This is an optimization exercise on Yosys and OpenROAD, whose aim is small area, a short achievable clock period and few clock cycles per item, not a production implementation.
Where RTL was checked, it was by simulation tests only, not by an equivalence proof against the original.
The series may have gaps, and a smaller design here may also do less where the tests do not look.
No functional check of the RTL was part of run 1.

--- flow/design.v: outline only ---
// module CNN: 5282 lines
module CNN(
    input                       clk,
    input                       rst_n,
    input                       in_valid,
    input      signed [15:0]    in_data,
    input                       opt,
    output reg                  out_valid,
    output reg signed [15:0]    out_data
);
  // ...
==> flow/run.sh <==
#!/bin/bash
# synth_recipe.tcl (not shown) runs the flow's synth.tcl, then flattens the netlist and writes it again
# the make line also repeats each setting of config.mk as NAME=value (left out here)
make -C /OpenROAD-flow-scripts/flow DESIGN_CONFIG=/design/flow/config.mk WORK_HOME=/design/flow/orfs CLKGATE_MAP_FILE= SYNTH_SCRIPT=/design/flow/synth_recipe.tcl finish
==> flow/config.mk <==
export PLATFORM = sky130hd
export DESIGN_NAME = CNN
export DESIGN_NICKNAME = CNN
export VERILOG_FILES = /design/flow/design.v
export SDC_FILE = /design/flow/constraint.sdc
export NUM_CORES = 4
export LEC_CHECK = 0
export ABC_CLOCK_PERIOD_IN_PS = 4500
export CAP_MARGIN = 20
export CORE_MARGIN = 2
export CORE_UTILIZATION = 40
export SLEW_MARGIN = 20
==> flow/constraint.sdc <==
create_clock -name core_clock -period 18.0 [get_ports {clk}]
set_input_delay 3.6000 -clock core_clock [delete_from_list [all_inputs] [get_ports {clk}]]
set_output_delay 3.6000 -clock core_clock [all_outputs]
set_load 0.01 [all_outputs]
**Run 1: met1 routing**

(1.5 px per um) Supply wires on this layer in gray. Cells faint in the background.
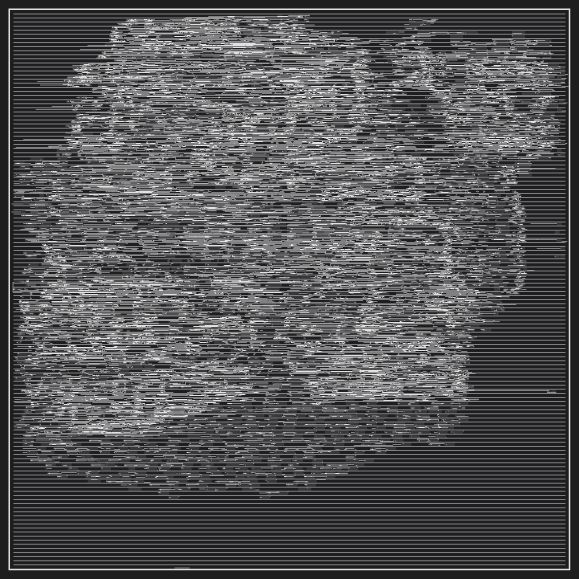
longest straight run	74.5 um
share of all routed wire	42%
main direction	horizontal

**Run 1: ports around the boundary**

(1 px per um) Pins as bars across the die edge, other pins in gray.
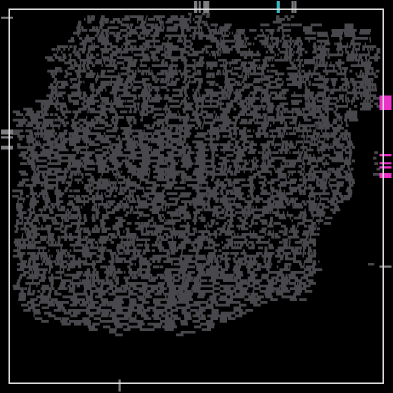
color	port	pins	direction	edge
magenta	`out_data`	16	output	right
cyan	`in_valid`	1	input	top
all pins by edge	17 right, 12 top, 7 left, 1 bottom

**Run 1: the clock network**

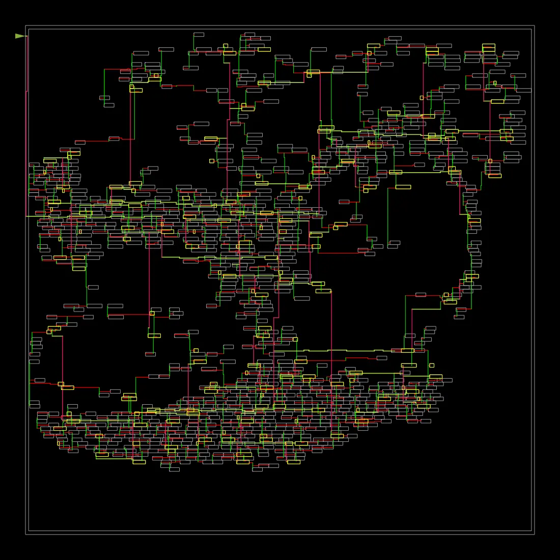
clock latency on the worst-skew pair: 0.72 ns
Sink Count: 967
clk_skew: 0.06572 ns
seq_cells: 967

**Run 1: a small window of the routed layout**

Region (176, 251) to (196, 271) um. Cells in gray, sequential cells in the stronger gray; small squares are vias.
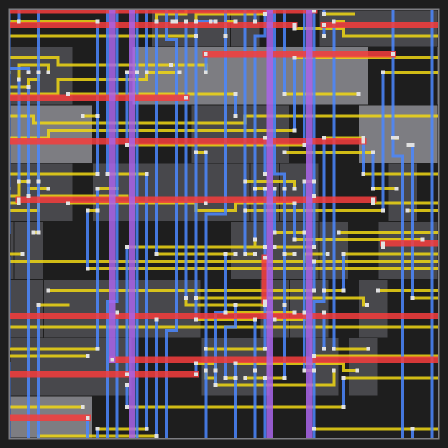
color	layer
purple	M4
blue	M2
yellow	M1
red	M3
cells with their middle in the window	23
sequential cells in the window	1
most frequent	inv_1 (5), fa_1 (4), nand2_1 (3)

==> metrics.md, run 1 <==
| Metric | Value |
|---|---|
| Core Rows | around 140 |
| Worst Path Arrival | 5.88 ns |
| Detailed Routing Iterations Pass 1 | 8 |
| Slowest-stage cell, CP | o31ai_1 |
| Die W | about 370 um |
| Worst Setup Start Kind | register |
| Critical path depth | 17 |
| Post-Synthesis Cells | around 4800 |
| RePlAce Congestion | 0.9264 |
| # fillers | ~13000 |
| Detail Route Antenna Nets | 0 |
| Post-Syn Area per Cell | approximately 11 um2 |
| Final setup vio count | 0 |
| First-pass GRT wire length | 231.1 mm |
| CTS Hold Bufs | 0 |
| Crit-path most repeated cell | o21a_1 |
| Sequential fraction of the synthesis area | roughly two fifths |
| YS warnings | 5 |
| Max stage delay on crit path | 0.79 ns |
| Setup bufs post-CTS | 0 |
| Worst-path clk slew | approximately 0.060 ns |
| Initial antenna violation count | 3 |
| Synth Cell Area | ~54000 um2 |
| Via count | between 30000 and 40000 |
| Starting Density | 40.21% |
| Core Area | approximately 140000 um2 |
| Syn nets | ~5400 |
| Die area | roughly 140000 um2 |
| Post-route minimum period | around 5.4 ns |
| Top cell type's share of synthesized area | between 20% and 30% |
| Storage element area | 22210 um2 |
| Relative slew slack | between 10% and 20% |
| Met3 Use GR | 3.555% |
| Final WL | 156.6 mm |
| Hold Fails Final Rpt | 0 |
| Kind of critical path | register to register |
| Worst R2R Setup Slack | ~13 ns |
| Slew Viols, Final | 0 |
| Total CTS buffers | between 90 and 100 |
| Routed WL per cell | approximately 24 um |
| Hold slack | a little under 0.3 ns |
| Crit path buffers/inverters | 4 |
| Max-Cap Viols | 0 |
| Vert. Die Dim | 372.6 um |
| Vias in the first global route | between 30000 and 40000 |
| GRT Total Usage | 22.54% |
| I/O Pins | 37 |
| Met2 global-route usage | about a third |
| CTS root buffer | clkbuf_16 |
| CTS H-tree depth | 3 |
| RSZ-0062 raised after global routing | false |
| Final worst path period share | 30.11% |
| CTS tree | built |
| Critical path cell sequence | or3_1 -> nor3_1 -> nor2_4 -> inv_1 -> buf_4 -> a22o_1 -> o21a_1 -> inv_1 -> ha_1 -> a21oi_1 -> a21boi_0 -> o21a_1 -> o21a_1 -> o31ai_1 -> buf_4 -> and3_1 -> nor2_1 |
| Share of post-route cells with drive strength above 1 | under 10% |
| Largest net degree at the start of global routing | 38 |
| DP Wirelength | 119.4 mm |
| Slew at the pin closest to its max-slew limit | ~1.2 ns |
| Most common cell in the netlist | dfxtp_1 |
| Aggregate global routing overflow | 0 |
| GR Util met1 | 31.50% |
| Leading post-synthesis cells by cell area | dfxtp_1 25%, fa_1 20%, edfxtp_1 16% |
| Critical path endpoint category | register |
| Area Growth Syn to Fin | 9.082% |
| Total Nets Final | roughly 5200 |
| Max FFs per register | ~580 |
| Synth Flop Type | dfxtp_1 |
| Max Fclk | about 0.18 GHz |
| DR vias/cell | between 5 and 6 |
| Post-synth top cells | 678 x dfxtp_1, 617 x inv_1, 543 x fa_1 |
| Post-Route Setup TNS | 0 ns |
| CP top delay family | compound AO/OA/AOI/OAI gates |
| Buffers on Ports | 36 |
| Unique masters post-synth | 66 |
| Clock buffer depth | 3 |
| Area of the multi-input gates | 28310 um2 |
| Worst Hold Depth | 0 |
| Async set or reset register ratio after synthesis | less than 1% |
| Top Usage Layer GRT | met2 |
| Crit Path Max Fanout | 18 |
| Synth area leader | dfxtp_1 |
| R2R cell count | 17 |
| Hold crit path type | register to register |
| Number of synthesized flops with an enable pin | 281 |
| Status | timing/DRC/antenna clean |
| Post-synthesis register bit count | around 970 |
| DRC errors left | 0 |
| Initial DRC count | roughly 4200 |
## run 1: per-stage QoR
step                setup slack, ns  cells  cell area (um2)  utilization [%]
global route                  12.16   6442            59270            43.86
floorplan                     13.05   4781            54330                -
detailed placement            12.35   6261            55890            41.36
finish                        12.58   6443            59270            43.86
global placement              12.38   6261            55890            41.36
CTS                           12.57   6439            59220            43.83
## run 1: logic make-up (layout without fill, tap and decap cells)
family / after synthesis / in the layout / share of synthesized area (%)
flip-flops: 967 / 967 / 40.88
AND/OR/NAND/NOR: 536 / 536 / 4.359
XOR/XNOR: 540 / 540 / 9.034
multiplexers: 17 / 17 / 0.3523
buffers and inverters: 1020 / 900 / 7.106
adder cells (fa/ha/maj): 644 / 644 / 22.33
other: 0 / 1 / 0
AO/OA/AOI/OAI: 1057 / 1057 / 15.94
## run 1: area by class of cell
cell class	instances	share of cell area [%]
diodes	1	0.004222
clock buffers	127	4.727
clock inverters	51	0.8909
inverters	625	3.958
multi-input cells	2794	47.77
flip-flops and latches	967	37.48
well taps	1781	3.760
repair buffers	97	1.412
## run 1: per-layer routing
| metal | up-vias | share of wire, % |
|---|---|---|
| met3 | 278 | 8.0 |
| met4 | 0 | 3.9 |
| met1 | 18280 | 42 |
| met5 | - | 0 |
| met2 | 1680 | 46 |
| li1 | 15960 | - |
## run 1: worst reg2reg max path, delay by kind of cell, from the launching register on
family	cells	cell delay (ns)
AOI/OAI and AO/OA	7	1.67
adders and majority gates	1	0.31
buffers and inverters	4	1.27
DFF	1	0.55
and+or+nand+nor	5	1.35
## run 1: cell usage in the layout (no fill, tap or decap), drive strengths merged, types with 13 or more instances in the layout
cell type / count
nor2: 138
a21oi: 38
clkdlybuf4s50: 36
nand2: 243
o221a: 80
ha: 101
nand2b: 30
o21a: 23
fa: 543
o22ai: 18
dfxtp: 678
o221ai: 107
xnor3: 13
inv: 634
clkbuf: 127
a22o: 183
xor2: 410
nand3: 28
clkinv: 34
a221oi: 101
and2: 16
nor2b: 23
edfxtp: 281
a31oi: 27
xnor2: 117
o21ai: 100
mux2: 17
buf: 61
a221o: 114
nor3: 14
and3: 21
a22oi: 219
## Run 2: what changed since run 1
--- a/flow/design.v
+++ b/flow/design.v
@@ -5244,16 +5244,20 @@
 end
-wire signed [15:0] conv = cs2_0 + cs2_1 + {^cs2_x, 15'd0};
+wire        px = ^cs2_x;
+wire [17:0] t1 = {2'b0, cs2_0} + {2'b0, cs2_1} + (px ? 18'h10000 : 18'h08000);
+wire signed [15:0] conv = t1[15:0] ^ 16'h8000;
 reg  [1:0] blk;
-reg        upd, first, last;
-always @(*) begin
-    blk = 2'd0; upd = 1'b0;
-    case (cnt)
-        7'd46, 7'd47, 7'd52, 7'd53: begin blk = 2'd0; upd = 1'b1; end
-        7'd48, 7'd49, 7'd54, 7'd55: begin blk = 2'd1; upd = 1'b1; end
-        7'd58, 7'd59, 7'd64, 7'd65: begin blk = 2'd2; upd = 1'b1; end
-        7'd60, 7'd61, 7'd66, 7'd67: begin blk = 2'd3; upd = 1'b1; end
+reg        upd, first, last, ld1, ld2;
+always @(posedge clk) begin
+    blk <= 2'd0; upd <= 1'b0;
+    case (cnt + 7'd1)
+        7'd46, 7'd47, 7'd52, 7'd53: begin blk <= 2'd0; upd <= 1'b1; end
+        7'd48, 7'd49, 7'd54, 7'd55: begin blk <= 2'd1; upd <= 1'b1; end
+        7'd58, 7'd59, 7'd64, 7'd65: begin blk <= 2'd2; upd <= 1'b1; end
+        7'd60, 7'd61, 7'd66, 7'd67: begin blk <= 2'd3; upd <= 1'b1; end
         default: ;
     endcase
-    first = (cnt == 7'd46) || (cnt == 7'd48) || (cnt == 7'd58) || (cnt == 7'd60);
-    last  = (cnt == 7'd67);
+    first <= (cnt == 7'd45) || (cnt == 7'd47) || (cnt == 7'd57) || (cnt == 7'd59);
+    last  <= (cnt == 7'd66);
+    ld1   <= (cnt == 7'd64);
+    ld2   <= (cnt == 7'd65);
 end
@@ -5269,3 +5273,6 @@
 wire signed [15:0] acur = first ? {opt_r, 15'd0} : mb;
-wire signed [15:0] mx   = (conv > acur) ? conv : acur;
+wire [17:0] t2 = {2'b0, cs2_0} + {2'b0, cs2_1} + (px ? 18'h10000 : 18'h08000)
+               + {2'b0, ~(acur ^ 16'h8000)};
+wire               gt   = t1[16] ^ t2[16];
+wire signed [15:0] mx   = gt ? conv : acur;
 always @(posedge clk) begin
@@ -5276,5 +5283,5 @@
         out_data <= mx;
-    else if (cnt == 7'd65)
+    else if (ld1)
         out_data <= m1;
-    else if (cnt == 7'd66)
+    else if (ld2)
         out_data <= m2;
--- a/flow/config.mk
+++ b/flow/config.mk
@@ -10,3 +10,4 @@
 export CORE_MARGIN = 2
-export CORE_UTILIZATION = 40
+export CORE_UTILIZATION = 60
+export PLACE_DENSITY = 0.7
 export SLEW_MARGIN = 20
**Run 2: the clock network**

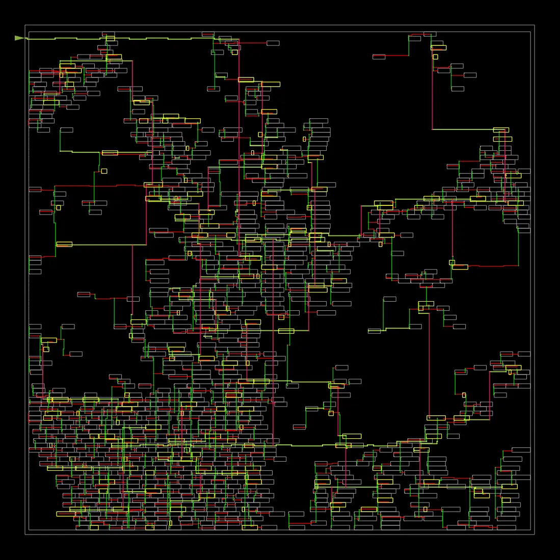
Sink Count: 974
clock latency on the worst-skew pair: 0.71 ns

**Run 2: met1 routing**

(2 px per um) Supply wires on this layer in gray. Cells faint in the background.
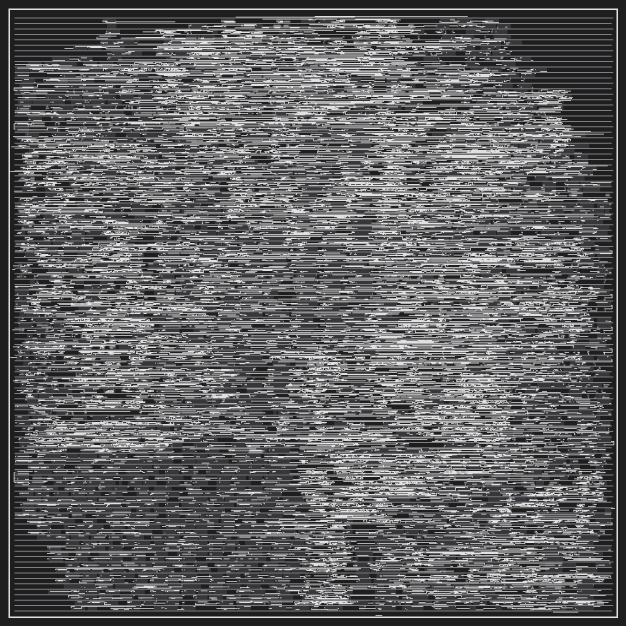
share of all routed wire	41%
wire length on this layer	62.1 mm
nets with wire on the layer	4805

==> run 2 against run 1 <==
Synthesized cell count shrank 4.9%. Worst hold slack improved by 0.015 ns. Register-to-register slack improved by 0.16 ns. Still clean on timing, DRC and antenna. Non-clock buffer count is 15 lower. Highest routed layer is now met5.
==> metrics.md, run 2 <==
| Metric | Value |
|---|---|
| Hold Fails Final Rpt | 0 |
| Leading post-synthesis cells by cell area | dfxtp_1 26%, fa_1 20%, edfxtp_1 16% |
| Synth Cell Area | about 54000 um2 |
| CTS tree | built |
| RSZ-0062 raised after global routing | false |
| Unique masters post-synth | between 60 and 70 |
| Post-synthesis register bit count | slightly below 1000 |
| Max-Cap Viols | 0 |
| Slew at the pin closest to its max-slew limit | 1.124 ns |
| Kind of critical path | register to register |
| Most common cell after layout, fill and taps aside | dfxtp_1 |
| Syn nets | between 5000 and 6000 |
| Worst R2R Setup Slack | roughly 13 ns |
| Post-synth top cells | 685 x dfxtp_1, 615 x inv_1, 544 x fa_1 |
| DP Wirelength | 114.3 mm |
| Buffers on Ports | 36 |
| Post-Syn Area per Cell | between 10 and 15 um2 |
| Die area | a little over 90000 um2 |
| CTS H-tree depth | 3 |
| Routed WL per cell | around 27 um |
| Most common cell in the netlist | dfxtp_1 |
| First-pass GRT wire length | ~220 mm |
| Worst Path Arrival | a little under 6 ns |
| Detail Route Antenna Nets | 0 |
| Share of post-route cells with drive strength above 1 | about 7.2% |
| Setup bufs post-CTS | 0 |
| Starting Density | between 60% and 70% |
| Clock buffer depth | 3 |
| Total CTS buffers | 93 |
| Relative slew slack | between 20 and 25% |
| Max FFs per register | approximately 580 |
| Synth area leader | dfxtp_1 |
| Slew Viols, Final | 0 |
| Storage element area | ~22000 um2 |
| Final worst slack | around 13 ns |
| RePlAce Congestion | ~1 |
| Critical path endpoint category | register |
| # fillers | ~6700 |
| Pre-CTS WS | 12.32 ns |
| Post-route minimum period | 5.262 ns |
| Area of the multi-input gates | around 28000 um2 |
| Aggregate global routing overflow | 0 |
| YS warnings | 5 |
| Status | timing/DRC/antenna clean |
| Initial antenna violation count | 6 |
| Hold slack | 0.3077 ns |
| CTS Hold Bufs | 0 |
| Via count | between 30000 and 40000 |
| Core Rows | 109 |
| Async set or reset register ratio after synthesis | less than 1% |
| Hold crit path type | register to register |
| Vert. Die Dim | 303.2 um |
| Sequential fraction of the synthesis area | about two fifths |
| Total Nets Final | ~5000 |
| Final WL | approximately 150 mm |
| Worst Setup Start Kind | register |
| Vias in the first global route | about 34000 |
| Worst-path clk slew | 0.06 ns |
| Post-Route Setup TNS | 0 ns |
| Initial DRC count | around 4200 |
| Top cell type's share of synthesized area | between 20% and 30% |
| DRC errors left | 0 |
| Area Growth Syn to Fin | 7.655% |
| Clk_skew | 0.07866 ns |
| Largest net degree at the start of global routing | 34 |
| Final core utilization | about two thirds |
| CTS root buffer | clkbuf_16 |
| Die W | about 300 um |
| Core Area | 88510 um2 |
| R2R cell count | 12 |
| I/O Pins | 37 |
| Detailed Routing Iterations Pass 1 | 6 |
| Number of synthesized flops with an enable pin | about 280 |
| GRT Total Usage | between 30% and 40% |
| Final setup vio count | 0 |
| Post-Synthesis Cells | around 4500 |
| Max Fclk | 0.1900 GHz |
| Crit Path Max Fanout | 18 |
| Most frequent cells in the layout | 684 x dfxtp_1, 615 x inv_1, 544 x fa_1 |
| DR vias/cell | ~6 |
| Synth Flop Type | dfxtp_1 |
| Worst Hold Depth | 0 |
| Final worst path period share | 29.24% |
Testbench counts for the RTL of run 2, summed over its fixed seeds: cycles 66,240, items 960.
run 2: cell count changes in the layout (fill, tap and decap cells not counted), moves of 27 or more:
| cell | before | now |
|---|---|---|
| nand2_1 | 243 | 140 |
| xor2_1 | 410 | 496 |
| a221o_1 | 114 | 63 |
| o221ai_1 | 107 | 62 |
| a22o_1 | 183 | 223 |
| nor2_1 | 134 | 96 |
| a22oi_1 | 219 | 256 |
| o21ai_0 | 91 | 55 |
| o221a_2 | 80 | 53 |
run 2: area by class of cell:
cell class,instances,area share (%)
inverters,625,4.056
well taps,1165,2.520
flip-flops and latches,974,38.65
multi-input cells,2607,48.03
diodes,1,0.004327
clock inverters,47,0.8956
clock buffers,124,4.627
repair buffers,82,1.220
run 2: worst max-delay path, cell delays in order (launching register included):
cell      delay (ns)
edfxtp_1        0.86
inv_1           0.49
o221a_2         0.41
nor2_1          0.16
ha_1            0.29
fa_1            0.52
fa_1            0.52
inv_1           0.06
fa_1            0.49
fa_1            0.39
fa_1            0.49
inv_1           0.05
fa_1            0.42
run 2: routing by layer:
| metal | up-vias | part of all wire (%) | wire length (um) | track usage, % |
|---|---|---|---|---|
| li1 | 15010 | - | - | - |
| met1 | 17440 | 41 | 62100 | 47.23 |
| met2 | 1805 | 45 | 67220 | 50.25 |
| met3 | 292 | 10 | 15080 | 7.096 |
| met4 | 8 | 4.2 | 6271 | 12.32 |
| met5 | - | 0.030 | 45 | 0 |
run 2: through the flow:
step,instances,area [um2]
finish,5625,57840
global route,5624,57830
CTS,5623,57820
floorplan,4545,53720
detailed placement,5452,54630
global placement,5452,54630
run 2: cell families after synthesis:
logic type / Yosys count / share of synthesized area (%)
xor+xnor: 620 / 10.39
simple gates: 369 / 3.146
flops: 974 / 41.60
buf+inv: 964 / 6.821
mux: 56 / 1.532
fa+ha+maj: 646 / 22.65
compound gates: 916 / 13.86
## Run 3: what changed since run 2
==> flow/flow/run.sh (new file) <==
#!/bin/bash
set -euo pipefail
export SETUP_SLACK_MARGIN=13.5
bash standard.sh > standard.log 2>&1
==> flow/standard.sh (new file) <==
#!/bin/bash
# synth_recipe.tcl (not shown) runs the flow's synth.tcl, then flattens the netlist and writes it again
# the make line also repeats each setting of config.mk as NAME=value (left out here)
make -C /OpenROAD-flow-scripts/flow DESIGN_CONFIG=/design/flow/config.mk WORK_HOME=/design/flow/orfs CLKGATE_MAP_FILE= SYNTH_SCRIPT=/design/flow/synth_recipe.tcl "${@:-finish}"
--- a/flow/config.mk
+++ b/flow/config.mk
@@ -10,4 +10,3 @@
 export CORE_MARGIN = 2
-export CORE_UTILIZATION = 60
-export PLACE_DENSITY = 0.7
+export CORE_UTILIZATION = 40
 export SLEW_MARGIN = 20
removed: flow/run.sh
**Run 3: the clock network**

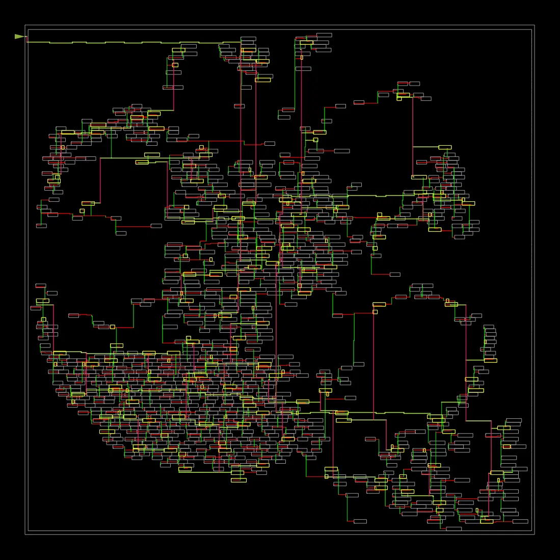
clock latency on the worst-skew pair: 0.74 ns
clkbuf count: 130
seq_cells: 974
total CTS buffers: 98

**Run 3: ports around the boundary**

(1 px per um) Pins as bars across the die edge, other pins in gray.
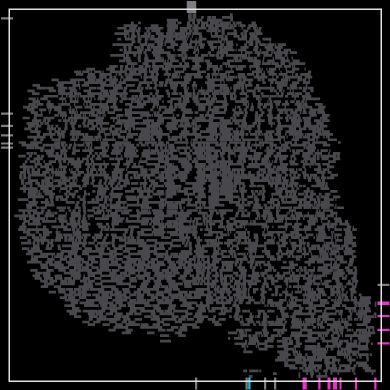
color	port	pins	direction	edge
magenta	`out_data`	16	output	11 bottom, 5 right
cyan	`in_valid`	1	input	bottom

==> run 3 against run 2 <==
Still clean. Sequential share of layout area down 2.3 points. First-iteration DRC count down 5.0%. Worst hold slack better by 0.010 ns. Clock-buffer cell count up 6. Core utilization down 19 points. Setup slack better by 0.37 ns. Global-route usage down 10 points. Fmax up 7.5%.
==> metrics.md, run 3 <==
| Metric | Value |
|---|---|
| Critical path depth | 1 |
| Syn nets | between 5000 and 6000 |
| Pre-CTS WS | about 12 ns |
| Post-Synthesis Cells | about 4500 |
| Aggregate global routing overflow | 0 |
| CTS Hold Bufs | 0 |
| Status | timing/DRC/antenna clean |
| Most common cell in the netlist | dfxtp_1 |
| Area of the multi-input gates | ~28000 um2 |
| Number of synthesized flops with an enable pin | roughly 280 |
| Max Fclk | approximately 0.20 GHz |
| Via count | between 30000 and 40000 |
| Crit path buffers/inverters | 1 |
| Critical path cell sequence | buf_2 |
| Storage element area | 22450 um2 |
| YS warnings | 5 |
| CTS root buffer | clkbuf_16 |
| Die W | about 370 um |
| RSZ-0062 raised after global routing | true |
| Post-synthesis register bit count | 974 |
| I/O Pins | 37 |
| Final setup vio count | 0 |
| Share of post-route cells with drive strength above 1 | between 10% and 20% |
| Critical path endpoint category | primary output |
| Sink Count | roughly 970 |
| CTS tree | built |
| Largest net degree at the start of global routing | 34 |
| Max-Cap Viols | 0 |
| Synth Cell Area | ~54000 um2 |
| Hold crit path type | register to register |
| Unique masters post-synth | 63 |
| Sequential fraction of the synthesis area | a little over two fifths |
| Detail Route Antenna Nets | 0 |
| Leading post-synthesis cells by cell area | dfxtp_1 26%, fa_1 20%, edfxtp_1 16% |
| Initial DRC count | between 3000 and 4000 |
| CP top delay family | flip-flops |
| Buffers on Ports | 36 |
| Slew Viols, Final | 0 |
| Core Area | 133500 um2 |
| Starting Density | about two fifths |
| Worst-path clk slew | roughly 0.060 ns |
| Vert. Die Dim | approximately 370 um |
| Post-Syn Area per Cell | roughly 12 um2 |
| GRT Total Usage | around 23% |
| Detailed Routing Iterations Pass 1 | 6 |
| CP Data Required Time | 14.40 ns |
| Worst Path Arrival | approximately 1.3 ns |
| Worst Hold Depth | 0 |
| Area Growth Syn to Fin | 14.91% |
| Synth Flop Type | dfxtp_1 |
| Final WL | 156.9 mm |
| Clk_skew | between 0.08 and 0.09 ns |
| Relative slew slack | 28.17% |
| Post-route minimum period | a little under 5 ns |
| Top cell type's share of synthesized area | roughly 26% |
| Die area | between 100000 and 150000 um2 |
| Async set or reset register ratio after synthesis | 0.8214% |
| DR vias/cell | ~5.4 |
| # fillers | ~12000 |
| RePlAce Congestion | slightly below 1 |
| Most frequent cells in the layout | 627 x dfxtp_1, 573 x inv_1, 494 x fa_1 |
| Max FFs per register | 576 |
| Initial antenna violation count | 10 |
| Post-Route Setup TNS | 0 ns |
| Max stage delay on crit path | 0.43 ns |
| Most common cell after layout, fill and taps aside | dfxtp_1 |
| Final worst path period share | between 20% and 30% |
| Core Rows | around 130 |
| Clock buffer depth | 3 |
| Post-synth top cells | 685 x dfxtp_1, 615 x inv_1, 544 x fa_1 |
| Synth area leader | dfxtp_1 |
| Worst R2R Setup Slack | around 13 ns |
| DP Wirelength | 114.4 mm |
| Worst Setup Start Kind | register |
| Vias in the first global route | approximately 35000 |
| CTS H-tree depth | 3 |
| Crit Path Max Fanout | 2 |
| Slowest-stage cell, CP | edfxtp_1 |
| First-pass GRT wire length | ~230 mm |
| Kind of critical path | register to primary output |
| R2R cell count | 14 |
| Final worst slack | 13.11 ns |
| Hold Fails Final Rpt | 0 |
| Routed WL per cell | between 20 and 25 um |
| DRC errors left | 0 |
| Total Nets Final | approximately 5300 |
| Slew at the pin closest to its max-slew limit | 1.076 ns |
==> run 3: cell counts after synthesis <==
Identical to the previous run, type by type.
==> run 3: timing repair <==
item	in CTS	in global routing
setup endpoints to repair	256	123
cloned	2	0
pin swaps	44	114
gates resized for setup	202	170
buffers inserted	163	82
==> run 3: cell type report <==
cell class	count	area share (%)
Antenna cell	4	0.01621
Clock buffer	130	4.398
Clock inverter	48	1.005
Inverter	625	3.901
Multi-Input combinational cell	2609	46.15
Sequential cell	974	36.37
Tap cell	1768	3.583
Timing Repair Buffer	328	4.578
==> run 3: metrics by stage <==
step / area [um2] / util, % / hold slack, ns / std cells
after floorplan: 53880 / - / 0.3096 / 4545
after global placement: 55410 / 41.52 / 0.3097 / 6057
after detailed placement: 55410 / 41.52 / 0.3121 / 6057
after CTS: 60410 / 45.27 / 0.3161 / 6400
after global routing: 61730 / 46.25 / 0.3247 / 6483
final: 61740 / 46.26 / 0.3178 / 6486
==> run 3: metal layers <==
| metal | track usage (%) | vias up | wire length (um) |
|---|---|---|---|
| met5 | 0 | - | 61 |
| met3 | 4.139 | 336 | 13780 |
| met2 | 35.19 | 1708 | 70220 |
| li1 | - | 15520 | - |
| met4 | 9.172 | 10 | 7229 |
| met1 | 31.64 | 17740 | 65580 |
==> run 3: cells by family (layout without fill, tap and decap cells) <==
group,Yosys count,count (layout),synth area share [%]
simple gates,369,369,3.146
mux,56,56,1.532
compound gates,916,918,13.86
fa+ha+maj,646,646,22.65
xor+xnor,620,620,10.39
flops,974,974,41.60
other cells,0,4,0
buf+inv,964,1131,6.821
## Run 4: what changed since run 3
==> flow/flow/run.sh (replaced) <==
#!/bin/bash
set -euo pipefail
export SYNTH_ARGS=-noabc
export SETUP_SLACK_MARGIN=13.5
bash standard.sh > standard.log 2>&1
**Run 4: ports around the boundary**

(1 px per um) Pins as bars across the die edge, other pins in gray.
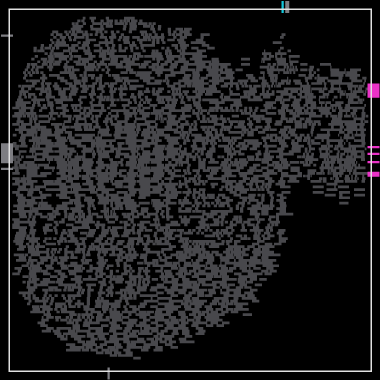
color	port	pins	direction	edge
cyan	`in_valid`	1	input	top
magenta	`out_data`	16	output	right
all pins by edge	16 left, 16 right, 4 top, 1 bottom

**Run 4: the clock network**

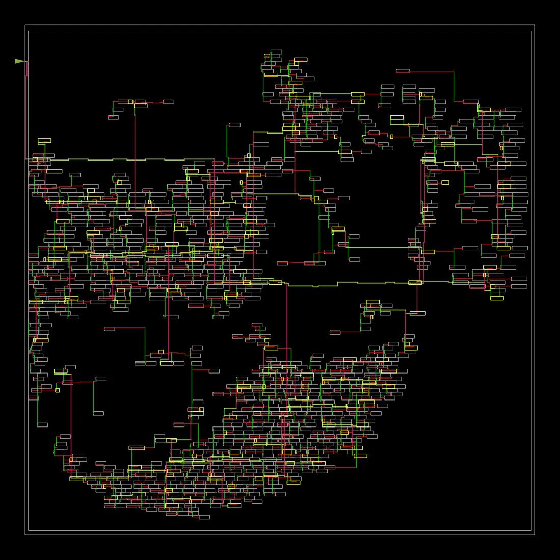
clk_skew: 0.09822 ns
clkbuf count: 136
clock latency on the worst-skew pair: 0.75 ns

==> run 4 against run 3 <==
Final cell count is 15% lower. Fmax grew 0.26%. Clock-buffer cell count is 6 higher. Flip-flop and latch count did not move.
==> metrics.md, run 4 <==
| Metric | Value |
|---|---|
| Max Fclk | a little over 0.2 GHz |
| Synth Flop Type | dfxtp_1 |
| Kind of critical path | register to primary output |
| Unique masters post-synth | 58 |
| Core Area | 125900 um2 |
| YS warnings | 5 |
| Worst R2R Setup Slack | about 14 ns |
| Share of post-route cells with drive strength above 1 | a little under an eighth |
| Total Nets Final | 4424 |
| Top cell type's share of synthesized area | between 20% and 30% |
| DR vias/cell | roughly 5.5 |
| CTS root buffer | clkbuf_16 |
| Status | timing/DRC/antenna clean |
| Die W | 360.5 um |
| First-pass GRT wire length | ~210 mm |
| Synth Cell Area | about 51000 um2 |
| Post-Route Setup TNS | 0 ns |
| Via count | approximately 30000 |
| Die area | about 130000 um2 |
| Worst-path clk slew | 0.06 ns |
| Leading post-synthesis cells by cell area | dfxtp_1 27%, fa_1 21%, edfxtp_1 17% |
| GRT Total Usage | 22.14% |
| Core Rows | 130 |
| Max stage delay on crit path | ~0.43 ns |
| Critical path endpoint category | primary output |
| Initial DRC count | approximately 2700 |
| Number of synthesized flops with an enable pin | ~280 |
| Most frequent cells in the layout | 655 x dfxtp_1, 633 x xor2_1, 547 x a22o_1 |
| Area Growth Syn to Fin | 12.24% |
| Async set or reset register ratio after synthesis | less than 1% |
| Post-route minimum period | slightly below 5 ns |
| Post-synth top cells | 685 x dfxtp_1, 634 x xor2_1, 547 x a22o_1 |
| Detailed Routing Iterations Pass 1 | 7 |
| Relative slew slack | 32.34% |
| RePlAce Congestion | roughly 0.95 |
| Worst Path Arrival | between 1 and 1.5 ns |
| Starting Density | 40.37% |
| Slowest-stage cell, CP | edfxtp_1 |
| Most common cell after layout, fill and taps aside | dfxtp_1 |
| I/O Pins | 37 |
| CP Data Required Time | 14.40 ns |
| Initial antenna violation count | 7 |
| DP Wirelength | 111.7 mm |
| Final setup vio count | 0 |
| Worst Setup Start Kind | register |
| Buffers on Ports | 36 |
| Critical path depth | 1 |
| Max FFs per register | 576 |
| Sink Count | approximately 970 |
| DRC errors left | 0 |
| Max-Cap Viols | 0 |
| Vert. Die Dim | 360.5 um |
| CTS H-tree depth | 3 |
| CP top delay family | flip-flops |
| Post-synthesis register bit count | between 900 and 1000 |
| CTS tree | built |
| Slew at the pin closest to its max-slew limit | 1.014 ns |
| Total CTS buffers | 98 |
| Routed WL per cell | about 26 um |
| Post-Syn Area per Cell | around 13 um2 |
| Hold Fails Final Rpt | 0 |
| RSZ-0062 raised after global routing | true |
| Crit Path Max Fanout | 2 |
| Worst Hold Depth | 0 |
| Hold crit path type | register to register |
| Detail Route Antenna Nets | 0 |
| Syn nets | between 4000 and 5000 |
| Sequential fraction of the synthesis area | 43.97% |
| Final WL | between 100 and 150 mm |
-- run 4: cell types whose count changed after synthesis, moves of 61 or more --
cell      change
a22o_1      +324
inv_1       -584
a22oi_1     -190
nand2_1     -100
o221ai_1     -61
xor2_1      +138
a221o_1      -63
-- run 4: stage by stage --
stage | hold slack [ns] | cell area [um2] | std cells | worst slack, ns
after global placement | 0.3096 | 52370 | 5189 | 12.77
after global routing | 0.2977 | 57040 | 5488 | 13.07
after floorplan | 0.3096 | 50830 | 3768 | 13.56
after CTS | 0.2824 | 56270 | 5432 | 13.07
final | 0.2979 | 57050 | 5493 | 13.12
after detailed placement | 0.3121 | 52370 | 5189 | 12.67
-- run 4: kinds of logic after synthesis --
logic type,after synthesis,share of synthesized area [%]
buffers and inverters,333,2.545
and+or+nand+nor,202,2.082
xor gates and xnor gates,766,13.25
DFF,974,43.97
muxes,56,1.283
AOI/OAI and AO/OA,787,12.83
adders and majority gates,650,24.04
-- run 4: worst reg2reg max path, cell delays in order, from the launching register on --
cell and delay, ns:
edfxtp_1 0.33, buf_4 0.31, xor2_1 0.48, a22o_1 0.25, fa_1 0.49, fa_1 0.56, fa_1 0.45, fa_1 0.41
fa_1 0.54, fa_1 0.49
-- run 4: final cells by class --
cell class,instances,area [um2]
fill,11290,68840
multi-input combinational,2461,27370
sequential,974,22390
clock buffer,136,2818
tap,1650,2064
timing repair buffer,188,1693
clock inverter,48,586.8
inverter,31,116.4
antenna,5,12.51
-- run 4: timing repair --
action                                  in CTS  in global routing
gates cloned                                 0                  2
pin swaps                                   10                 18
hold buffers                                 0                  0
gates resized for setup                     96                 63
buffers inserted                            59                 54
endpoints found under the setup margin     114                 96
-- run 4: routing by layer --
| metal | wire length (um) | up-vias | part of all wire, % | track usage [%] |
|---|---|---|---|---|
| li1 | - | 13150 | - | - |
| met1 | 59050 | 15540 | 41 | 28.84 |
| met2 | 69660 | 1214 | 48 | 37.12 |
| met3 | 9397 | 276 | 6.5 | 3.402 |
| met4 | 5947 | 4 | 4.1 | 8.606 |
| met5 | 23 | - | 0.016 | 0 |
## Run 5: what changed since run 4
==> flow/run.sh (new file) <==
#!/bin/bash
# synth_recipe.tcl (not shown) runs the flow's synth.tcl, then flattens the netlist and writes it again
# the make line also repeats each setting of config.mk as NAME=value (left out here)
make -C /OpenROAD-flow-scripts/flow DESIGN_CONFIG=/design/flow/config.mk WORK_HOME=/design/flow/orfs CLKGATE_MAP_FILE= SYNTH_SCRIPT=/design/flow/synth_recipe.tcl finish
--- a/flow/config.mk
+++ b/flow/config.mk
@@ -11,2 +11,4 @@
 export CORE_UTILIZATION = 40
+export CTS_CLUSTER_DIAMETER = 150
+export CTS_CLUSTER_SIZE = 20
 export SLEW_MARGIN = 20
removed: flow/flow/run.sh
removed: flow/standard.sh
**Run 5: the clock network**

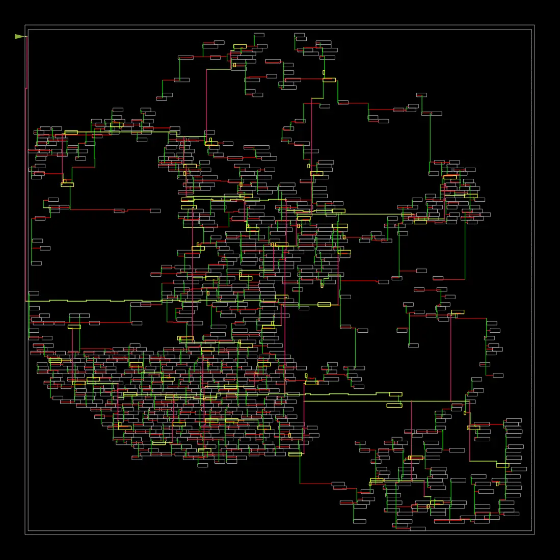
clock latency on the worst-skew pair: 0.70 ns
clk_skew: 0.05616 ns

**Run 5: met1 routing**

(1.5 px per um) Supply wires on this layer in gray. Cells faint in the background.
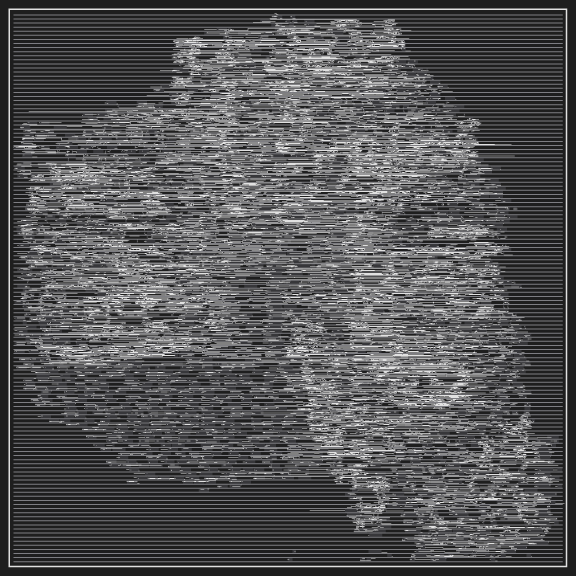
longest straight run	122 um
main direction	horizontal

==> run 5 against run 4 <==
Synthesized cell count rose by 21%. Cell area is essentially flat. Fmax shrank 6.6%. Worst hold slack gained 0.0088 ns. Synthesized area increased by 5.7%. Core utilization decreased by 2.6 points.
==> metrics.md, run 5 <==
| Metric | Value |
|---|---|
| Status | timing/DRC/antenna clean |
| Final core utilization | between 40% and 50% |
| Crit path buffers/inverters | 1 |
| Detail Route Antenna Nets | 0 |
| Starting Density | between 40% and 50% |
| CTS resizes | 0 |
| I/O Pins | 37 |
| Worst Setup Start Kind | register |
| Post-Syn Area per Cell | around 12 um2 |
| Core Rows | about 130 |
| Synth Flop Type | dfxtp_1 |
| Worst Path Arrival | 1.62 ns |
| Critical path depth | 1 |
| GRT Total Usage | 22.34% |
| Final setup vio count | 0 |
| Relative slew slack | between 20% and 30% |
| Buffers on Ports | 36 |
| RSZ-0062 raised after global routing | false |
| Max stage delay on crit path | 0.56 ns |
| Die area | ~140000 um2 |
| Leading post-synthesis cells by cell area | dfxtp_1 26%, fa_1 20%, edfxtp_1 16% |
| Post-Route Setup TNS | 0 ns |
| Number of synthesized flops with an enable pin | approximately 280 |
| Post-Synthesis Cells | between 4000 and 5000 |
| First-pass GRT wire length | between 200 and 250 mm |
| Metal3 WL | 12.52 mm |
| Slowest-stage cell, CP | clkdlybuf4s50_1 |
| Synth Cell Area | between 50000 and 60000 um2 |
| Top cell type's share of synthesized area | between 20% and 30% |
| Final WL | approximately 150 mm |
| DP Wirelength | between 100 and 150 mm |
| Aggregate global routing overflow | 0 |
| Most common cell after layout, fill and taps aside | dfxtp_1 |
| Area Growth Syn to Fin | 6.137% |
| Initial DRC count | approximately 3700 |
| Total CTS buffers | 54 |
| Clock buffer depth | 3 |
| Vias in the first global route | 33020 |
| Kind of critical path | register to primary output |
| Met1 wire length | 66.82 mm |
| Crit Path Max Fanout | 2 |
| Share of post-route cells with drive strength above 1 | under 10% |
| Worst-path clk slew | 0.09 ns |
| Hold crit path type | register to register |
| Synth area leader | dfxtp_1 |
| Most frequent cells in the layout | 685 x dfxtp_1, 615 x inv_1, 544 x fa_1 |
| Detailed Routing Iterations Pass 1 | 6 |
| Vert. Die Dim | approximately 370 um |
| CTS H-tree depth | 2 |
| Hold slack | between 0.3 and 0.4 ns |
| R2R cell count | 13 |
| Post-route minimum period | around 5.2 ns |
| Via count | between 30000 and 40000 |
| Critical path endpoint category | primary output |
| Syn nets | roughly 5200 |
| CTS Hold Bufs | 0 |
| Setup bufs post-CTS | 0 |
| Core Area | between 100000 and 150000 um2 |
| Die W | about 370 um |
| Slew Viols, Final | 0 |
| Sink Count | around 970 |
| Critical path cell sequence | clkdlybuf4s50_1 |
## run 5: cell types whose count changed in the layout (fill, tap and decap cells not counted), sizes merged, moves of 60 or more
cell	previous run	this run
a221o	0	63
a22o	547	223
a22oi	66	256
buf	167	52
inv	42	616
nand2	40	140
o221ai	2	62
xor2	634	496
## run 5: per-stage QoR
stage	area (um2)	setup slack (ns)	cells
floorplan	53720	12.96	4545
finish	57020	12.78	6151
detailed placement	55440	12.30	6061
global placement	55420	12.35	6060
global route	57010	12.68	6146
CTS	56990	12.70	6145
## run 5: layout make-up
type / instances / share of cell area, %
tap: 1768 / 3.879
clock inverter: 5 / 0.1755
inverter: 625 / 4.114
sequential: 974 / 39.20
timing repair buffer: 88 / 1.352
antenna: 5 / 0.02194
clock buffer: 79 / 2.534
multi-input combinational: 2607 / 48.72
## run 5: metal layers
metal  track usage (%)  vias up
li1                  -    14890
met1             31.77    17180
met2             34.91     1542
met3             3.619      231
met4             6.976       12
met5                 0        -
## run 5: cells by family (layout without fill, tap and decap cells)
kind of cell    count (synthesis)  count (layout)  share of synthesized area [%]
flops                         974             974                          41.60
simple gates                  369             369                          3.146
buf+inv                       964             797                          6.821
xor+xnor                      620             620                          10.39
mux                            56              56                          1.532
fa+ha+maj                     646             646                          22.65
compound gates                916             916                          13.86
other cells                     0               5                              0
## Run 6: what changed since run 5
--- a/flow/config.mk
+++ b/flow/config.mk
@@ -11,4 +11,2 @@
 export CORE_UTILIZATION = 40
-export CTS_CLUSTER_DIAMETER = 150
-export CTS_CLUSTER_SIZE = 20
 export SLEW_MARGIN = 20
**Run 6: the clock network**

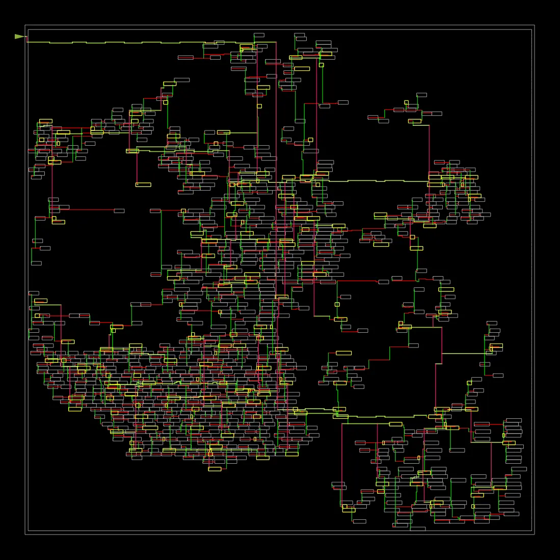
clock latency on the worst-skew pair: 0.74 ns
clk_skew: 0.08829 ns
clkbuf count: 131
total CTS buffers: 99

**Run 6: met1 routing**

(1.5 px per um) Supply wires on this layer in gray. Cells faint in the background.
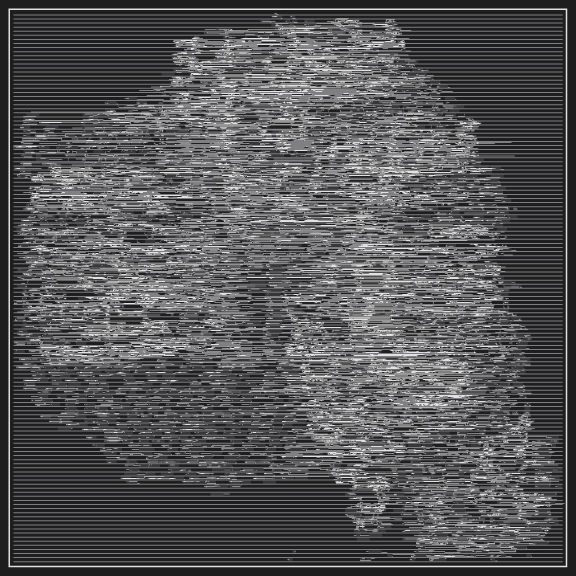
main direction	horizontal
longest straight run	98.7 um
wire length on this layer	67.2 mm
share of all routed wire	43%
nets with wire on the layer	4810

==> run 6 against run 5 <==
Still clean on timing, DRC and antenna. Via count is 1.0% higher. Sequential share of layout area is 1.3 points lower. Non-clock buffer count stayed put. Flip-flop and latch count stayed put. Critical path depth stayed put. Routed wire length is 1.0% higher. Setup slack worse by 0.063 ns. Synthesized area stayed put. Clock skew is 0.032 ns higher. First-iteration DRC count is 3.9% lower. Critical path type unchanged. Critical endpoint unchanged.
==> metrics.md, run 6 <==
| Metric | Value |
|---|---|
| Post-Route Setup TNS | 0 ns |
| Number of synthesized flops with an enable pin | between 200 and 300 |
| Worst Path Arrival | approximately 1.7 ns |
| Synth Cell Area | between 50000 and 60000 um2 |
| Critical path endpoint category | primary output |
| Starting Density | 40.26% |
| RSZ-0062 raised after global routing | false |
| Crit Path Max Fanout | 2 |
| Metal3 WL | 12.61 mm |
| Slew Viols, Final | 0 |
| Worst Hold Depth | 0 |
| Setup bufs post-CTS | 0 |
| Relative slew slack | roughly 26% |
| Synth area leader | dfxtp_1 |
| Unique masters post-synth | between 60 and 70 |
| First-pass GRT wire length | roughly 230 mm |
| Total Nets Final | about 5000 |
| Sequential fraction of the synthesis area | around two fifths |
| Largest net degree at the start of global routing | 34 |
| Vias in the first global route | ~34000 |
| Crit path buffers/inverters | 1 |
| Syn nets | about 5200 |
| Met1 wire length | 67.21 mm |
| Final WL | ~160 mm |
| DR vias/cell | between 5 and 6 |
| Sink Count | 974 |
| Top cell type's share of synthesized area | 25.53% |
| Critical path cell sequence | clkdlybuf4s50_1 |
| CP Data Required Time | approximately 14 ns |
| Post-Synthesis Cells | ~4500 |
| Status | timing/DRC/antenna clean |
| Async set or reset register ratio after synthesis | less than 1% |
| Critical path depth | 1 |
| Routed WL per cell | between 20 and 25 um |
| CTS H-tree depth | 3 |
| Area after DPL | ~55000 um2 |
| I/O Pins | 37 |
| Buffers on Ports | 36 |
| Post-route minimum period | approximately 5.3 ns |
| GRT Total Usage | a little under a quarter |
| Leading post-synthesis cells by cell area | dfxtp_1 26%, fa_1 20%, edfxtp_1 16% |
| Core Rows | between 100 and 150 |
| Max stage delay on crit path | approximately 0.56 ns |
| Detailed Routing Iterations Pass 1 | 6 |
| R2R cell count | 13 |
| Slew at the pin closest to its max-slew limit | ~1.1 ns |
| CTS root buffer | clkbuf_16 |
| Final worst path period share | between 20 and 30% |
| Share of post-route cells with drive strength above 1 | under 10% |
| Max FFs per register | around 580 |
| YS warnings | 5 |
| Vert. Die Dim | 370.5 um |
| Design Area, Final | 58980 um2 |
| Final setup vio count | 0 |
| Area Growth Syn to Fin | 9.775% |
| Initial antenna violation count | 7 |
| Via count | 34190 |
| DRC errors left | 0 |
| Post-synthesis register bit count | between 900 and 1000 |
| Hold slack | around 0.28 ns |
| Aggregate global routing overflow | 0 |
| Worst R2R Setup Slack | around 13 ns |
| CTS resizes | 0 |
| Most common cell in the netlist | dfxtp_1 |
| Worst-path clk slew | about 0.07 ns |
| Hold Fails Final Rpt | 0 |
| Most common cell after layout, fill and taps aside | dfxtp_1 |
| Hold crit path type | register to register |
| Most frequent cells in the layout | 685 x dfxtp_1, 615 x inv_1, 544 x fa_1 |
| Die W | 370.5 um |
| CTS tree | built |
| Detail Route Antenna Nets | 0 |
| Slowest-stage cell, CP | clkdlybuf4s50_1 |
| Max-Cap Viols | 0 |
| Worst Setup Start Kind | register |
| Clock buffer depth | 3 |
| CP top delay family | buffers and inverters |
| Kind of critical path | register to primary output |
| # fillers | roughly 12000 |
| Post-synth top cells | 685 x dfxtp_1, 615 x inv_1, 544 x fa_1 |
| Synth Flop Type | dfxtp_1 |
| Core Area | between 100000 and 150000 um2 |
| CTS Hold Bufs | 0 |
| Post-Syn Area per Cell | approximately 12 um2 |
| DP Wirelength | between 100 and 150 mm |
| Max Fclk | 0.1891 GHz |
| Initial DRC count | ~3500 |
==> run 6: cell counts after synthesis <==
Identical to the previous run, type by type.
==> run 6: final cells by class <==
type                    count  area, um2  share of cell area, %
inverters                 625       2346                  3.978
repair buffers             88      770.7                  1.307
clock inverters            54      748.2                  1.269
clock buffers             131       2759                  4.678
diodes                      2      5.005               0.008486
flip-flops and latches    974      22350                  37.90
well taps                1768       2212                  3.751
multi-input cells        2607      27780                  47.11
==> run 6: cells by family after synthesis <==
logic type | count (synthesis) | share of synthesized area [%]
xor+xnor | 620 | 10.39
buf+inv | 964 | 6.821
mux | 56 | 1.532
fa+ha+maj | 646 | 22.65
simple gates | 369 | 3.146
compound gates | 916 | 13.86
flops | 974 | 41.60
==> run 6: metal layers <==
| layer | vias to the layer above | GRT usage [%] |
|---|---|---|
| li1 | 15050 | - |
| met1 | 17370 | 31.90 |
| met2 | 1508 | 35.21 |
| met3 | 254 | 4.182 |
| met4 | 10 | 7.311 |
| met5 | - | 0 |
==> run 6: worst register-to-register path: stages, from the launching register on <==
cell and delay (ns):
edfxtp_1 0.97, xor2_1 0.19, a22o_1 0.30, fa_1 0.48
inv_1 0.05, fa_1 0.44, fa_1 0.51, inv_1 0.07
fa_1 0.55, inv_1 0.07, fa_1 0.42, inv_1 0.09
fa_1 0.42, fa_1 0.47
==> run 6: metrics by stage <==
stage                     utilization [%]  std cells  setup slack (ns)
final                               44.19       6249             12.71
after CTS                           44.17       6246             12.65
after detailed placement            41.54       6061             12.30
after global placement              41.52       6060             12.35
after global routing                44.19       6247             12.64
after floorplan                         -       4545             12.96
## Run 7: what changed since run 6
--- a/flow/config.mk
+++ b/flow/config.mk
@@ -11,2 +11,4 @@
 export CORE_UTILIZATION = 40
+export CTS_CLUSTER_DIAMETER = 120
+export CTS_CLUSTER_SIZE = 24
 export SLEW_MARGIN = 20
**Run 7: ports around the boundary**

(1 px per um) Pins as bars across the die edge, other pins in gray.
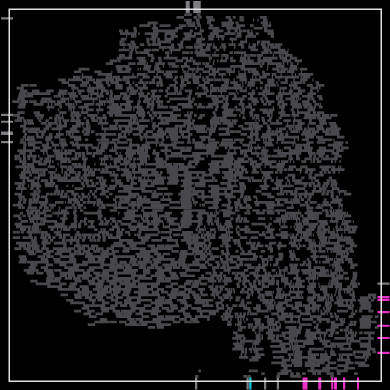
color	port	pins	direction	edge
magenta	`out_data`	16	output	10 bottom, 6 right
cyan	`in_valid`	1	input	bottom
all pins by edge	15 bottom, 9 top, 7 right, 6 left

**Run 7: the clock network**

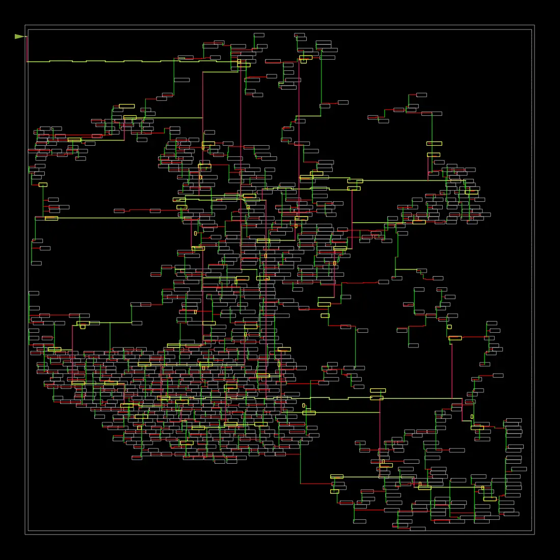
clk_skew: 0.05779 ns
total CTS buffers: 49
clock latency on the worst-skew pair: 0.71 ns

==> run 7 against run 6 <==
Still clean on timing, DRC and antenna. Final cell count shrank 1.6%. Synthesized cell count did not move. Cell area down 3.3%. Die area did not move. Critical path depth stayed put. Fmax rose by 0.47%. Non-clock buffer count did not move. Flip-flop and latch count did not move. Sequential share of layout area increased by 1.3 points.
==> metrics.md, run 7 <==
| Metric | Value |
|---|---|
| Vert. Die Dim | between 300 and 400 um |
| Post-synthesis register bit count | between 900 and 1000 |
| Initial antenna violation count | 7 |
| Sequential fraction of the synthesis area | a little over two fifths |
| Crit path buffers/inverters | 1 |
| Setup bufs post-CTS | 0 |
| CTS resizes | 0 |
| Most frequent cells in the layout | 685 x dfxtp_1, 616 x inv_1, 544 x fa_1 |
| Crit Path Max Fanout | 2 |
| Slowest-stage cell, CP | clkdlybuf4s50_1 |
| Syn nets | 5211 |
| Synth Cell Area | ~54000 um2 |
| Post-Syn Area per Cell | between 10 and 15 um2 |
| Most common cell after layout, fill and taps aside | dfxtp_1 |
| Hold Fails Final Rpt | 0 |
| Final setup vio count | 0 |
| Async set or reset register ratio after synthesis | less than 1% |
| Synth area leader | dfxtp_1 |
| GRT Total Usage | between 20 and 25% |
| Max Fclk | roughly 0.19 GHz |
| Max-Cap Viols | 0 |
| Clock buffer depth | 3 |
| Sink Count | approximately 970 |
| Via count | approximately 34000 |
| First-pass GRT wire length | 224.3 mm |
| R2R cell count | 13 |
| Core Rows | approximately 130 |
| Unique masters post-synth | 63 |
| Post-Synthesis Cells | between 4000 and 5000 |
| Slew Viols, Final | 0 |
| YS warnings | 5 |
| Initial DRC count | between 3000 and 4000 |
| DP Wirelength | between 100 and 150 mm |
| CTS root buffer | clkbuf_16 |
| Final worst path period share | 29.24% |
| CTS Hold Bufs | 0 |
| Kind of critical path | register to primary output |
| CP top delay family | buffers and inverters |
| Post-Route Setup TNS | 0 ns |
| Area Growth Syn to Fin | 6.141% |
| RePlAce Congestion | 0.9469 |
| Share of post-route cells with drive strength above 1 | 5.418% |
| DR vias/cell | 5.511 |
| CP Data Required Time | between 10 and 15 ns |
| Routed WL per cell | ~25 um |
| Worst Hold Depth | 0 |
| I/O Pins | 37 |
| Post-synth top cells | 685 x dfxtp_1, 615 x inv_1, 544 x fa_1 |
| DRC errors left | 0 |
| Worst R2R Setup Slack | between 10 and 15 ns |
| Post-route minimum period | around 5.3 ns |
| Worst Setup Start Kind | register |
| Critical path cell sequence | clkdlybuf4s50_1 |
| Die area | between 100000 and 150000 um2 |
| Leading post-synthesis cells by cell area | dfxtp_1 26%, fa_1 20%, edfxtp_1 16% |
| Largest net degree at the start of global routing | 34 |
| Most common cell in the netlist | dfxtp_1 |
| Number of synthesized flops with an enable pin | about 280 |
| Starting Density | between 40 and 50% |
| Status | timing/DRC/antenna clean |
| Critical path depth | 1 |
| CTS H-tree depth | 2 |
| Worst-path clk slew | around 0.1 ns |
| Max stage delay on crit path | about 0.56 ns |
| Design Area, Final | roughly 57000 um2 |
| Relative slew slack | 22.93% |
| Detail Route Antenna Nets | 0 |
| Core Area | 133500 um2 |
| Hold crit path type | register to register |
| Aggregate global routing overflow | 0 |
| Detailed Routing Iterations Pass 1 | 7 |
| # fillers | ~13000 |
| Area after DPL | approximately 55000 um2 |
| Total Nets Final | between 5000 and 6000 |
| Buffers on Ports | 36 |
| Synth Flop Type | dfxtp_1 |
| Vias in the first global route | 32990 |
| Slew at the pin closest to its max-slew limit | roughly 1.1 ns |
| RSZ-0062 raised after global routing | false |
| Final WL | about 150 mm |
| Critical path endpoint category | primary output |
| Max FFs per register | around 580 |
| Die W | about 370 um |
| Top cell type's share of synthesized area | ~26% |
| Worst Path Arrival | roughly 1.7 ns |
| CTS tree | built |
==> run 7: changes by cell type in the layout (fill, tap and decap cells not counted) <==
cell and change:
clkinv_8 +2, clkinvlp_4 -7, clkbuf_1 -1, clkbuf_8 -14, inv_6 -11, clkinv_16 -3
clkinv_2 -9, clkinv_4 -4, diode_2 +4, bufinv_16 -8, clkbuf_16 -50, clkinv_1 -2
inv_1 +1, inv_12 +1
==> run 7: routing by layer <==
layer	up-vias	routed length, um	part of all wire [%]	track usage [%]
li1	14900	-	-	-
met5	-	64	0.042	0
met2	1501	69380	45	35.10
met1	17260	67010	44	31.87
met4	10	4530	2.9	6.065
met3	208	12580	8.2	3.714
==> run 7: cell families after synthesis <==
family                     count (synthesis)  synth area share (%)
buffers and inverters                    964                 6.821
and+or+nand+nor                          369                 3.146
adders and majority gates                646                 22.65
AOI/OAI and AO/OA                        916                 13.86
muxes                                     56                 1.532
DFF                                      974                 41.60
xor gates and xnor gates                 620                 10.39
==> run 7: cell type report <==
cell class	instances	area (um2)	area share (%)
timing repair buffer	88	770.7	1.352
antenna	6	15.01	0.02633
clock inverter	14	234.0	0.4103
multi-input combinational	2607	27780	48.72
tap	1768	2212	3.879
sequential	974	22350	39.20
clock buffer	66	1311	2.300
inverter	625	2346	4.114
==> run 7: through the flow <==
step / instances / setup WS [ns] / utilization [%] / hold WS [ns]
after floorplan: 4545 / 12.96 / - / 0.3096
after global placement: 6060 / 12.35 / 41.52 / 0.3097
after detailed placement: 6061 / 12.30 / 41.54 / 0.3121
after CTS: 6141 / 12.68 / 42.70 / 0.2992
after global routing: 6142 / 12.64 / 42.72 / 0.3146
final: 6148 / 12.74 / 42.73 / 0.2895
==> run 7: worst reg2reg max path: cells and delay by family (launching register included) <==
| family | cells | cell delay [ns] |
|---|---|---|
| AO/OA/AOI/OAI | 1 | 0.30 |
| XOR/XNOR | 1 | 0.19 |
| adder cells (fa/ha/maj) | 7 | 3.37 |
| buffers and inverters | 4 | 0.28 |
| flip-flops | 1 | 0.98 |
## Run 8: what changed since run 7
==> flow/flow/run.sh (new file) <==
#!/bin/bash
# The standard layout (standard.sh) with one change to synthesis: Yosys's
# synth runs with -noabc, so the generic ABC pass before full-adder
# extraction does not restructure the hand-written carry-save trees (the
# registers and all other passes are unchanged).  make's output is in
# standard.log; each tool's own log is under orfs/logs.
set -euo pipefail
export SYNTH_ARGS=-noabc
bash standard.sh > standard.log 2>&1
==> flow/standard.sh (new file) <==
#!/bin/bash
# synth_recipe.tcl (not shown) runs the flow's synth.tcl, then flattens the netlist and writes it again
# the make line also repeats each setting of config.mk as NAME=value (left out here)
make -C /OpenROAD-flow-scripts/flow DESIGN_CONFIG=/design/flow/config.mk WORK_HOME=/design/flow/orfs CLKGATE_MAP_FILE= SYNTH_SCRIPT=/design/flow/synth_recipe.tcl "${@:-finish}"
--- a/flow/config.mk
+++ b/flow/config.mk
@@ -11,4 +11,2 @@
 export CORE_UTILIZATION = 40
-export CTS_CLUSTER_DIAMETER = 120
-export CTS_CLUSTER_SIZE = 24
 export SLEW_MARGIN = 20
removed: flow/run.sh
**Run 8: ports around the boundary**

(1 px per um) Pins as bars across the die edge, other pins in gray.
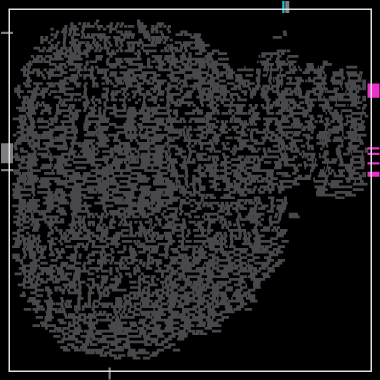
color	port	pins	direction	edge
cyan	`in_valid`	1	input	top
magenta	`out_data`	16	output	right
all pins by edge	16 left, 16 right, 4 top, 1 bottom

**Run 8: met1 routing**

(1.5 px per um) Supply wires on this layer in gray. Cells faint in the background.
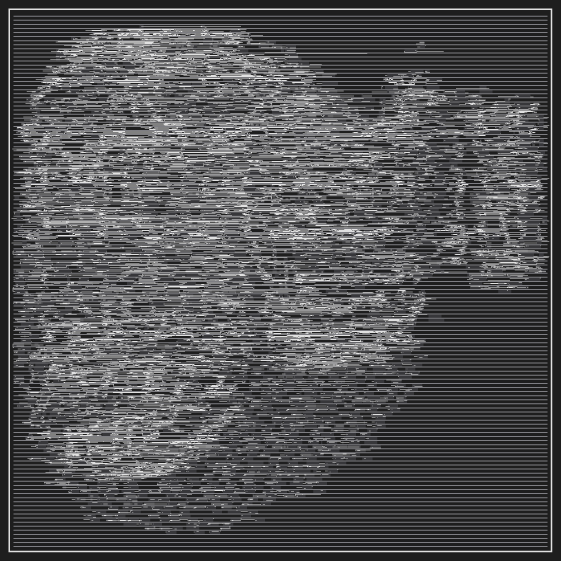
main direction	horizontal
longest straight run	107 um

==> run 8 against run 7 <==
Fmax is 0.33% higher. Die area is 5.3% lower. Critical path type unchanged. Global-route usage is 0.25 points lower. Cell area is 2.1% lower. First-iteration DRC count is 15% lower. Flip-flop and latch count stayed put. Worst hold slack better by 0.029 ns. Synthesized cell count is 17% lower. Largest cell class unchanged. Non-clock buffer count is 11 lower. Setup slack better by 0.018 ns.
==> metrics.md, run 8 <==
| Metric | Value |
|---|---|
| Status | timing/DRC/antenna clean |
| Sink Count | between 900 and 1000 |
| Max stage delay on crit path | 0.58 ns |
| Post-synth top cells | 685 x dfxtp_1, 634 x xor2_1, 547 x a22o_1 |
| Max FFs per register | around 580 |
| I/O Pins | 37 |
| Total Nets Final | around 4300 |
| Setup bufs post-CTS | 0 |
| CTS resizes | 0 |
| Clock buffer depth | 3 |
| Buffers on Ports | 36 |
| Die W | approximately 360 um |
| Vias in the first global route | approximately 30000 |
| Kind of critical path | register to primary output |
| Core Area | roughly 130000 um2 |
| Synth area leader | dfxtp_1 |
| Share of post-route cells with drive strength above 1 | ~7.2% |
| CTS root buffer | clkbuf_16 |
| Sequential fraction of the synthesis area | 43.97% |
| CTS Hold Bufs | 0 |
| Post-synthesis register bit count | between 900 and 1000 |
| RSZ-0062 raised after global routing | false |
| Post-Syn Area per Cell | approximately 13 um2 |
| CTS H-tree depth | 3 |
| Worst R2R Setup Slack | about 13 ns |
| Max-Cap Viols | 0 |
| Top cell type's share of synthesized area | 26.98% |
| Core Rows | 130 |
| Clock latency on the worst-skew pair | between 0.7 and 0.8 ns |
| Synth Cell Area | about 50000 um2 |
| Async set or reset register ratio after synthesis | less than 1% |
| Critical path cell sequence | clkdlybuf4s50_1 |
| Slew Viols, Final | 0 |
| Max Fclk | about 0.19 GHz |
| R2R cell count | 16 |
| Clk_skew | about 0.088 ns |
| Final setup vio count | 0 |
| Slowest-stage cell, CP | clkdlybuf4s50_1 |
| Crit Path Max Fanout | 2 |
| Syn nets | 4438 |
| Post-route minimum period | about 5.2 ns |
| Slew at the pin closest to its max-slew limit | around 1.2 ns |
| DR vias/cell | between 5 and 6 |
| Worst Setup Start Kind | register |
| Worst Path Arrival | around 1.7 ns |
| Hold Fails Final Rpt | 0 |
| YS warnings | 5 |
| Initial DRC count | 3237 |
| Initial antenna violation count | 5 |
| Via count | slightly below 30000 |
| Relative slew slack | between 20 and 25% |
| Synth Flop Type | dfxtp_1 |
| Detail Route Antenna Nets | 0 |
| Leading post-synthesis cells by cell area | dfxtp_1 27%, fa_1 21%, edfxtp_1 17% |
| Critical path depth | 1 |
| RePlAce Congestion | 0.9141 |
| Worst Hold Depth | 0 |
| Starting Density | roughly two fifths |
| Final worst path period share | 29.14% |
| Detailed Routing Iterations Pass 1 | 5 |
| Hold crit path type | register to register |
| Unique masters post-synth | between 50 and 60 |
| Most frequent cells in the layout | 685 x dfxtp_1, 634 x xor2_1, 547 x a22o_1 |
| Aggregate global routing overflow | 0 |
| Vert. Die Dim | around 360 um |
| DP Wirelength | 112.4 mm |
| Worst-path clk slew | 0.06 ns |
| Routed WL per cell | 26.62 um |
| CTS tree | built |
| Most common cell in the netlist | dfxtp_1 |
| Crit path buffers/inverters | 1 |
| CP Data Required Time | between 10 and 15 ns |
| GRT Total Usage | between 20% and 30% |
| DRC errors left | 0 |
| Most common cell after layout, fill and taps aside | dfxtp_1 |
| Post-Route Setup TNS | 0 ns |
| Final core utilization | ~44% |
| Final WL | 143.2 mm |
| CP top delay family | buffers and inverters |
| Critical path endpoint category | primary output |
| Die area | roughly 130000 um2 |
| Area Growth Syn to Fin | 9.864% |
| First-pass GRT wire length | approximately 210 mm |
| Number of synthesized flops with an enable pin | 281 |
| Post-Synthesis Cells | about 3800 |
| Total CTS buffers | 99 |
-- run 8: cell count changes after synthesis, sizes merged, moves of 63 or more --
cell | previous run | this run
inv | 616 | 31
a22o | 223 | 547
a22oi | 256 | 66
xor2 | 496 | 634
nand2 | 140 | 40
a221o | 63 | 0
-- run 8: layout make-up --
class	instances	area [um2]
Clock inverter	55	714.4
Antenna cell	2	5.005
Timing Repair Buffer	77	668.1
Tap cell	1650	2064
Inverter	31	116.4
Fill cell	11410	70050
Sequential cell	974	22350
Clock buffer	130	2725
Multi-Input combinational cell	2461	27200
-- run 8: cell families after synthesis --
logic type / count (synthesis) / share of synthesized area [%]
XOR/XNOR: 766 / 13.25
AND/OR/NAND/NOR: 202 / 2.082
adder cells (fa/ha/maj): 650 / 24.04
multiplexers: 56 / 1.283
AO/OA/AOI/OAI: 787 / 12.83
buffers and inverters: 333 / 2.545
flip-flops: 974 / 43.97
-- run 8: routing by layer --
metal  vias to the layer above  GRT usage, %  share of wire (%)
met5                         -             0              0.018
met4                         4         7.704                3.8
met3                       255         3.754                6.6
met2                      1172         36.96                 48
met1                     15380         28.91                 42
li1                      12920             -                  -
-- run 8: through the flow --
stage | cell area (um2) | hold WS, ns | std cells | setup WS [ns]
3_5_place_dp | 52400 | 0.3121 | 5193 | 12.44
4_1_cts | 55840 | 0.3161 | 5378 | 12.68
3_3_place_gp | 52400 | 0.3098 | 5193 | 12.49
2_1_floorplan | 50830 | 0.3096 | 3768 | 13.37
6_report | 55840 | 0.3181 | 5380 | 12.75
5_1_grt | 55840 | 0.3182 | 5379 | 12.65
## Run 9: what changed since run 8
--- a/flow/design.v
+++ b/flow/design.v
@@ -12,3 +12,3 @@
 reg        opt_r;
-reg signed [15:0] m1, m2, m3;
+reg signed [15:0] m0, m1, m2, m3;
 integer i;
@@ -5248,3 +5248,3 @@
 reg  [1:0] blk;
-reg        upd, first, last, ld1, ld2;
+reg        upd, first, last, ld0, ld1, ld2;
 always @(posedge clk) begin
@@ -5260,2 +5260,3 @@
     last  <= (cnt == 7'd66);
+    ld0   <= (cnt == 7'd63);
     ld1   <= (cnt == 7'd64);
@@ -5266,3 +5267,3 @@
     case (blk)
-        2'd0: mb = out_data;
+        2'd0: mb = m0;
         2'd1: mb = m1;
@@ -5278,2 +5279,3 @@
 always @(posedge clk) begin
+    if (upd && blk == 2'd0) m0 <= mx;
     if (upd && blk == 2'd1) m1 <= mx;
@@ -5281,8 +5283,3 @@
     if (upd && blk == 2'd3) m3 <= mx;
-    if ((upd && blk == 2'd0) || last)
-        out_data <= mx;
-    else if (ld1)
-        out_data <= m1;
-    else if (ld2)
-        out_data <= m2;
+    out_data <= ld0 ? m0 : ld1 ? m1 : ld2 ? m2 : mx;
 end
==> flow/flow/run.sh (replaced) <==
#!/bin/bash
set -euo pipefail
export SYNTH_ARGS=-noabc
export SETUP_SLACK_MARGIN=13.5
bash standard.sh > standard.log 2>&1
--- a/flow/config.mk
+++ b/flow/config.mk
@@ -11,2 +11,4 @@
 export CORE_UTILIZATION = 40
+export CTS_CLUSTER_DIAMETER = 150
+export CTS_CLUSTER_SIZE = 20
 export SLEW_MARGIN = 20
**Run 9: the clock network**

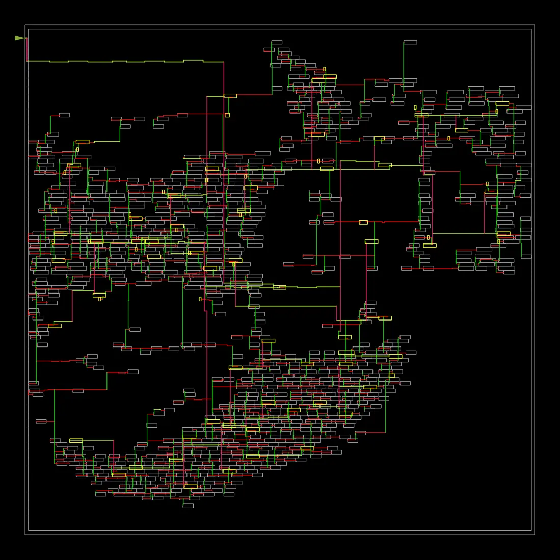
Sink Count: 990
seq_cells: 990
clk_skew: 0.07612 ns
clkbuf count: 81

**Run 9: met1 routing**

(1.5 px per um) Supply wires on this layer in gray. Cells faint in the background.
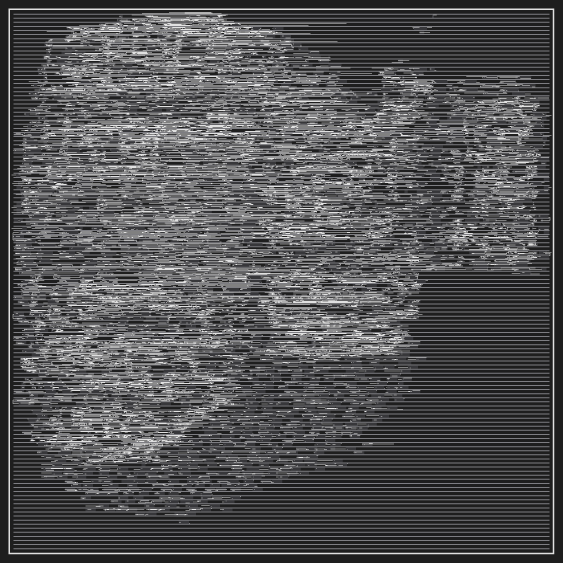
wire length on this layer	58.8 mm
nets with wire on the layer	4183

==> run 9 against run 8 <==
Still clean. Core utilization down 0.66 points. Sequential share of layout area up 0.79 points. Setup slack improved by 0.44 ns. Synthesized cell count up 1.2%. Synthesized area rose by 0.77%. Final cell count up 1.4%.
==> metrics.md, run 9 <==
| Metric | Value |
|---|---|
| Kind of critical path | register to primary output |
| Async set or reset register ratio after synthesis | 0.8081% |
| CP top delay family | flip-flops |
| Initial antenna violation count | 11 |
| Post-Route Setup TNS | 0 ns |
| Detail Route Antenna Nets | 0 |
| YS warnings | 5 |
| Detailed Routing Iterations Pass 1 | 5 |
| Area Growth Syn to Fin | 8.652% |
| CP Data Required Time | between 10 and 15 ns |
| Post-synth top cells | 701 x dfxtp_1, 643 x xor2_1, 553 x a22o_1 |
| Initial DRC count | 2955 |
| Critical path cell sequence | buf_2 |
| Status | timing/DRC/antenna clean |
| Starting Density | ~40% |
| Core Area | around 130000 um2 |
| Unique masters post-synth | 60 |
| Slew Viols, Final | 0 |
| DR vias/cell | 5.481 |
| Core Rows | around 130 |
| DRC errors left | 0 |
| Most common cell in the netlist | dfxtp_1 |
| Die area | 130900 um2 |
| R2R cell count | 9 |
| Clock latency on the worst-skew pair | slightly above 0.7 ns |
| Most frequent cells in the layout | 667 x dfxtp_1, 642 x xor2_1, 553 x a22o_1 |
| Buffers on Ports | 36 |
| Worst Hold Depth | 0 |
| Slowest-stage cell, CP | dfrtp_1 |
| I/O Pins | 37 |
| Routed WL per cell | ~26 um |
| Sequential fraction of the synthesis area | ~44% |
| Final WL | around 140 mm |
| Synth Cell Area | between 50000 and 60000 um2 |
| Vert. Die Dim | around 360 um |
| Worst-path clk slew | about 0.090 ns |
| Hold crit path type | register to register |
| Post-Synthesis Cells | 3815 |
| Largest net degree at the start of global routing | 36 |
| Aggregate global routing overflow | 0 |
| Final worst path period share | between 20% and 30% |
| Max FFs per register | roughly 580 |
| Post-route minimum period | 4.805 ns |
| Clock buffer depth | 3 |
| Die W | 361.8 um |
| Total Nets Final | roughly 4400 |
| Crit path buffers/inverters | 1 |
| Leading post-synthesis cells by cell area | dfxtp_1 27%, fa_1 21%, edfxtp_1 16% |
| CTS Hold Bufs | 0 |
| CTS tree | built |
| Max-Cap Viols | 0 |
| Worst R2R Setup Slack | about 14 ns |
| Worst Path Arrival | about 1.2 ns |
| Total CTS buffers | between 50 and 60 |
| Worst Setup Start Kind | register |
| Crit Path Max Fanout | 1 |
| Most common cell after layout, fill and taps aside | dfxtp_1 |
| Number of synthesized flops with an enable pin | about 280 |
| Critical path depth | 1 |
| Via count | 29900 |
| RePlAce Congestion | just over 0.9 |
| Post-synthesis register bit count | 990 |
| # fillers | around 12000 |
| Max stage delay on crit path | roughly 0.37 ns |
| Max Fclk | between 0.2 and 0.25 GHz |
| Synth area leader | dfxtp_1 |
| DP Wirelength | around 110 mm |
| First-pass GRT wire length | about 210 mm |
| Slew at the pin closest to its max-slew limit | 0.9744 ns |
| Top cell type's share of synthesized area | around 27% |
| Critical path endpoint category | primary output |
| Post-Syn Area per Cell | around 13 um2 |
| GRT Total Usage | a little over a fifth |
| Synth Flop Type | dfxtp_1 |
| Vias in the first global route | just over 30000 |
| CTS H-tree depth | 2 |
| Syn nets | 4485 |
| CTS root buffer | clkbuf_16 |
Testbench counts for the RTL of run 9, summed over its fixed seeds: cycles 66,240, items 960.
## run 9: what timing repair did
action,CTS,global route
pin swaps,3,15
setup endpoints to repair,203,166
setup buffers,69,58
resized for setup,106,56
hold endpoints to repair,0,0
## run 9: through the flow
step | cells | area [um2] | hold slack, ns | setup WS, ns | util [%]
floorplan | 3815 | 51220 | 0.3096 | 13.56 | -
detailed placement | 5241 | 52680 | 0.3121 | 12.58 | 41.36
finish | 5455 | 55650 | 0.2997 | 13.19 | 43.70
global route | 5455 | 55650 | 0.2989 | 13.15 | 43.70
CTS | 5396 | 54960 | 0.2813 | 13.15 | 43.15
global placement | 5241 | 52680 | 0.3096 | 12.67 | 41.36
## run 9: area by class of cell
type | count | area, um2 | share of cell area, %
antenna | 1 | 2.502 | 0.004496
sequential | 990 | 22710 | 40.81
multi-input combinational | 2494 | 27390 | 49.22
tap | 1662 | 2079 | 3.737
inverter | 26 | 97.59 | 0.1754
timing repair buffer | 196 | 1764 | 3.170
clock inverter | 5 | 86.33 | 0.1551
clock buffer | 81 | 1516 | 2.725
## run 9: kinds of logic after synthesis
logic type,synth area share (%)
AND/OR/NAND/NOR,2.203
adder cells (fa/ha/maj),23.85
buffers and inverters,2.621
flip-flops,44.26
multiplexers,0.6351
AO/OA/AOI/OAI,13.12
XOR/XNOR,13.31
## run 9: per-layer routing
| layer | wire [um] | vias up | global-route usage [%] |
|---|---|---|---|
| met5 | 54 | - | 0 |
| met4 | 6395 | 8 | 8.881 |
| met3 | 9139 | 258 | 3.129 |
| met2 | 67770 | 1118 | 35.96 |
| met1 | 58850 | 15360 | 28.33 |
| li1 | - | 13160 | - |
## Run 10: what changed since run 9
==> flow/run.sh (new file) <==
#!/bin/bash
# synth_recipe.tcl (not shown) runs the flow's synth.tcl, then flattens the netlist and writes it again
# the make line also repeats each setting of config.mk as NAME=value (left out here)
make -C /OpenROAD-flow-scripts/flow DESIGN_CONFIG=/design/flow/config.mk WORK_HOME=/design/flow/orfs CLKGATE_MAP_FILE= SYNTH_SCRIPT=/design/flow/synth_recipe.tcl finish
removed: flow/flow/run.sh
removed: flow/standard.sh
**Run 10: ports around the boundary**

(1 px per um) Pins as bars across the die edge, other pins in gray.
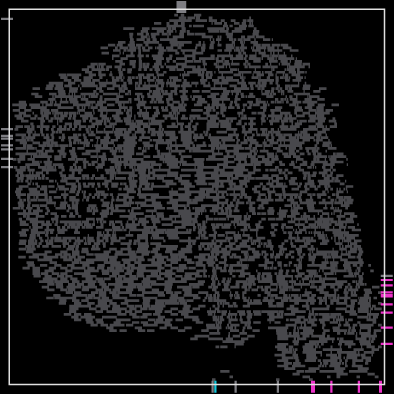
color	port	pins	direction	edge
cyan	`in_valid`	1	input	bottom
magenta	`out_data`	16	output	9 right, 7 bottom
all pins by edge	11 bottom, 10 right, 8 left, 8 top

**Run 10: met1 routing**

(1.5 px per um) Supply wires on this layer in gray. Cells faint in the background.
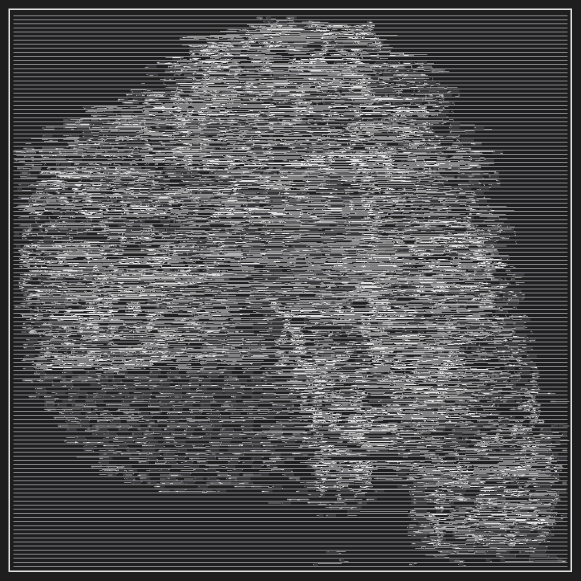
main direction	horizontal
longest straight run	111 um
nets with wire on the layer	4875

==> run 10 against run 9 <==
Still clean. First-iteration DRC count up 17%. Clock skew down 0.015 ns. Routed wire length up 8.7%. Sequential share of layout area down 1.6 points. Final cell count up 15%. Register-to-register slack worse by 0.77 ns. Synthesized area up 6.7%. Critical endpoint is now m1[13]$_DFFE_PP_.
==> metrics.md, run 10 <==
| Metric | Value |
|---|---|
| Status | timing/DRC/antenna clean |
| Hold crit path type | register to register |
| Slew Viols, Final | 0 |
| Synth Flop Type | dfxtp_1 |
| Total CTS buffers | between 50 and 60 |
| DR vias/cell | 5.545 |
| Slew at the pin closest to its max-slew limit | roughly 1.1 ns |
| Vias in the first global route | approximately 34000 |
| Via count | approximately 35000 |
| Syn nets | around 5400 |
| Clock buffer depth | 3 |
| Crit-path most repeated cell | ha_1 |
| Post-synth top cells | 701 x dfxtp_1, 618 x inv_1, 544 x fa_1 |
| YS warnings | 5 |
| Most common cell after layout, fill and taps aside | dfxtp_1 |
| Final worst path period share | a little under 30% |
| Crit Path Max Fanout | 15 |
| CTS H-tree depth | 2 |
| Worst-path clk slew | 0.08 ns |
| Die W | around 370 um |
| GR Util met1 | a little under a third |
| Worst R2R Setup Slack | 12.79 ns |
| Met3 Use GR | 4.133% |
| Post-synthesis register bit count | 990 |
| Top cell type's share of synthesized area | about 26% |
| Slowest-stage cell, CP | a211oi_4 |
| Final WL | 154.6 mm |
| R2R cell count | 17 |
| Vert. Die Dim | between 300 and 400 um |
| Synth Cell Area | 54670 um2 |
| RSZ-0062 raised after global routing | false |
| Placed cells | slightly above 6000 |
| Sink Count | 990 |
| Main combinational cell family by area after synthesis | adder cells |
| Sequential fraction of the synthesis area | approximately two fifths |
| Critical path cell sequence | ha_1 -> ha_1 -> fa_1 -> a21o_1 -> a221oi_2 -> nor3_1 -> a211oi_1 -> xor2_1 -> inv_1 -> ha_1 -> a211o_1 -> a31oi_1 -> o21bai_1 -> a21o_1 -> a211oi_4 -> nor2_1 -> a21oi_1 |
| Core Area | 135600 um2 |
| Starting Density | 40.31% |
| Post-Syn Area per Cell | 11.66 um2 |
| RePlAce Congestion | 0.9563 |
| # fillers | approximately 13000 |
| Synth Area in Adders | between 20 and 25% |
| CTS resizes | 0 |
| Worst Path Arrival | around 5.7 ns |
| CP Data Required Time | ~18 ns |
| DRC errors left | 0 |
| Buffers on Ports | 36 |
| Unique masters post-synth | a little under 70 |
| Largest net degree at the start of global routing | 34 |
| Core Rows | around 140 |
| Die area | between 100000 and 150000 um2 |
| Relative slew slack | 25.70% |
| CTS tree | built |
| Number of synthesized flops with an enable pin | around 280 |
| CTS root buffer | clkbuf_16 |
| Aggregate global routing overflow | 0 |
| CTS Hold Bufs | 0 |
| Detail Route Antenna Nets | 0 |
| Clk_skew | slightly above 0.06 ns |
| Total Nets Final | 5124 |
| Worst Setup Start Kind | register |
| I/O Pins | 37 |
| Area Growth Syn to Fin | 5.674% |
| Final cell count without fillers | between 6000 and 7000 |
run 10: changes by cell type in the layout (fill, tap and decap cells not counted), moves of 76 or more:
| cell | delta |
|---|---|
| a22oi_1 | +183 |
| buf_4 | -93 |
| o221a_2 | +76 |
| a22o_1 | -342 |
| xor2_1 | -170 |
| nand2_1 | +141 |
| a221oi_1 | +78 |
| inv_1 | +592 |
run 10: area by class of cell:
type                            instances  area (um2)  share of cell area, %
Clock buffer                           81        1484                  2.569
Tap cell                             1781        2228                  3.857
Inverter                              626        2350                  4.067
Multi-Input combinational cell       2704       28230                  48.86
Sequential cell                       990       22670                  39.25
Clock inverter                          4       98.84                 0.1711
Antenna cell                            4       10.01                0.01733
Timing Repair Buffer                   81       698.2                  1.209
run 10: critical path, delay by kind of cell, from the launching register on:
| family | cells | cell delay (ns) |
|---|---|---|
| buffers and inverters | 1 | 0.08 |
| and+or+nand+nor | 2 | 0.28 |
| adders and majority gates | 4 | 1.32 |
| AOI/OAI and AO/OA | 9 | 2.71 |
| DFF | 1 | 0.31 |
| xor gates and xnor gates | 1 | 0.32 |
run 10: logic make-up (layout without fill, tap and decap cells):
logic type,after synthesis,count (layout)
fa+ha+maj,646,646
flops,990,990
other cells,0,4
buf+inv,995,792
mux,42,42
simple gates,443,443
compound gates,977,977
xor+xnor,596,596
run 10: metal layers:
| layer | wire length [um] | share of wire [%] |
|---|---|---|
| met5 | 41 | 0.027 |
| met4 | 4507 | 2.9 |
| met3 | 13650 | 8.8 |
| met2 | 69800 | 45 |
| met1 | 66570 | 43 |
run 10: stage by stage:
stage	area (um2)	hold WS [ns]	setup slack [ns]	util [%]
2_1_floorplan	54670	0.3096	13.11	-
3_3_place_gp	56170	0.3100	12.44	41.41
3_5_place_dp	56170	0.3121	12.38	41.42
4_1_cts	57760	0.3151	12.73	42.58
5_1_grt	57760	0.3222	12.37	42.58
6_report	57770	0.2998	12.79	42.59
## Run 11: what changed since run 10
--- a/flow/design.v
+++ b/flow/design.v
@@ -56,7 +56,12 @@
 always @(posedge clk) begin
-    for (i = 0; i < 9; i = i + 1)
-        if (cnt == 7'd36 + i) begin
-            k_one[i] <= e_one;
-            k_two[i] <= e_two;
-            k_neg[i] <= e_neg;
+    if (cnt >= 7'd36 && cnt <= 7'd44) begin
+        k_one[8] <= e_one;
+        k_two[8] <= e_two;
+        k_neg[8] <= e_neg;
+    end
+    for (i = 0; i < 8; i = i + 1)
+        if (cnt == 7'd37 + i) begin
+            k_one[i] <= k_one[8];
+            k_two[i] <= k_two[8];
+            k_neg[i] <= k_neg[8];
         end
@@ -5247,13 +5252,12 @@
 wire signed [15:0] conv = t1[15:0] ^ 16'h8000;
-reg  [1:0] blk;
-reg        upd, first, last, ld0, ld1, ld2;
+reg  [3:0] wr, wr_n;
+reg        first, last, ld0, ld1, ld2;
+always @(*) begin
+    wr_n[0] = (cnt == 7'd45) || (cnt == 7'd46) || (cnt == 7'd51) || (cnt == 7'd52);
+    wr_n[1] = (cnt == 7'd47) || (cnt == 7'd48) || (cnt == 7'd53) || (cnt == 7'd54);
+    wr_n[2] = (cnt == 7'd57) || (cnt == 7'd58) || (cnt == 7'd63) || (cnt == 7'd64);
+    wr_n[3] = (cnt == 7'd59) || (cnt == 7'd60) || (cnt == 7'd65) || (cnt == 7'd66);
+end
 always @(posedge clk) begin
-    blk <= 2'd0; upd <= 1'b0;
-    case (cnt + 7'd1)
-        7'd46, 7'd47, 7'd52, 7'd53: begin blk <= 2'd0; upd <= 1'b1; end
-        7'd48, 7'd49, 7'd54, 7'd55: begin blk <= 2'd1; upd <= 1'b1; end
-        7'd58, 7'd59, 7'd64, 7'd65: begin blk <= 2'd2; upd <= 1'b1; end
-        7'd60, 7'd61, 7'd66, 7'd67: begin blk <= 2'd3; upd <= 1'b1; end
-        default: ;
-    endcase
+    wr    <= wr_n;
     first <= (cnt == 7'd45) || (cnt == 7'd47) || (cnt == 7'd57) || (cnt == 7'd59);
@@ -5264,11 +5268,4 @@
 end
-reg signed [15:0] mb;
-always @(*) begin
-    case (blk)
-        2'd0: mb = m0;
-        2'd1: mb = m1;
-        2'd2: mb = m2;
-        default: mb = m3;
-    endcase
-end
+wire signed [15:0] mb = ({16{wr[0]}} & m0) | ({16{wr[1]}} & m1)
+                      | ({16{wr[2]}} & m2) | ({16{wr[3]}} & m3);
 wire signed [15:0] acur = first ? {opt_r, 15'd0} : mb;
@@ -5279,6 +5276,6 @@
 always @(posedge clk) begin
-    if (upd && blk == 2'd0) m0 <= mx;
-    if (upd && blk == 2'd1) m1 <= mx;
-    if (upd && blk == 2'd2) m2 <= mx;
-    if (upd && blk == 2'd3) m3 <= mx;
+    if (wr[0]) m0 <= mx;
+    if (wr[1]) m1 <= mx;
+    if (wr[2]) m2 <= mx;
+    if (wr[3]) m3 <= mx;
     out_data <= ld0 ? m0 : ld1 ? m1 : ld2 ? m2 : mx;
==> flow/flow/run.sh (new file) <==
#!/bin/bash
set -euo pipefail
export SYNTH_ARGS=-noabc
export SETUP_SLACK_MARGIN=13.5
bash standard.sh > standard.log 2>&1
==> flow/standard.sh (new file) <==
#!/bin/bash
# synth_recipe.tcl (not shown) runs the flow's synth.tcl, then flattens the netlist and writes it again
# the make line also repeats each setting of config.mk as NAME=value (left out here)
make -C /OpenROAD-flow-scripts/flow DESIGN_CONFIG=/design/flow/config.mk WORK_HOME=/design/flow/orfs CLKGATE_MAP_FILE= SYNTH_SCRIPT=/design/flow/synth_recipe.tcl "${@:-finish}"
--- a/flow/config.mk
+++ b/flow/config.mk
@@ -14 +14,2 @@
 export SLEW_MARGIN = 20
+export TNS_END_PERCENT = 20
removed: flow/run.sh
**Run 11: met1 routing**

(1.5 px per um) Supply wires on this layer in gray. Cells faint in the background.
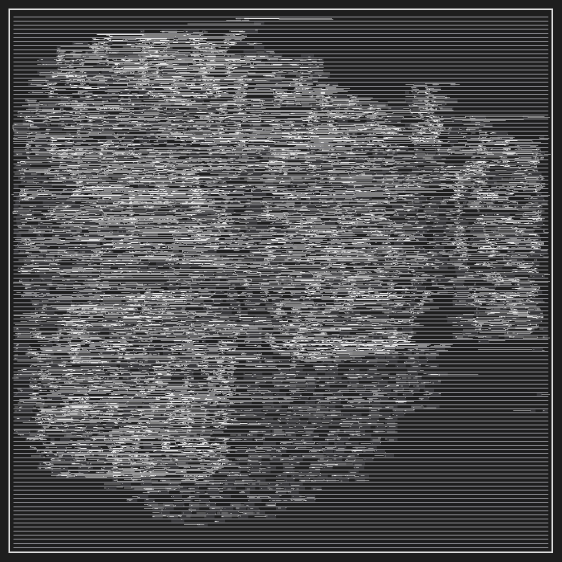
longest straight run	145 um
wire length on this layer	60.4 mm
share of all routed wire	43%
nets with wire on the layer	4162

**Run 11: a small window of the routed layout**

Region (171, 243) to (191, 263) um. Cells in gray, sequential cells in the stronger gray; small squares are vias.
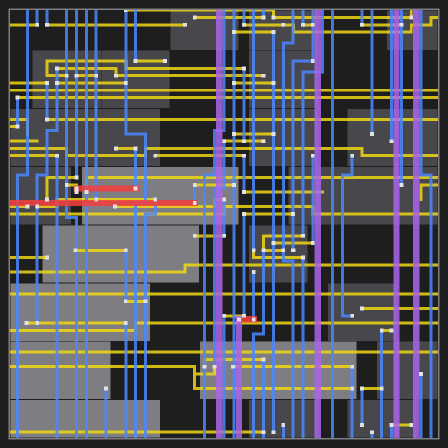
color	layer
red	M3
purple	M4
yellow	M1
blue	M2
sequential cells in the window	6
cells with their middle in the window	21
most frequent	xor2_1 (7), dfxtp_1 (6)

==> run 11 against run 10 <==
Sequential share of layout area grew 1.5 points. Fmax grew 6.9%. Highest routed layer unchanged. Non-clock buffer count grew 155. Clock skew increased by 0.013 ns. Flip-flop and latch count rose by 1. Via count is 15% lower. Final cell count decreased by 13%. Still clean.
==> metrics.md, run 11 <==
| Metric | Value |
|---|---|
| Post-synthesis register bit count | around 990 |
| Starting Density | between 40% and 50% |
| Total CTS buffers | 55 |
| Vias in the first global route | 30550 |
| Post-route minimum period | 4.872 ns |
| Initial DRC count | about 2400 |
| Buffers on Ports | 36 |
| Final WL | roughly 140 mm |
| Via count | 29630 |
| First-pass GRT wire length | between 200 and 250 mm |
| Slew at the pin closest to its max-slew limit | 0.9593 ns |
| Max Fclk | around 0.2 GHz |
| Worst-path clk slew | 0.09 ns |
| Max-Cap Viols | 0 |
| DRC errors left | 0 |
| Synth Cell Area | around 51000 um2 |
| Critical path cell sequence | buf_6 |
| Clk_skew | ~0.074 ns |
| DR vias/cell | about 5.5 |
| DP Wirelength | ~110 mm |
| Final worst path period share | 27.07% |
| Status | timing/DRC/antenna clean |
| Relative slew slack | between 30 and 40% |
| CP Data Required Time | 14.40 ns |
| Worst Path Arrival | around 1.3 ns |
| Detailed Routing Iterations Pass 1 | 6 |
| Post-synth top cells | 702 x dfxtp_1, 650 x xor2_1, 570 x a22o_1 |
| Hold Fails Final Rpt | 0 |
| Clock latency on the worst-skew pair | 0.73 ns |
| Hold slack | about 0.27 ns |
| Routed WL per cell | 26.00 um |
| Final setup vio count | 0 |
| Post-Syn Area per Cell | roughly 14 um2 |
| CP top delay family | flip-flops |
| Placed cells | a little over 5000 |
| Worst Setup Start Kind | register |
| Post-Synthesis Cells | 3752 |
| Die W | approximately 360 um |
| Worst R2R Setup Slack | about 13 ns |
| Unique masters post-synth | between 60 and 70 |
| I/O Pins | 37 |
| Area Growth Syn to Fin | 9.428% |
| Share of post-route cells with drive strength above 1 | 10.02% |
| Die area | between 100000 and 150000 um2 |
| Most frequent cells in the layout | 670 x dfxtp_1, 648 x xor2_1, 570 x a22o_1 |
| GRT Total Usage | roughly 22% |
| Sink Count | 991 |
| Post-Route Setup TNS | 0 ns |
| RSZ-0062 raised after global routing | true |
| Top cell type's share of synthesized area | roughly 28% |
| Slew Viols, Final | 0 |
| CTS H-tree depth | 2 |
| Worst Hold Depth | 0 |
| Total Nets Final | ~4400 |
| Most common cell after layout, fill and taps aside | dfxtp_1 |
| Crit path buffers/inverters | 1 |
| Critical path endpoint category | primary output |
Testbench counts for the RTL of run 11, summed over its fixed seeds: cycles 66,240, items 960.
run 11: cell types whose count changed after synthesis, moves of 72 or more:
cell      before  now
a22o_1       211  570
a22oi_1      250   99
nand2_1      186   41
nor2_1       125   27
o221ai_1      76    4
o221a_2       76    0
a221oi_1      89    6
xor2_1       472  650
inv_1        618   32
a221o_1       77    0
run 11: kinds of logic after synthesis:
logic type / synth area share [%]
compound gates: 13.06
xor+xnor: 13.50
fa+ha+maj: 23.86
buf+inv: 2.559
flops: 44.50
mux: 0.8932
simple gates: 1.615
run 11: repair_timing:
item,CTS,global route
endpoints found under the setup margin,124,133
pin swaps,7,26
gates resized for setup,108,59
buffers inserted,10,140
hold buffers,0,0
run 11: layout make-up:
type,count,area (um2)
clock inverters,4,75.07
inverters,33,123.9
clock buffers,87,1496
fillers,11380,70260
flip-flops and latches,991,22740
diodes,1,2.502
multi-input cells,2431,27220
well taps,1650,2064
repair buffers,236,2071
run 11: stage by stage:
step                utilization [%]  setup slack [ns]  cell area (um2)
finish                        44.26             13.13            55790
detailed placement            41.76             12.79            52650
global placement              41.76             12.74            52650
global route                  44.26             13.09            55790
CTS                           43.13             13.08            54370
floorplan                         -             13.47            50990
run 11: routing by layer:
| layer | vias to the layer above | share of wire [%] | global-route usage (%) |
|---|---|---|---|
| met2 | 992 | 47 | 35.30 |
| met1 | 15360 | 43 | 29.02 |
| li1 | 13050 | - | - |
| met5 | - | 0.023 | 0 |
| met3 | 225 | 6.1 | 3.082 |
| met4 | 4 | 4.1 | 8.360 |
## Run 12: what changed since run 11
--- a/flow/config.mk
+++ b/flow/config.mk
@@ -14,2 +14 @@
 export SLEW_MARGIN = 20
-export TNS_END_PERCENT = 20
**Run 12: the clock network**

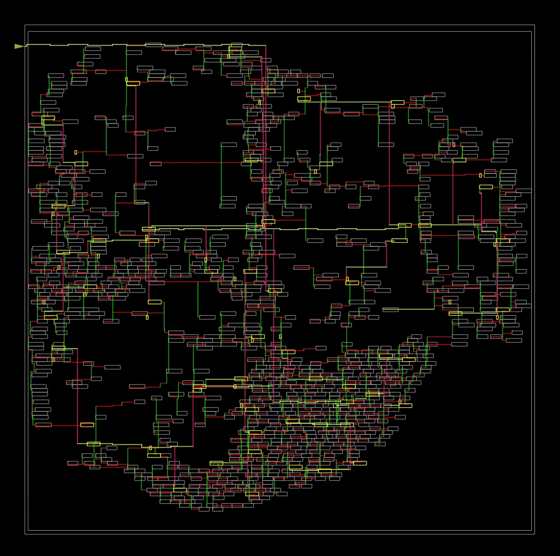
total CTS buffers: 55
Sink Count: 991
clkbuf count: 86
seq_cells: 991

**Run 12: a small window of the routed layout**

Region (171, 243) to (191, 263) um. Cells in gray, sequential cells in the stronger gray; small squares are vias.
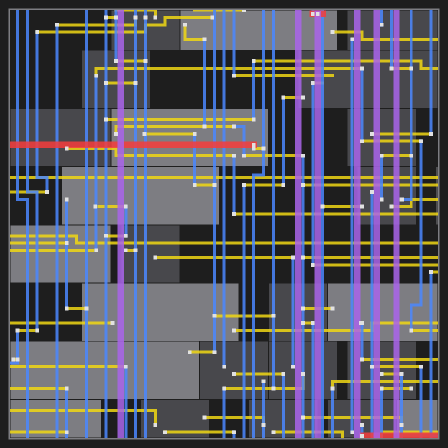
color	layer
blue	M2
red	M3
yellow	M1
purple	M4
cells with their middle in the window	23
sequential cells in the window	8
most frequent	dfxtp_1 (7), xor2_1 (4), xnor2_1 (4)

==> run 12 against run 11 <==
Fmax is 0.56% higher. Final cell count is essentially flat. Sequential share of layout area is 0.060 points lower. Clock-buffer cell count shrank 1. Critical endpoint unchanged. Critical path depth did not move. Die area did not move. First-iteration DRC count rose by 2.7%. Global-route usage is 0.20 points higher. Core utilization up 0.077 points. Highest routed layer unchanged. Clock skew grew 0.019 ns. Worst hold slack lost 0.0070 ns. Register-to-register slack improved by 0.17 ns.
==> metrics.md, run 12 <==
| Metric | Value |
|---|---|
| Status | timing/DRC/antenna clean |
| CTS H-tree depth | 2 |
| Die W | 361.0 um |
| Via count | between 20000 and 30000 |
| Clk_skew | between 0.09 and 0.1 ns |
| Final WL | 142.8 mm |
| Synth area leader | dfxtp_1 |
| Max Fclk | 0.2064 GHz |
| Post-Route Setup TNS | 0 ns |
| Design Area, Final | between 50000 and 60000 um2 |
| Max FFs per register | 576 |
| First-pass GRT wire length | a little over 200 mm |
| Most frequent cells in the layout | 665 x dfxtp_1, 649 x xor2_1, 570 x a22o_1 |
| DP Wirelength | roughly 110 mm |
| Core Area | between 100000 and 150000 um2 |
| Relative slew slack | a little over a third |
| Top cell type's share of synthesized area | between 20% and 30% |
| Met1 wire length | just over 60 mm |
| Hold Fails Final Rpt | 0 |
| Metal3 WL | approximately 7.5 mm |
| GRT Total Usage | a little over a fifth |
| Area after DPL | around 53000 um2 |
| Post-Synthesis Cells | about 3800 |
| CTS tree | built |
| Detail Route Antenna Nets | 0 |
| Critical path depth | 1 |
| Crit Path Max Fanout | 1 |
| Slew Viols, Final | 0 |
| Starting Density | between 40 and 50% |
| Routed WL per cell | between 20 and 30 um |
| Post-Syn Area per Cell | 13.59 um2 |
| Number of synthesized flops with an enable pin | 281 |
| Hold slack | between 0.2 and 0.3 ns |
| Area Growth Syn to Fin | 9.619% |
| Most common cell in the netlist | dfxtp_1 |
| Worst Path Arrival | roughly 1.3 ns |
| Share of post-route cells with drive strength above 1 | a little over a tenth |
| Slew at the pin closest to its max-slew limit | 0.9674 ns |
| Most common cell after layout, fill and taps aside | dfxtp_1 |
| Leading post-synthesis cells by cell area | dfxtp_1 28%, fa_1 21%, edfxtp_1 17% |
| Clock latency on the worst-skew pair | about 0.71 ns |
| Critical path endpoint category | primary output |
| CP top delay family | flip-flops |
| Total length of routed met2 wires | 69.14 mm |
| Synth Flop Type | dfxtp_1 |
| Die area | 130300 um2 |
| Worst R2R Setup Slack | roughly 14 ns |
| Uppermost routed layer | met5 |
| Slowest-stage cell, CP | dfrtp_1 |
| Unique masters post-synth | 69 |
| Worst Setup Start Kind | register |
| Aggregate global routing overflow | 0 |
| Final setup vio count | 0 |
| CP Data Required Time | roughly 14 ns |
## run 12: routing by layer
metal,global-route usage [%],up-vias
li1,-,13050
met1,28.87,15560
met2,36.74,939
met3,2.875,225
met4,7.531,6
met5,0,-
## run 12: kinds of logic after synthesis
family                     count (synthesis)  share of synthesized area [%]
DFF                                      991                          44.50
AOI/OAI and AO/OA                        804                          13.06
xor gates and xnor gates                 783                          13.50
adders and majority gates                646                          23.86
buffers and inverters                    330                          2.559
and+or+nand+nor                          157                          1.615
muxes                                     41                         0.8932
## run 12: repair_timing
action,CTS,global route
cloned,0,1
buffers inserted,66,85
setup endpoints to repair,126,113
pin swaps,10,29
resized for setup,115,67
## run 12: per-stage QoR
stage	instances	utilization, %	setup slack (ns)
CTS	5348	43.58	13.10
floorplan	3752	-	13.55
global placement	5192	41.77	12.76
finish	5437	44.34	13.15
global route	5434	44.33	13.10
detailed placement	5192	41.77	12.79
## run 12: final cells by class
class | instances | area [um2]
tap | 1650 | 2064
clock buffer | 86 | 1514
inverter | 33 | 123.9
antenna | 3 | 7.507
fill | 11360 | 70170
clock inverter | 4 | 61.31
multi-input combinational | 2431 | 27270
timing repair buffer | 239 | 2110
sequential | 991 | 22740
## Run 13: what changed since run 12
--- a/flow/design.v
+++ b/flow/design.v
@@ -31,8 +31,4 @@
 end
-always @(posedge clk or negedge rst_n) begin
-    if (!rst_n)
-        out_valid <= 1'b0;
-    else
-        out_valid <= (cnt >= 7'd64) && (cnt <= 7'd67);
-end
+always @(posedge clk)
+    out_valid <= (cnt >= 7'd64) && (cnt <= 7'd67);
 always @(posedge clk) begin
**Run 13: the clock network**

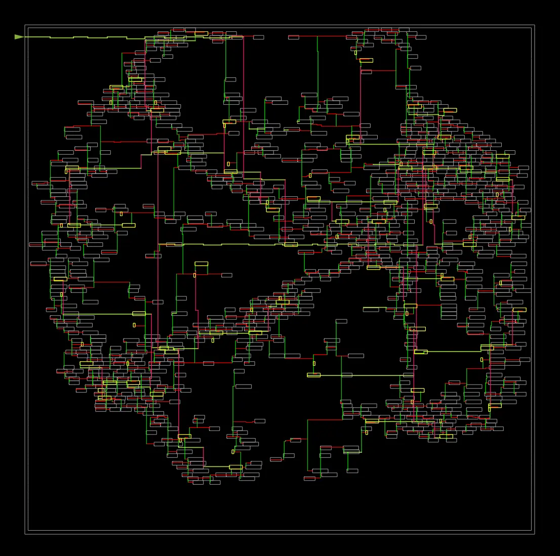
clk_skew: 0.03288 ns

**Run 13: ports around the boundary**

(1 px per um) Pins as bars across the die edge, other pins in gray.
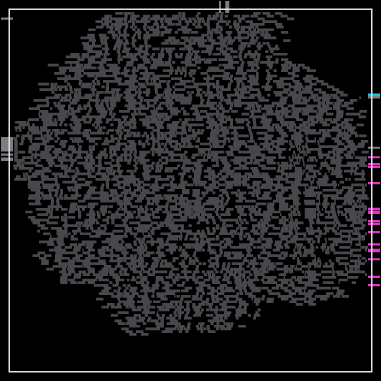
color	port	pins	direction	edge
cyan	`in_valid`	1	input	right
magenta	`out_data`	16	output	right
all pins by edge	20 right, 14 left, 3 top

==> run 13 against run 12 <==
Fmax up 1.7%. Flip-flop and latch count stayed put. Synthesized cell count up 0.16%. Worst hold slack better by 0.037 ns. Highest routed layer unchanged.
==> metrics.md, run 13 <==
| Metric | Value |
|---|---|
| Uppermost routed layer | met5 |
| Worst Path Arrival | ~1.2 ns |
| Starting Density | 40.16% |
| Initial antenna violation count | 10 |
| CTS H-tree depth | 2 |
| Slew at the pin closest to its max-slew limit | around 0.93 ns |
| Slew Viols, Final | 0 |
| Clock buffer depth | 3 |
| CP top delay family | flip-flops |
| Worst R2R Setup Slack | roughly 14 ns |
| Async set or reset register ratio after synthesis | 0.7064% |
| Unique masters post-synth | 68 |
| Clock latency on the worst-skew pair | slightly above 0.7 ns |
| Number of synthesized flops with an enable pin | 281 |
| Synth Area in Adders | a little under a quarter |
| Core Area | between 100000 and 150000 um2 |
| Total length of routed met2 wires | between 60 and 70 mm |
| Worst Setup Start Kind | register |
| Worst-path clk slew | between 0.1 and 0.15 ns |
| CTS tree | built |
| Worst Hold Depth | 0 |
| YS warnings | 5 |
| Total Nets Final | 4405 |
| Max FFs per register | ~580 |
| Status | timing/DRC/antenna clean |
| Syn nets | roughly 4400 |
| Compound-Gate Fraction of Synth Area | a little over an eighth |
| Hold Fails Final Rpt | 0 |
| Synth Cell Area | about 51000 um2 |
| Via count | about 30000 |
| Core Rows | approximately 130 |
| CTS root buffer | clkbuf_16 |
| Die area | between 100000 and 150000 um2 |
| Main combinational cell family by area after synthesis | adder cells |
| Max-Cap Viols | 0 |
| Sink Count | a little under 1000 |
| DP Wirelength | about 110 mm |
| Die W | between 300 and 400 um |
| Top cell type's share of synthesized area | 27.59% |
| Hold crit path type | register to register |
| CP Data Required Time | between 10 and 15 ns |
| Kind of critical path | register to primary output |
| Crit Path Max Fanout | 1 |
| First-pass GRT wire length | 210.2 mm |
| Post-Synth XOR/XNOR Area | roughly 14% |
| Crit path buffers/inverters | 1 |
| Detailed Routing Iterations Pass 1 | 5 |
| Vias in the first global route | slightly above 30000 |
| Total CTS buffers | 55 |
| Aggregate global routing overflow | 0 |
| Buffers on Ports | 36 |
Testbench counts for the RTL of run 13, summed over its fixed seeds: cycles 66,240, items 960.
## run 13: cell count changes after synthesis, sizes merged, moves of 3 or more
| cell | previous run | this run |
|---|---|---|
| and3 | 3 | 10 |
| buf | 98 | 104 |
| clkbuf | 199 | 193 |
| nand2b | 13 | 10 |
| nand3 | 6 | 12 |
| nor2 | 27 | 22 |
| nor2b | 16 | 21 |
| nor3 | 15 | 11 |
| o21ai | 30 | 38 |
## run 13: cell type report
class	instances	area [um2]
Sequential cell	991	22750
Clock buffer	92	1515
Clock inverter	4	87.58
Inverter	31	116.4
Tap cell	1662	2079
Multi-Input combinational cell	2439	27340
Antenna cell	4	10.01
Fill cell	11440	71270
Timing Repair Buffer	221	1863
## run 13: kinds of logic (layout without fill, tap and decap cells)
family | after synthesis | in the layout
flip-flops | 991 | 991
AO/OA/AOI/OAI | 808 | 808
XOR/XNOR | 784 | 784
adder cells (fa/ha/maj) | 646 | 646
buffers and inverters | 328 | 348
AND/OR/NAND/NOR | 162 | 162
multiplexers | 39 | 39
other | 0 | 4
## run 13: layer usage
layer / vias to the layer above / global-route usage (%)
li1: 13030 / -
met1: 15590 / 31.56
met2: 1153 / 33.85
met3: 200 / 4.115
met4: 2 / 6.473
met5: - / 0
## run 13: what timing repair did
item	4_1_cts	5_1_grt
gates resized for setup	103	90
pin swaps	6	40
setup buffers	86	52
setup endpoints to repair	135	94
endpoints found under the hold margin	0	0
gates cloned	0	1
## run 13: metrics by stage
step	hold slack (ns)	utilization [%]	area [um2]
after floorplan	0.3096	-	51020
after global placement	0.3095	41.43	52630
after detailed placement	0.3121	41.43	52630
after CTS	0.2998	43.30	55000
after global routing	0.3018	43.89	55750
final	0.3018	43.89	55760
## Run 14: what changed since run 13
==> flow/flow/run.sh (replaced) <==
#!/bin/bash
set -euo pipefail
export SYNTH_ARGS=-noabc
export SETUP_SLACK_MARGIN=13.25
bash standard.sh > standard.log 2>&1
**Run 14: the clock network**

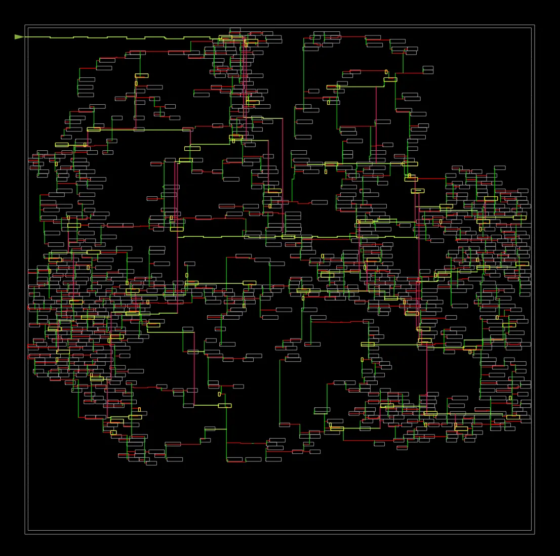
clkbuf count: 96
clk_skew: 0.04620 ns

**Run 14: a small window of the routed layout**

Region (171, 243) to (191, 263) um. Cells in gray, sequential cells in the stronger gray; small squares are vias.
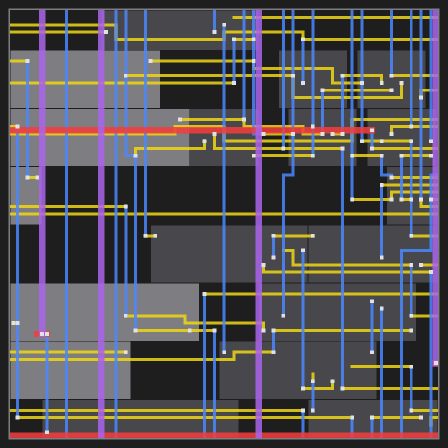
color	layer
yellow	M1
purple	M4
blue	M2
red	M3
most frequent	fa_1 (6)
sequential cells in the window	4
cells with their middle in the window	17

==> run 14 against run 13 <==
Still clean on timing, DRC and antenna. Synthesized cell count stayed put. Die area is the same. Cell area down 1.4%. Flip-flop and latch count did not move. Core utilization fell by 0.60 points. Clock skew grew 0.013 ns. Fmax is 0.10% lower. Routed wire length down 2.1%. Setup slack got worse by 0.0048 ns. First-iteration DRC count down 1.7%. Worst hold slack improved by 0.0060 ns. Critical endpoint is now out_data[2]. Largest cell class unchanged. Highest routed layer unchanged.
==> metrics.md, run 14 <==
| Metric | Value |
|---|---|
| Met2 global-route usage | 33.46% |
| Total Nets Final | about 4300 |
| Post-synth top cells | 703 x dfxtp_1, 651 x xor2_1, 568 x a22o_1 |
| Post-Synth XOR/XNOR Area | between 10 and 15% |
| Status | timing/DRC/antenna clean |
| Aggregate global routing overflow | 0 |
| Mux cell area share after synthesis | 0.8535% |
| Hold Fails Final Rpt | 0 |
| Met3 Use GR | about 4.3% |
| R2R cell count | 9 |
| GR Util met1 | 30.94% |
| Core Area | about 130000 um2 |
| Synth Flop Type | dfxtp_1 |
| Main combinational cell family by area after synthesis | adder cells |
| Crit path buffers/inverters | 1 |
| Post-route minimum period | 4.769 ns |
| Post-Synthesis Cells | around 3800 |
| GRT Total Usage | around 22% |
| Synth Area in Simple Gates | around 1.7% |
| Design Area, Final | roughly 55000 um2 |
| Top cell type's share of synthesized area | between 20 and 30% |
| Max-Cap Viols | 0 |
| Crit Path Max Fanout | 1 |
| First-pass GRT wire length | just over 200 mm |
| DR vias/cell | between 5 and 6 |
| Max Fclk | between 0.2 and 0.25 GHz |
| Kind of critical path | register to primary output |
| Vias in the first global route | 30130 |
| Worst Path Arrival | about 1.2 ns |
| Unique masters post-synth | 68 |
| CTS root buffer | clkbuf_16 |
| Core Rows | roughly 130 |
| Final worst path period share | 26.49% |
| Final WL | between 100 and 150 mm |
| Compound-Gate Fraction of Synth Area | a little over an eighth |
| Critical path endpoint category | primary output |
| Largest net degree at the start of global routing | 33 |
| Slew at the pin closest to its max-slew limit | 1.074 ns |
| Top Usage Layer GRT | met2 |
| Most common cell in the netlist | dfxtp_1 |
| Sequential fraction of the synthesis area | between 40 and 50% |
| Critical path depth | 1 |
| Synth Cell Area | around 51000 um2 |
| Syn nets | roughly 4400 |
| I/O Pins | 37 |
| Detailed Routing Iterations Pass 1 | 5 |
| Worst-path clk slew | roughly 0.10 ns |
| Worst Setup Start Kind | register |
| Die area | about 130000 um2 |
| CTS tree | built |
| DP Wirelength | between 100 and 150 mm |
| DRC errors left | 0 |
| Synth area leader | dfxtp_1 |
| Max stage delay on crit path | ~0.37 ns |
| CP Data Required Time | ~14 ns |
| Worst R2R Setup Slack | around 13 ns |
| Worst Hold Depth | 0 |
| Clock buffer depth | 3 |
| Post-Route Setup TNS | 0 ns |
| Most common cell after layout, fill and taps aside | dfxtp_1 |
| Leading post-synthesis cells by cell area | dfxtp_1 28%, fa_1 21%, edfxtp_1 17% |
| Area Growth Syn to Fin | 7.797% |
| Final setup vio count | 0 |
| Routed WL per cell | between 20 and 30 um |
| Vert. Die Dim | 361.1 um |
| CTS H-tree depth | 2 |
| Hold slack | 0.3078 ns |
| Relative slew slack | roughly 28% |
| Clock latency on the worst-skew pair | ~0.70 ns |
[run 14: layout make-up]
class / instances / area (um2)
Inverter: 31 / 116.4
Tap cell: 1662 / 2079
Fill cell: 11490 / 72040
Clock buffer: 96 / 1551
Timing Repair Buffer: 155 / 1378
Multi-Input combinational cell: 2439 / 27080
Antenna cell: 1 / 2.502
Clock inverter: 3 / 71.32
Sequential cell: 991 / 22710
[run 14: logic make-up (layout without fill, tap and decap cells)]
family                     after synthesis  count (layout)
xor gates and xnor gates               784             784
DFF                                    991             991
muxes                                   39              39
adders and majority gates              646             646
other                                    0               1
AOI/OAI and AO/OA                      808             808
buffers and inverters                  328             285
and+or+nand+nor                        162             162
[run 14: what timing repair did]
action,in CTS,in global routing
resized for setup,89,23
setup buffers,16,51
pin swaps,3,4
setup endpoints to repair,103,85
gates cloned,0,1
[run 14: per-stage QoR]
stage	cells	util, %	setup slack (ns)
6_report	5378	43.29	13.23
5_1_grt	5377	43.29	13.16
4_1_cts	5325	42.86	13.16
3_5_place_dp	5210	41.46	12.66
3_3_place_gp	5210	41.46	12.67
2_1_floorplan	3758	-	13.37
[run 14: per-layer routing]
metal | up-vias | share of wire (%)
met5 | - | 0.028
met4 | 6 | 2.6
met3 | 203 | 7.9
met2 | 1123 | 45
met1 | 15230 | 45
li1 | 12920 | -
[run 14: worst reg2reg max path, delay by kind of cell (launching register included)]
family	cells	cell delay, ns
AO/OA/AOI/OAI	1	0.30
flip-flops	1	0.85
XOR/XNOR	1	0.18
adder cells (fa/ha/maj)	7	3.22
## Run 15: what changed since run 14
==> flow/run.sh (new file) <==
#!/bin/bash
# synth_recipe.tcl (not shown) runs the flow's synth.tcl, then flattens the netlist and writes it again
# the make line also repeats each setting of config.mk as NAME=value (left out here)
make -C /OpenROAD-flow-scripts/flow DESIGN_CONFIG=/design/flow/config.mk WORK_HOME=/design/flow/orfs CLKGATE_MAP_FILE= SYNTH_SCRIPT=/design/flow/synth_recipe.tcl finish
removed: flow/flow/run.sh
removed: flow/standard.sh
**Run 15: a small window of the routed layout**

Region (177, 252) to (197, 272) um. Cells in gray, sequential cells in the stronger gray; small squares are vias.
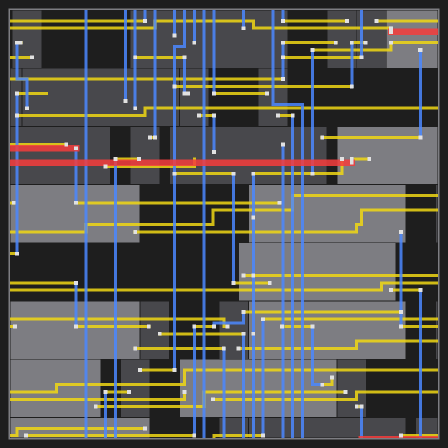
color	layer
red	M3
blue	M2
yellow	M1
cells with their middle in the window	22
most frequent	inv_1 (10), dfxtp_1 (8), fa_1 (4)
sequential cells in the window	8

**Run 15: met1 routing**

(1.5 px per um) Supply wires on this layer in gray. Cells faint in the background.
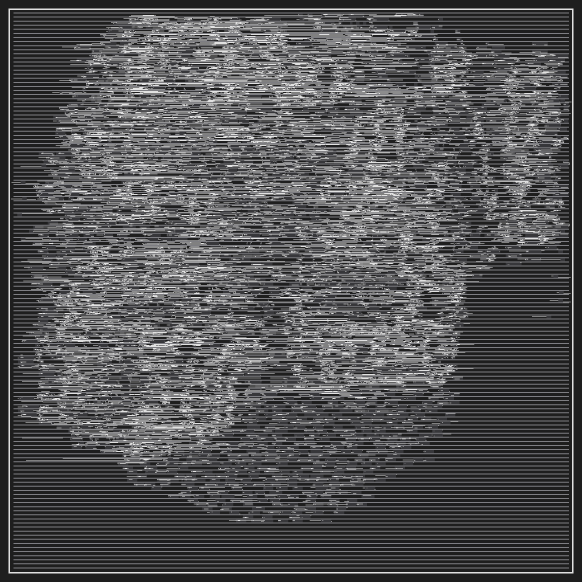
share of all routed wire	42%
main direction	horizontal
wire length on this layer	65.0 mm
nets with wire on the layer	4946
longest straight run	74.1 um

==> run 15 against run 14 <==
Cell area increased by 5.4%. Sequential share of layout area decreased by 2.2 points. Die area increased by 7.6%. Setup slack got worse by 0.49 ns. Flip-flop and latch count unchanged. Synthesized area increased by 7.7%. First-iteration DRC count increased by 37%. Fmax decreased by 9.4%. Highest routed layer unchanged.
==> metrics.md, run 15 <==
| Metric | Value |
|---|---|
| Status | timing/DRC/antenna clean |
| First-pass GRT wire length | 231.9 mm |
| CP Data Required Time | roughly 14 ns |
| Synth Area in Simple Gates | 3.736% |
| Share of post-route cells with drive strength above 1 | under 10% |
| RePlAce Congestion | approximately 0.95 |
| YS warnings | 5 |
| Core Rows | between 100 and 150 |
| Post-Synth XOR/XNOR Area | 8.634% |
| Storage element area | roughly 23000 um2 |
| Top cell type's share of synthesized area | 25.61% |
| Worst Setup Start Kind | register |
| Unique masters post-synth | between 60 and 70 |
| Clock latency on the worst-skew pair | ~0.74 ns |
| Synth Cell Area | 54950 um2 |
| Total CTS buffers | 55 |
| Vert. Die Dim | 374.7 um |
| Max stage delay on crit path | between 0.5 and 0.6 ns |
| Synth Area in Adders | about 22% |
| Synth area leader | dfxtp_1 |
| Initial antenna violation count | 16 |
| CTS tree | built |
| Die area | between 100000 and 150000 um2 |
| DP Wirelength | approximately 110 mm |
| Worst R2R Setup Slack | 12.89 ns |
| Slowest-stage cell, CP | clkdlybuf4s50_1 |
| Critical path endpoint category | primary output |
| Initial DRC count | about 4000 |
| Via count | approximately 36000 |
| Syn nets | 5442 |
| Final setup vio count | 0 |
| Worst-path clk slew | approximately 0.1 ns |
| CP top delay family | buffers and inverters |
| Hold slack | 0.2476 ns |
| Core Area | approximately 140000 um2 |
| Sink Count | between 900 and 1000 |
| Slew at the pin closest to its max-slew limit | between 1 and 1.5 ns |
| Post-Route Setup TNS | 0 ns |
| Final core utilization | 42.33% |
| Hold Fails Final Rpt | 0 |
| GRT Total Usage | 22.10% |
| Relative slew slack | 21.17% |
| DRC errors left | 0 |
| Critical path cell sequence | clkdlybuf4s50_1 |
| Final worst path period share | between 20 and 30% |
| Post-synth top cells | 703 x dfxtp_1, 638 x inv_1, 544 x fa_1 |
| Max FFs per register | 576 |
| Hold crit path type | register to register |
| Max-Cap Viols | 0 |
| Aggregate global routing overflow | 0 |
| Most common cell after layout, fill and taps aside | dfxtp_1 |
| Most frequent cells in the layout | 702 x dfxtp_1, 638 x inv_1, 544 x fa_1 |
| CTS root buffer | clkbuf_16 |
| DR vias/cell | 5.638 |
| CTS resizes | 0 |
| Area Growth Syn to Fin | 5.508% |
| I/O Pins | 37 |
| Worst Path Arrival | roughly 1.7 ns |
| Post-route minimum period | 5.261 ns |
| Largest net degree at the start of global routing | 39 |
| Final cell count without fillers | 6363 |
| Kind of critical path | register to primary output |
| Number of synthesized flops with an enable pin | ~280 |
| Starting Density | approximately two fifths |
| Die W | between 300 and 400 um |
| Async set or reset register ratio after synthesis | less than 1% |
| Sequential fraction of the synthesis area | between 40% and 50% |
| Post-Synthesis Cells | between 4000 and 5000 |
| Max Fclk | between 0.15 and 0.2 GHz |
| Clk_skew | ~0.09 ns |
| Main combinational cell family by area after synthesis | adder cells |
| Clock buffer depth | 3 |
| Area of the multi-input gates | ~28000 um2 |
| Vias in the first global route | between 30000 and 40000 |
| Worst Hold Depth | 0 |
| Crit path buffers/inverters | 1 |
| Final WL | 155.8 mm |
| Detail Route Antenna Nets | 0 |
| Setup bufs post-CTS | 0 |
| CTS H-tree depth | 2 |
| Post-Syn Area per Cell | between 10 and 15 um2 |
| Routed WL per cell | 24.48 um |
| Total Nets Final | approximately 5200 |
| CTS Hold Bufs | 0 |
| Critical path depth | 1 |
| Crit Path Max Fanout | 1 |
| Detailed Routing Iterations Pass 1 | 7 |
| Most common cell in the netlist | dfxtp_1 |
| Synth Flop Type | dfxtp_1 |
| Leading post-synthesis cells by cell area | dfxtp_1 26%, fa_1 20%, edfxtp_1 15% |
| Compound-Gate Fraction of Synth Area | ~16% |
| # fillers | around 13000 |
| Slew Viols, Final | 0 |
| RSZ-0062 raised after global routing | false |
| Mux cell area share after synthesis | less than 1% |
| Buffers on Ports | 36 |
| Post-synthesis register bit count | 991 |
| R2R cell count | 14 |
| Placed cells | 6270 |
[run 15: cell types whose count changed after synthesis, sizes merged, moves of 119 or more]
cell and change:
a221o +119, xor2 -256, nor2 +135, a22oi +142, nand2 +159, a22o -394, inv +609
[run 15: final cells by class]
cell class / count / share of cell area (%)
Inverter: 648 / 4.195
Clock inverter: 4 / 0.1705
Timing Repair Buffer: 93 / 1.360
Clock buffer: 86 / 2.577
Sequential cell: 991 / 39.13
Multi-Input combinational cell: 2744 / 48.68
Antenna cell: 3 / 0.01295
Tap cell: 1794 / 3.871
[run 15: through the flow]
| stage | worst slack, ns | instance area [um2] |
|---|---|---|
| 4_1_cts | 12.68 | 57970 |
| 5_1_grt | 12.49 | 57970 |
| 6_report | 12.74 | 57980 |
| 2_1_floorplan | 13.17 | 54950 |
| 3_5_place_dp | 12.90 | 56380 |
| 3_3_place_gp | 12.94 | 56380 |
[run 15: layer usage]
layer	vias to the layer above	share of wire, %	track usage, %
met4	2	4.1	8.757
met2	1546	47	35.64
met5	-	0.019	0
li1	15820	-	-
met1	18260	42	30.06
met3	245	7.5	3.118
[run 15: logic make-up (layout without fill, tap and decap cells)]
| kind of cell | count (synthesis) | after routing |
|---|---|---|
| flip-flops | 991 | 991 |
| AND/OR/NAND/NOR | 473 | 473 |
| AO/OA/AOI/OAI | 1091 | 1091 |
| buffers and inverters | 1043 | 831 |
| other | 0 | 3 |
| multiplexers | 18 | 18 |
| adder cells (fa/ha/maj) | 644 | 644 |
| XOR/XNOR | 518 | 518 |

static timing again, ports no longer ideal:
In the flow no input, the clock included, has a driving cell. The finished layouts below were timed again as built, in two steps. Step 1 assumes that a clkbuf_16 drives the clock port and a buf_2 every other input. Step 2 moves the port delays by t, midway between the first and last clock arrival at a register: inputs arrive t later, outputs are due t later. That takes back most of the time a late clock gives input paths. a / b / c = ideal ports / drivers / drivers and shift; a / b = the first two.
run	shift t [ns]	slack for setup (ns)	worst setup path after step 2
run 1	0.761	12.579 / 12.578 / 12.239	input to register
run 2	0.740	12.738 / 12.738 / 12.325	input to register
run 3	0.775	13.105 / 13.026 / 12.666	input to register
run 4	0.777	13.118 / 13.040 / 12.787	input to register
run 5	0.750	12.776 / 12.701 / 12.273	input to register
run 6	0.781	12.712 / 12.629 / 12.280	input to register
run 7	0.762	12.737 / 12.658 / 12.244	input to register
run 8	0.765	12.755 / 12.679 / 12.426	input to register
run 9	0.763	13.195 / 13.105 / 12.818	input to register
run 10	0.770	12.791 / 12.720 / 12.339	input to register
run 11	0.769	13.128 / 13.049 / 13.002	input to register
run 12	0.749	13.155 / 13.077 / 13.036	input to register
run 13	0.771	13.236 / 13.159 / 13.000	input to register
run 14	0.747	13.231 / 13.161 / 13.020	input to register
run 15	0.757	12.739 / 12.662 / 12.891	register to register
After both steps every run listed still meets setup and hold. For run 5, which loses most, drivers alone change the setup slack by -0.075 ns; drivers and shift together by -0.503 ns.
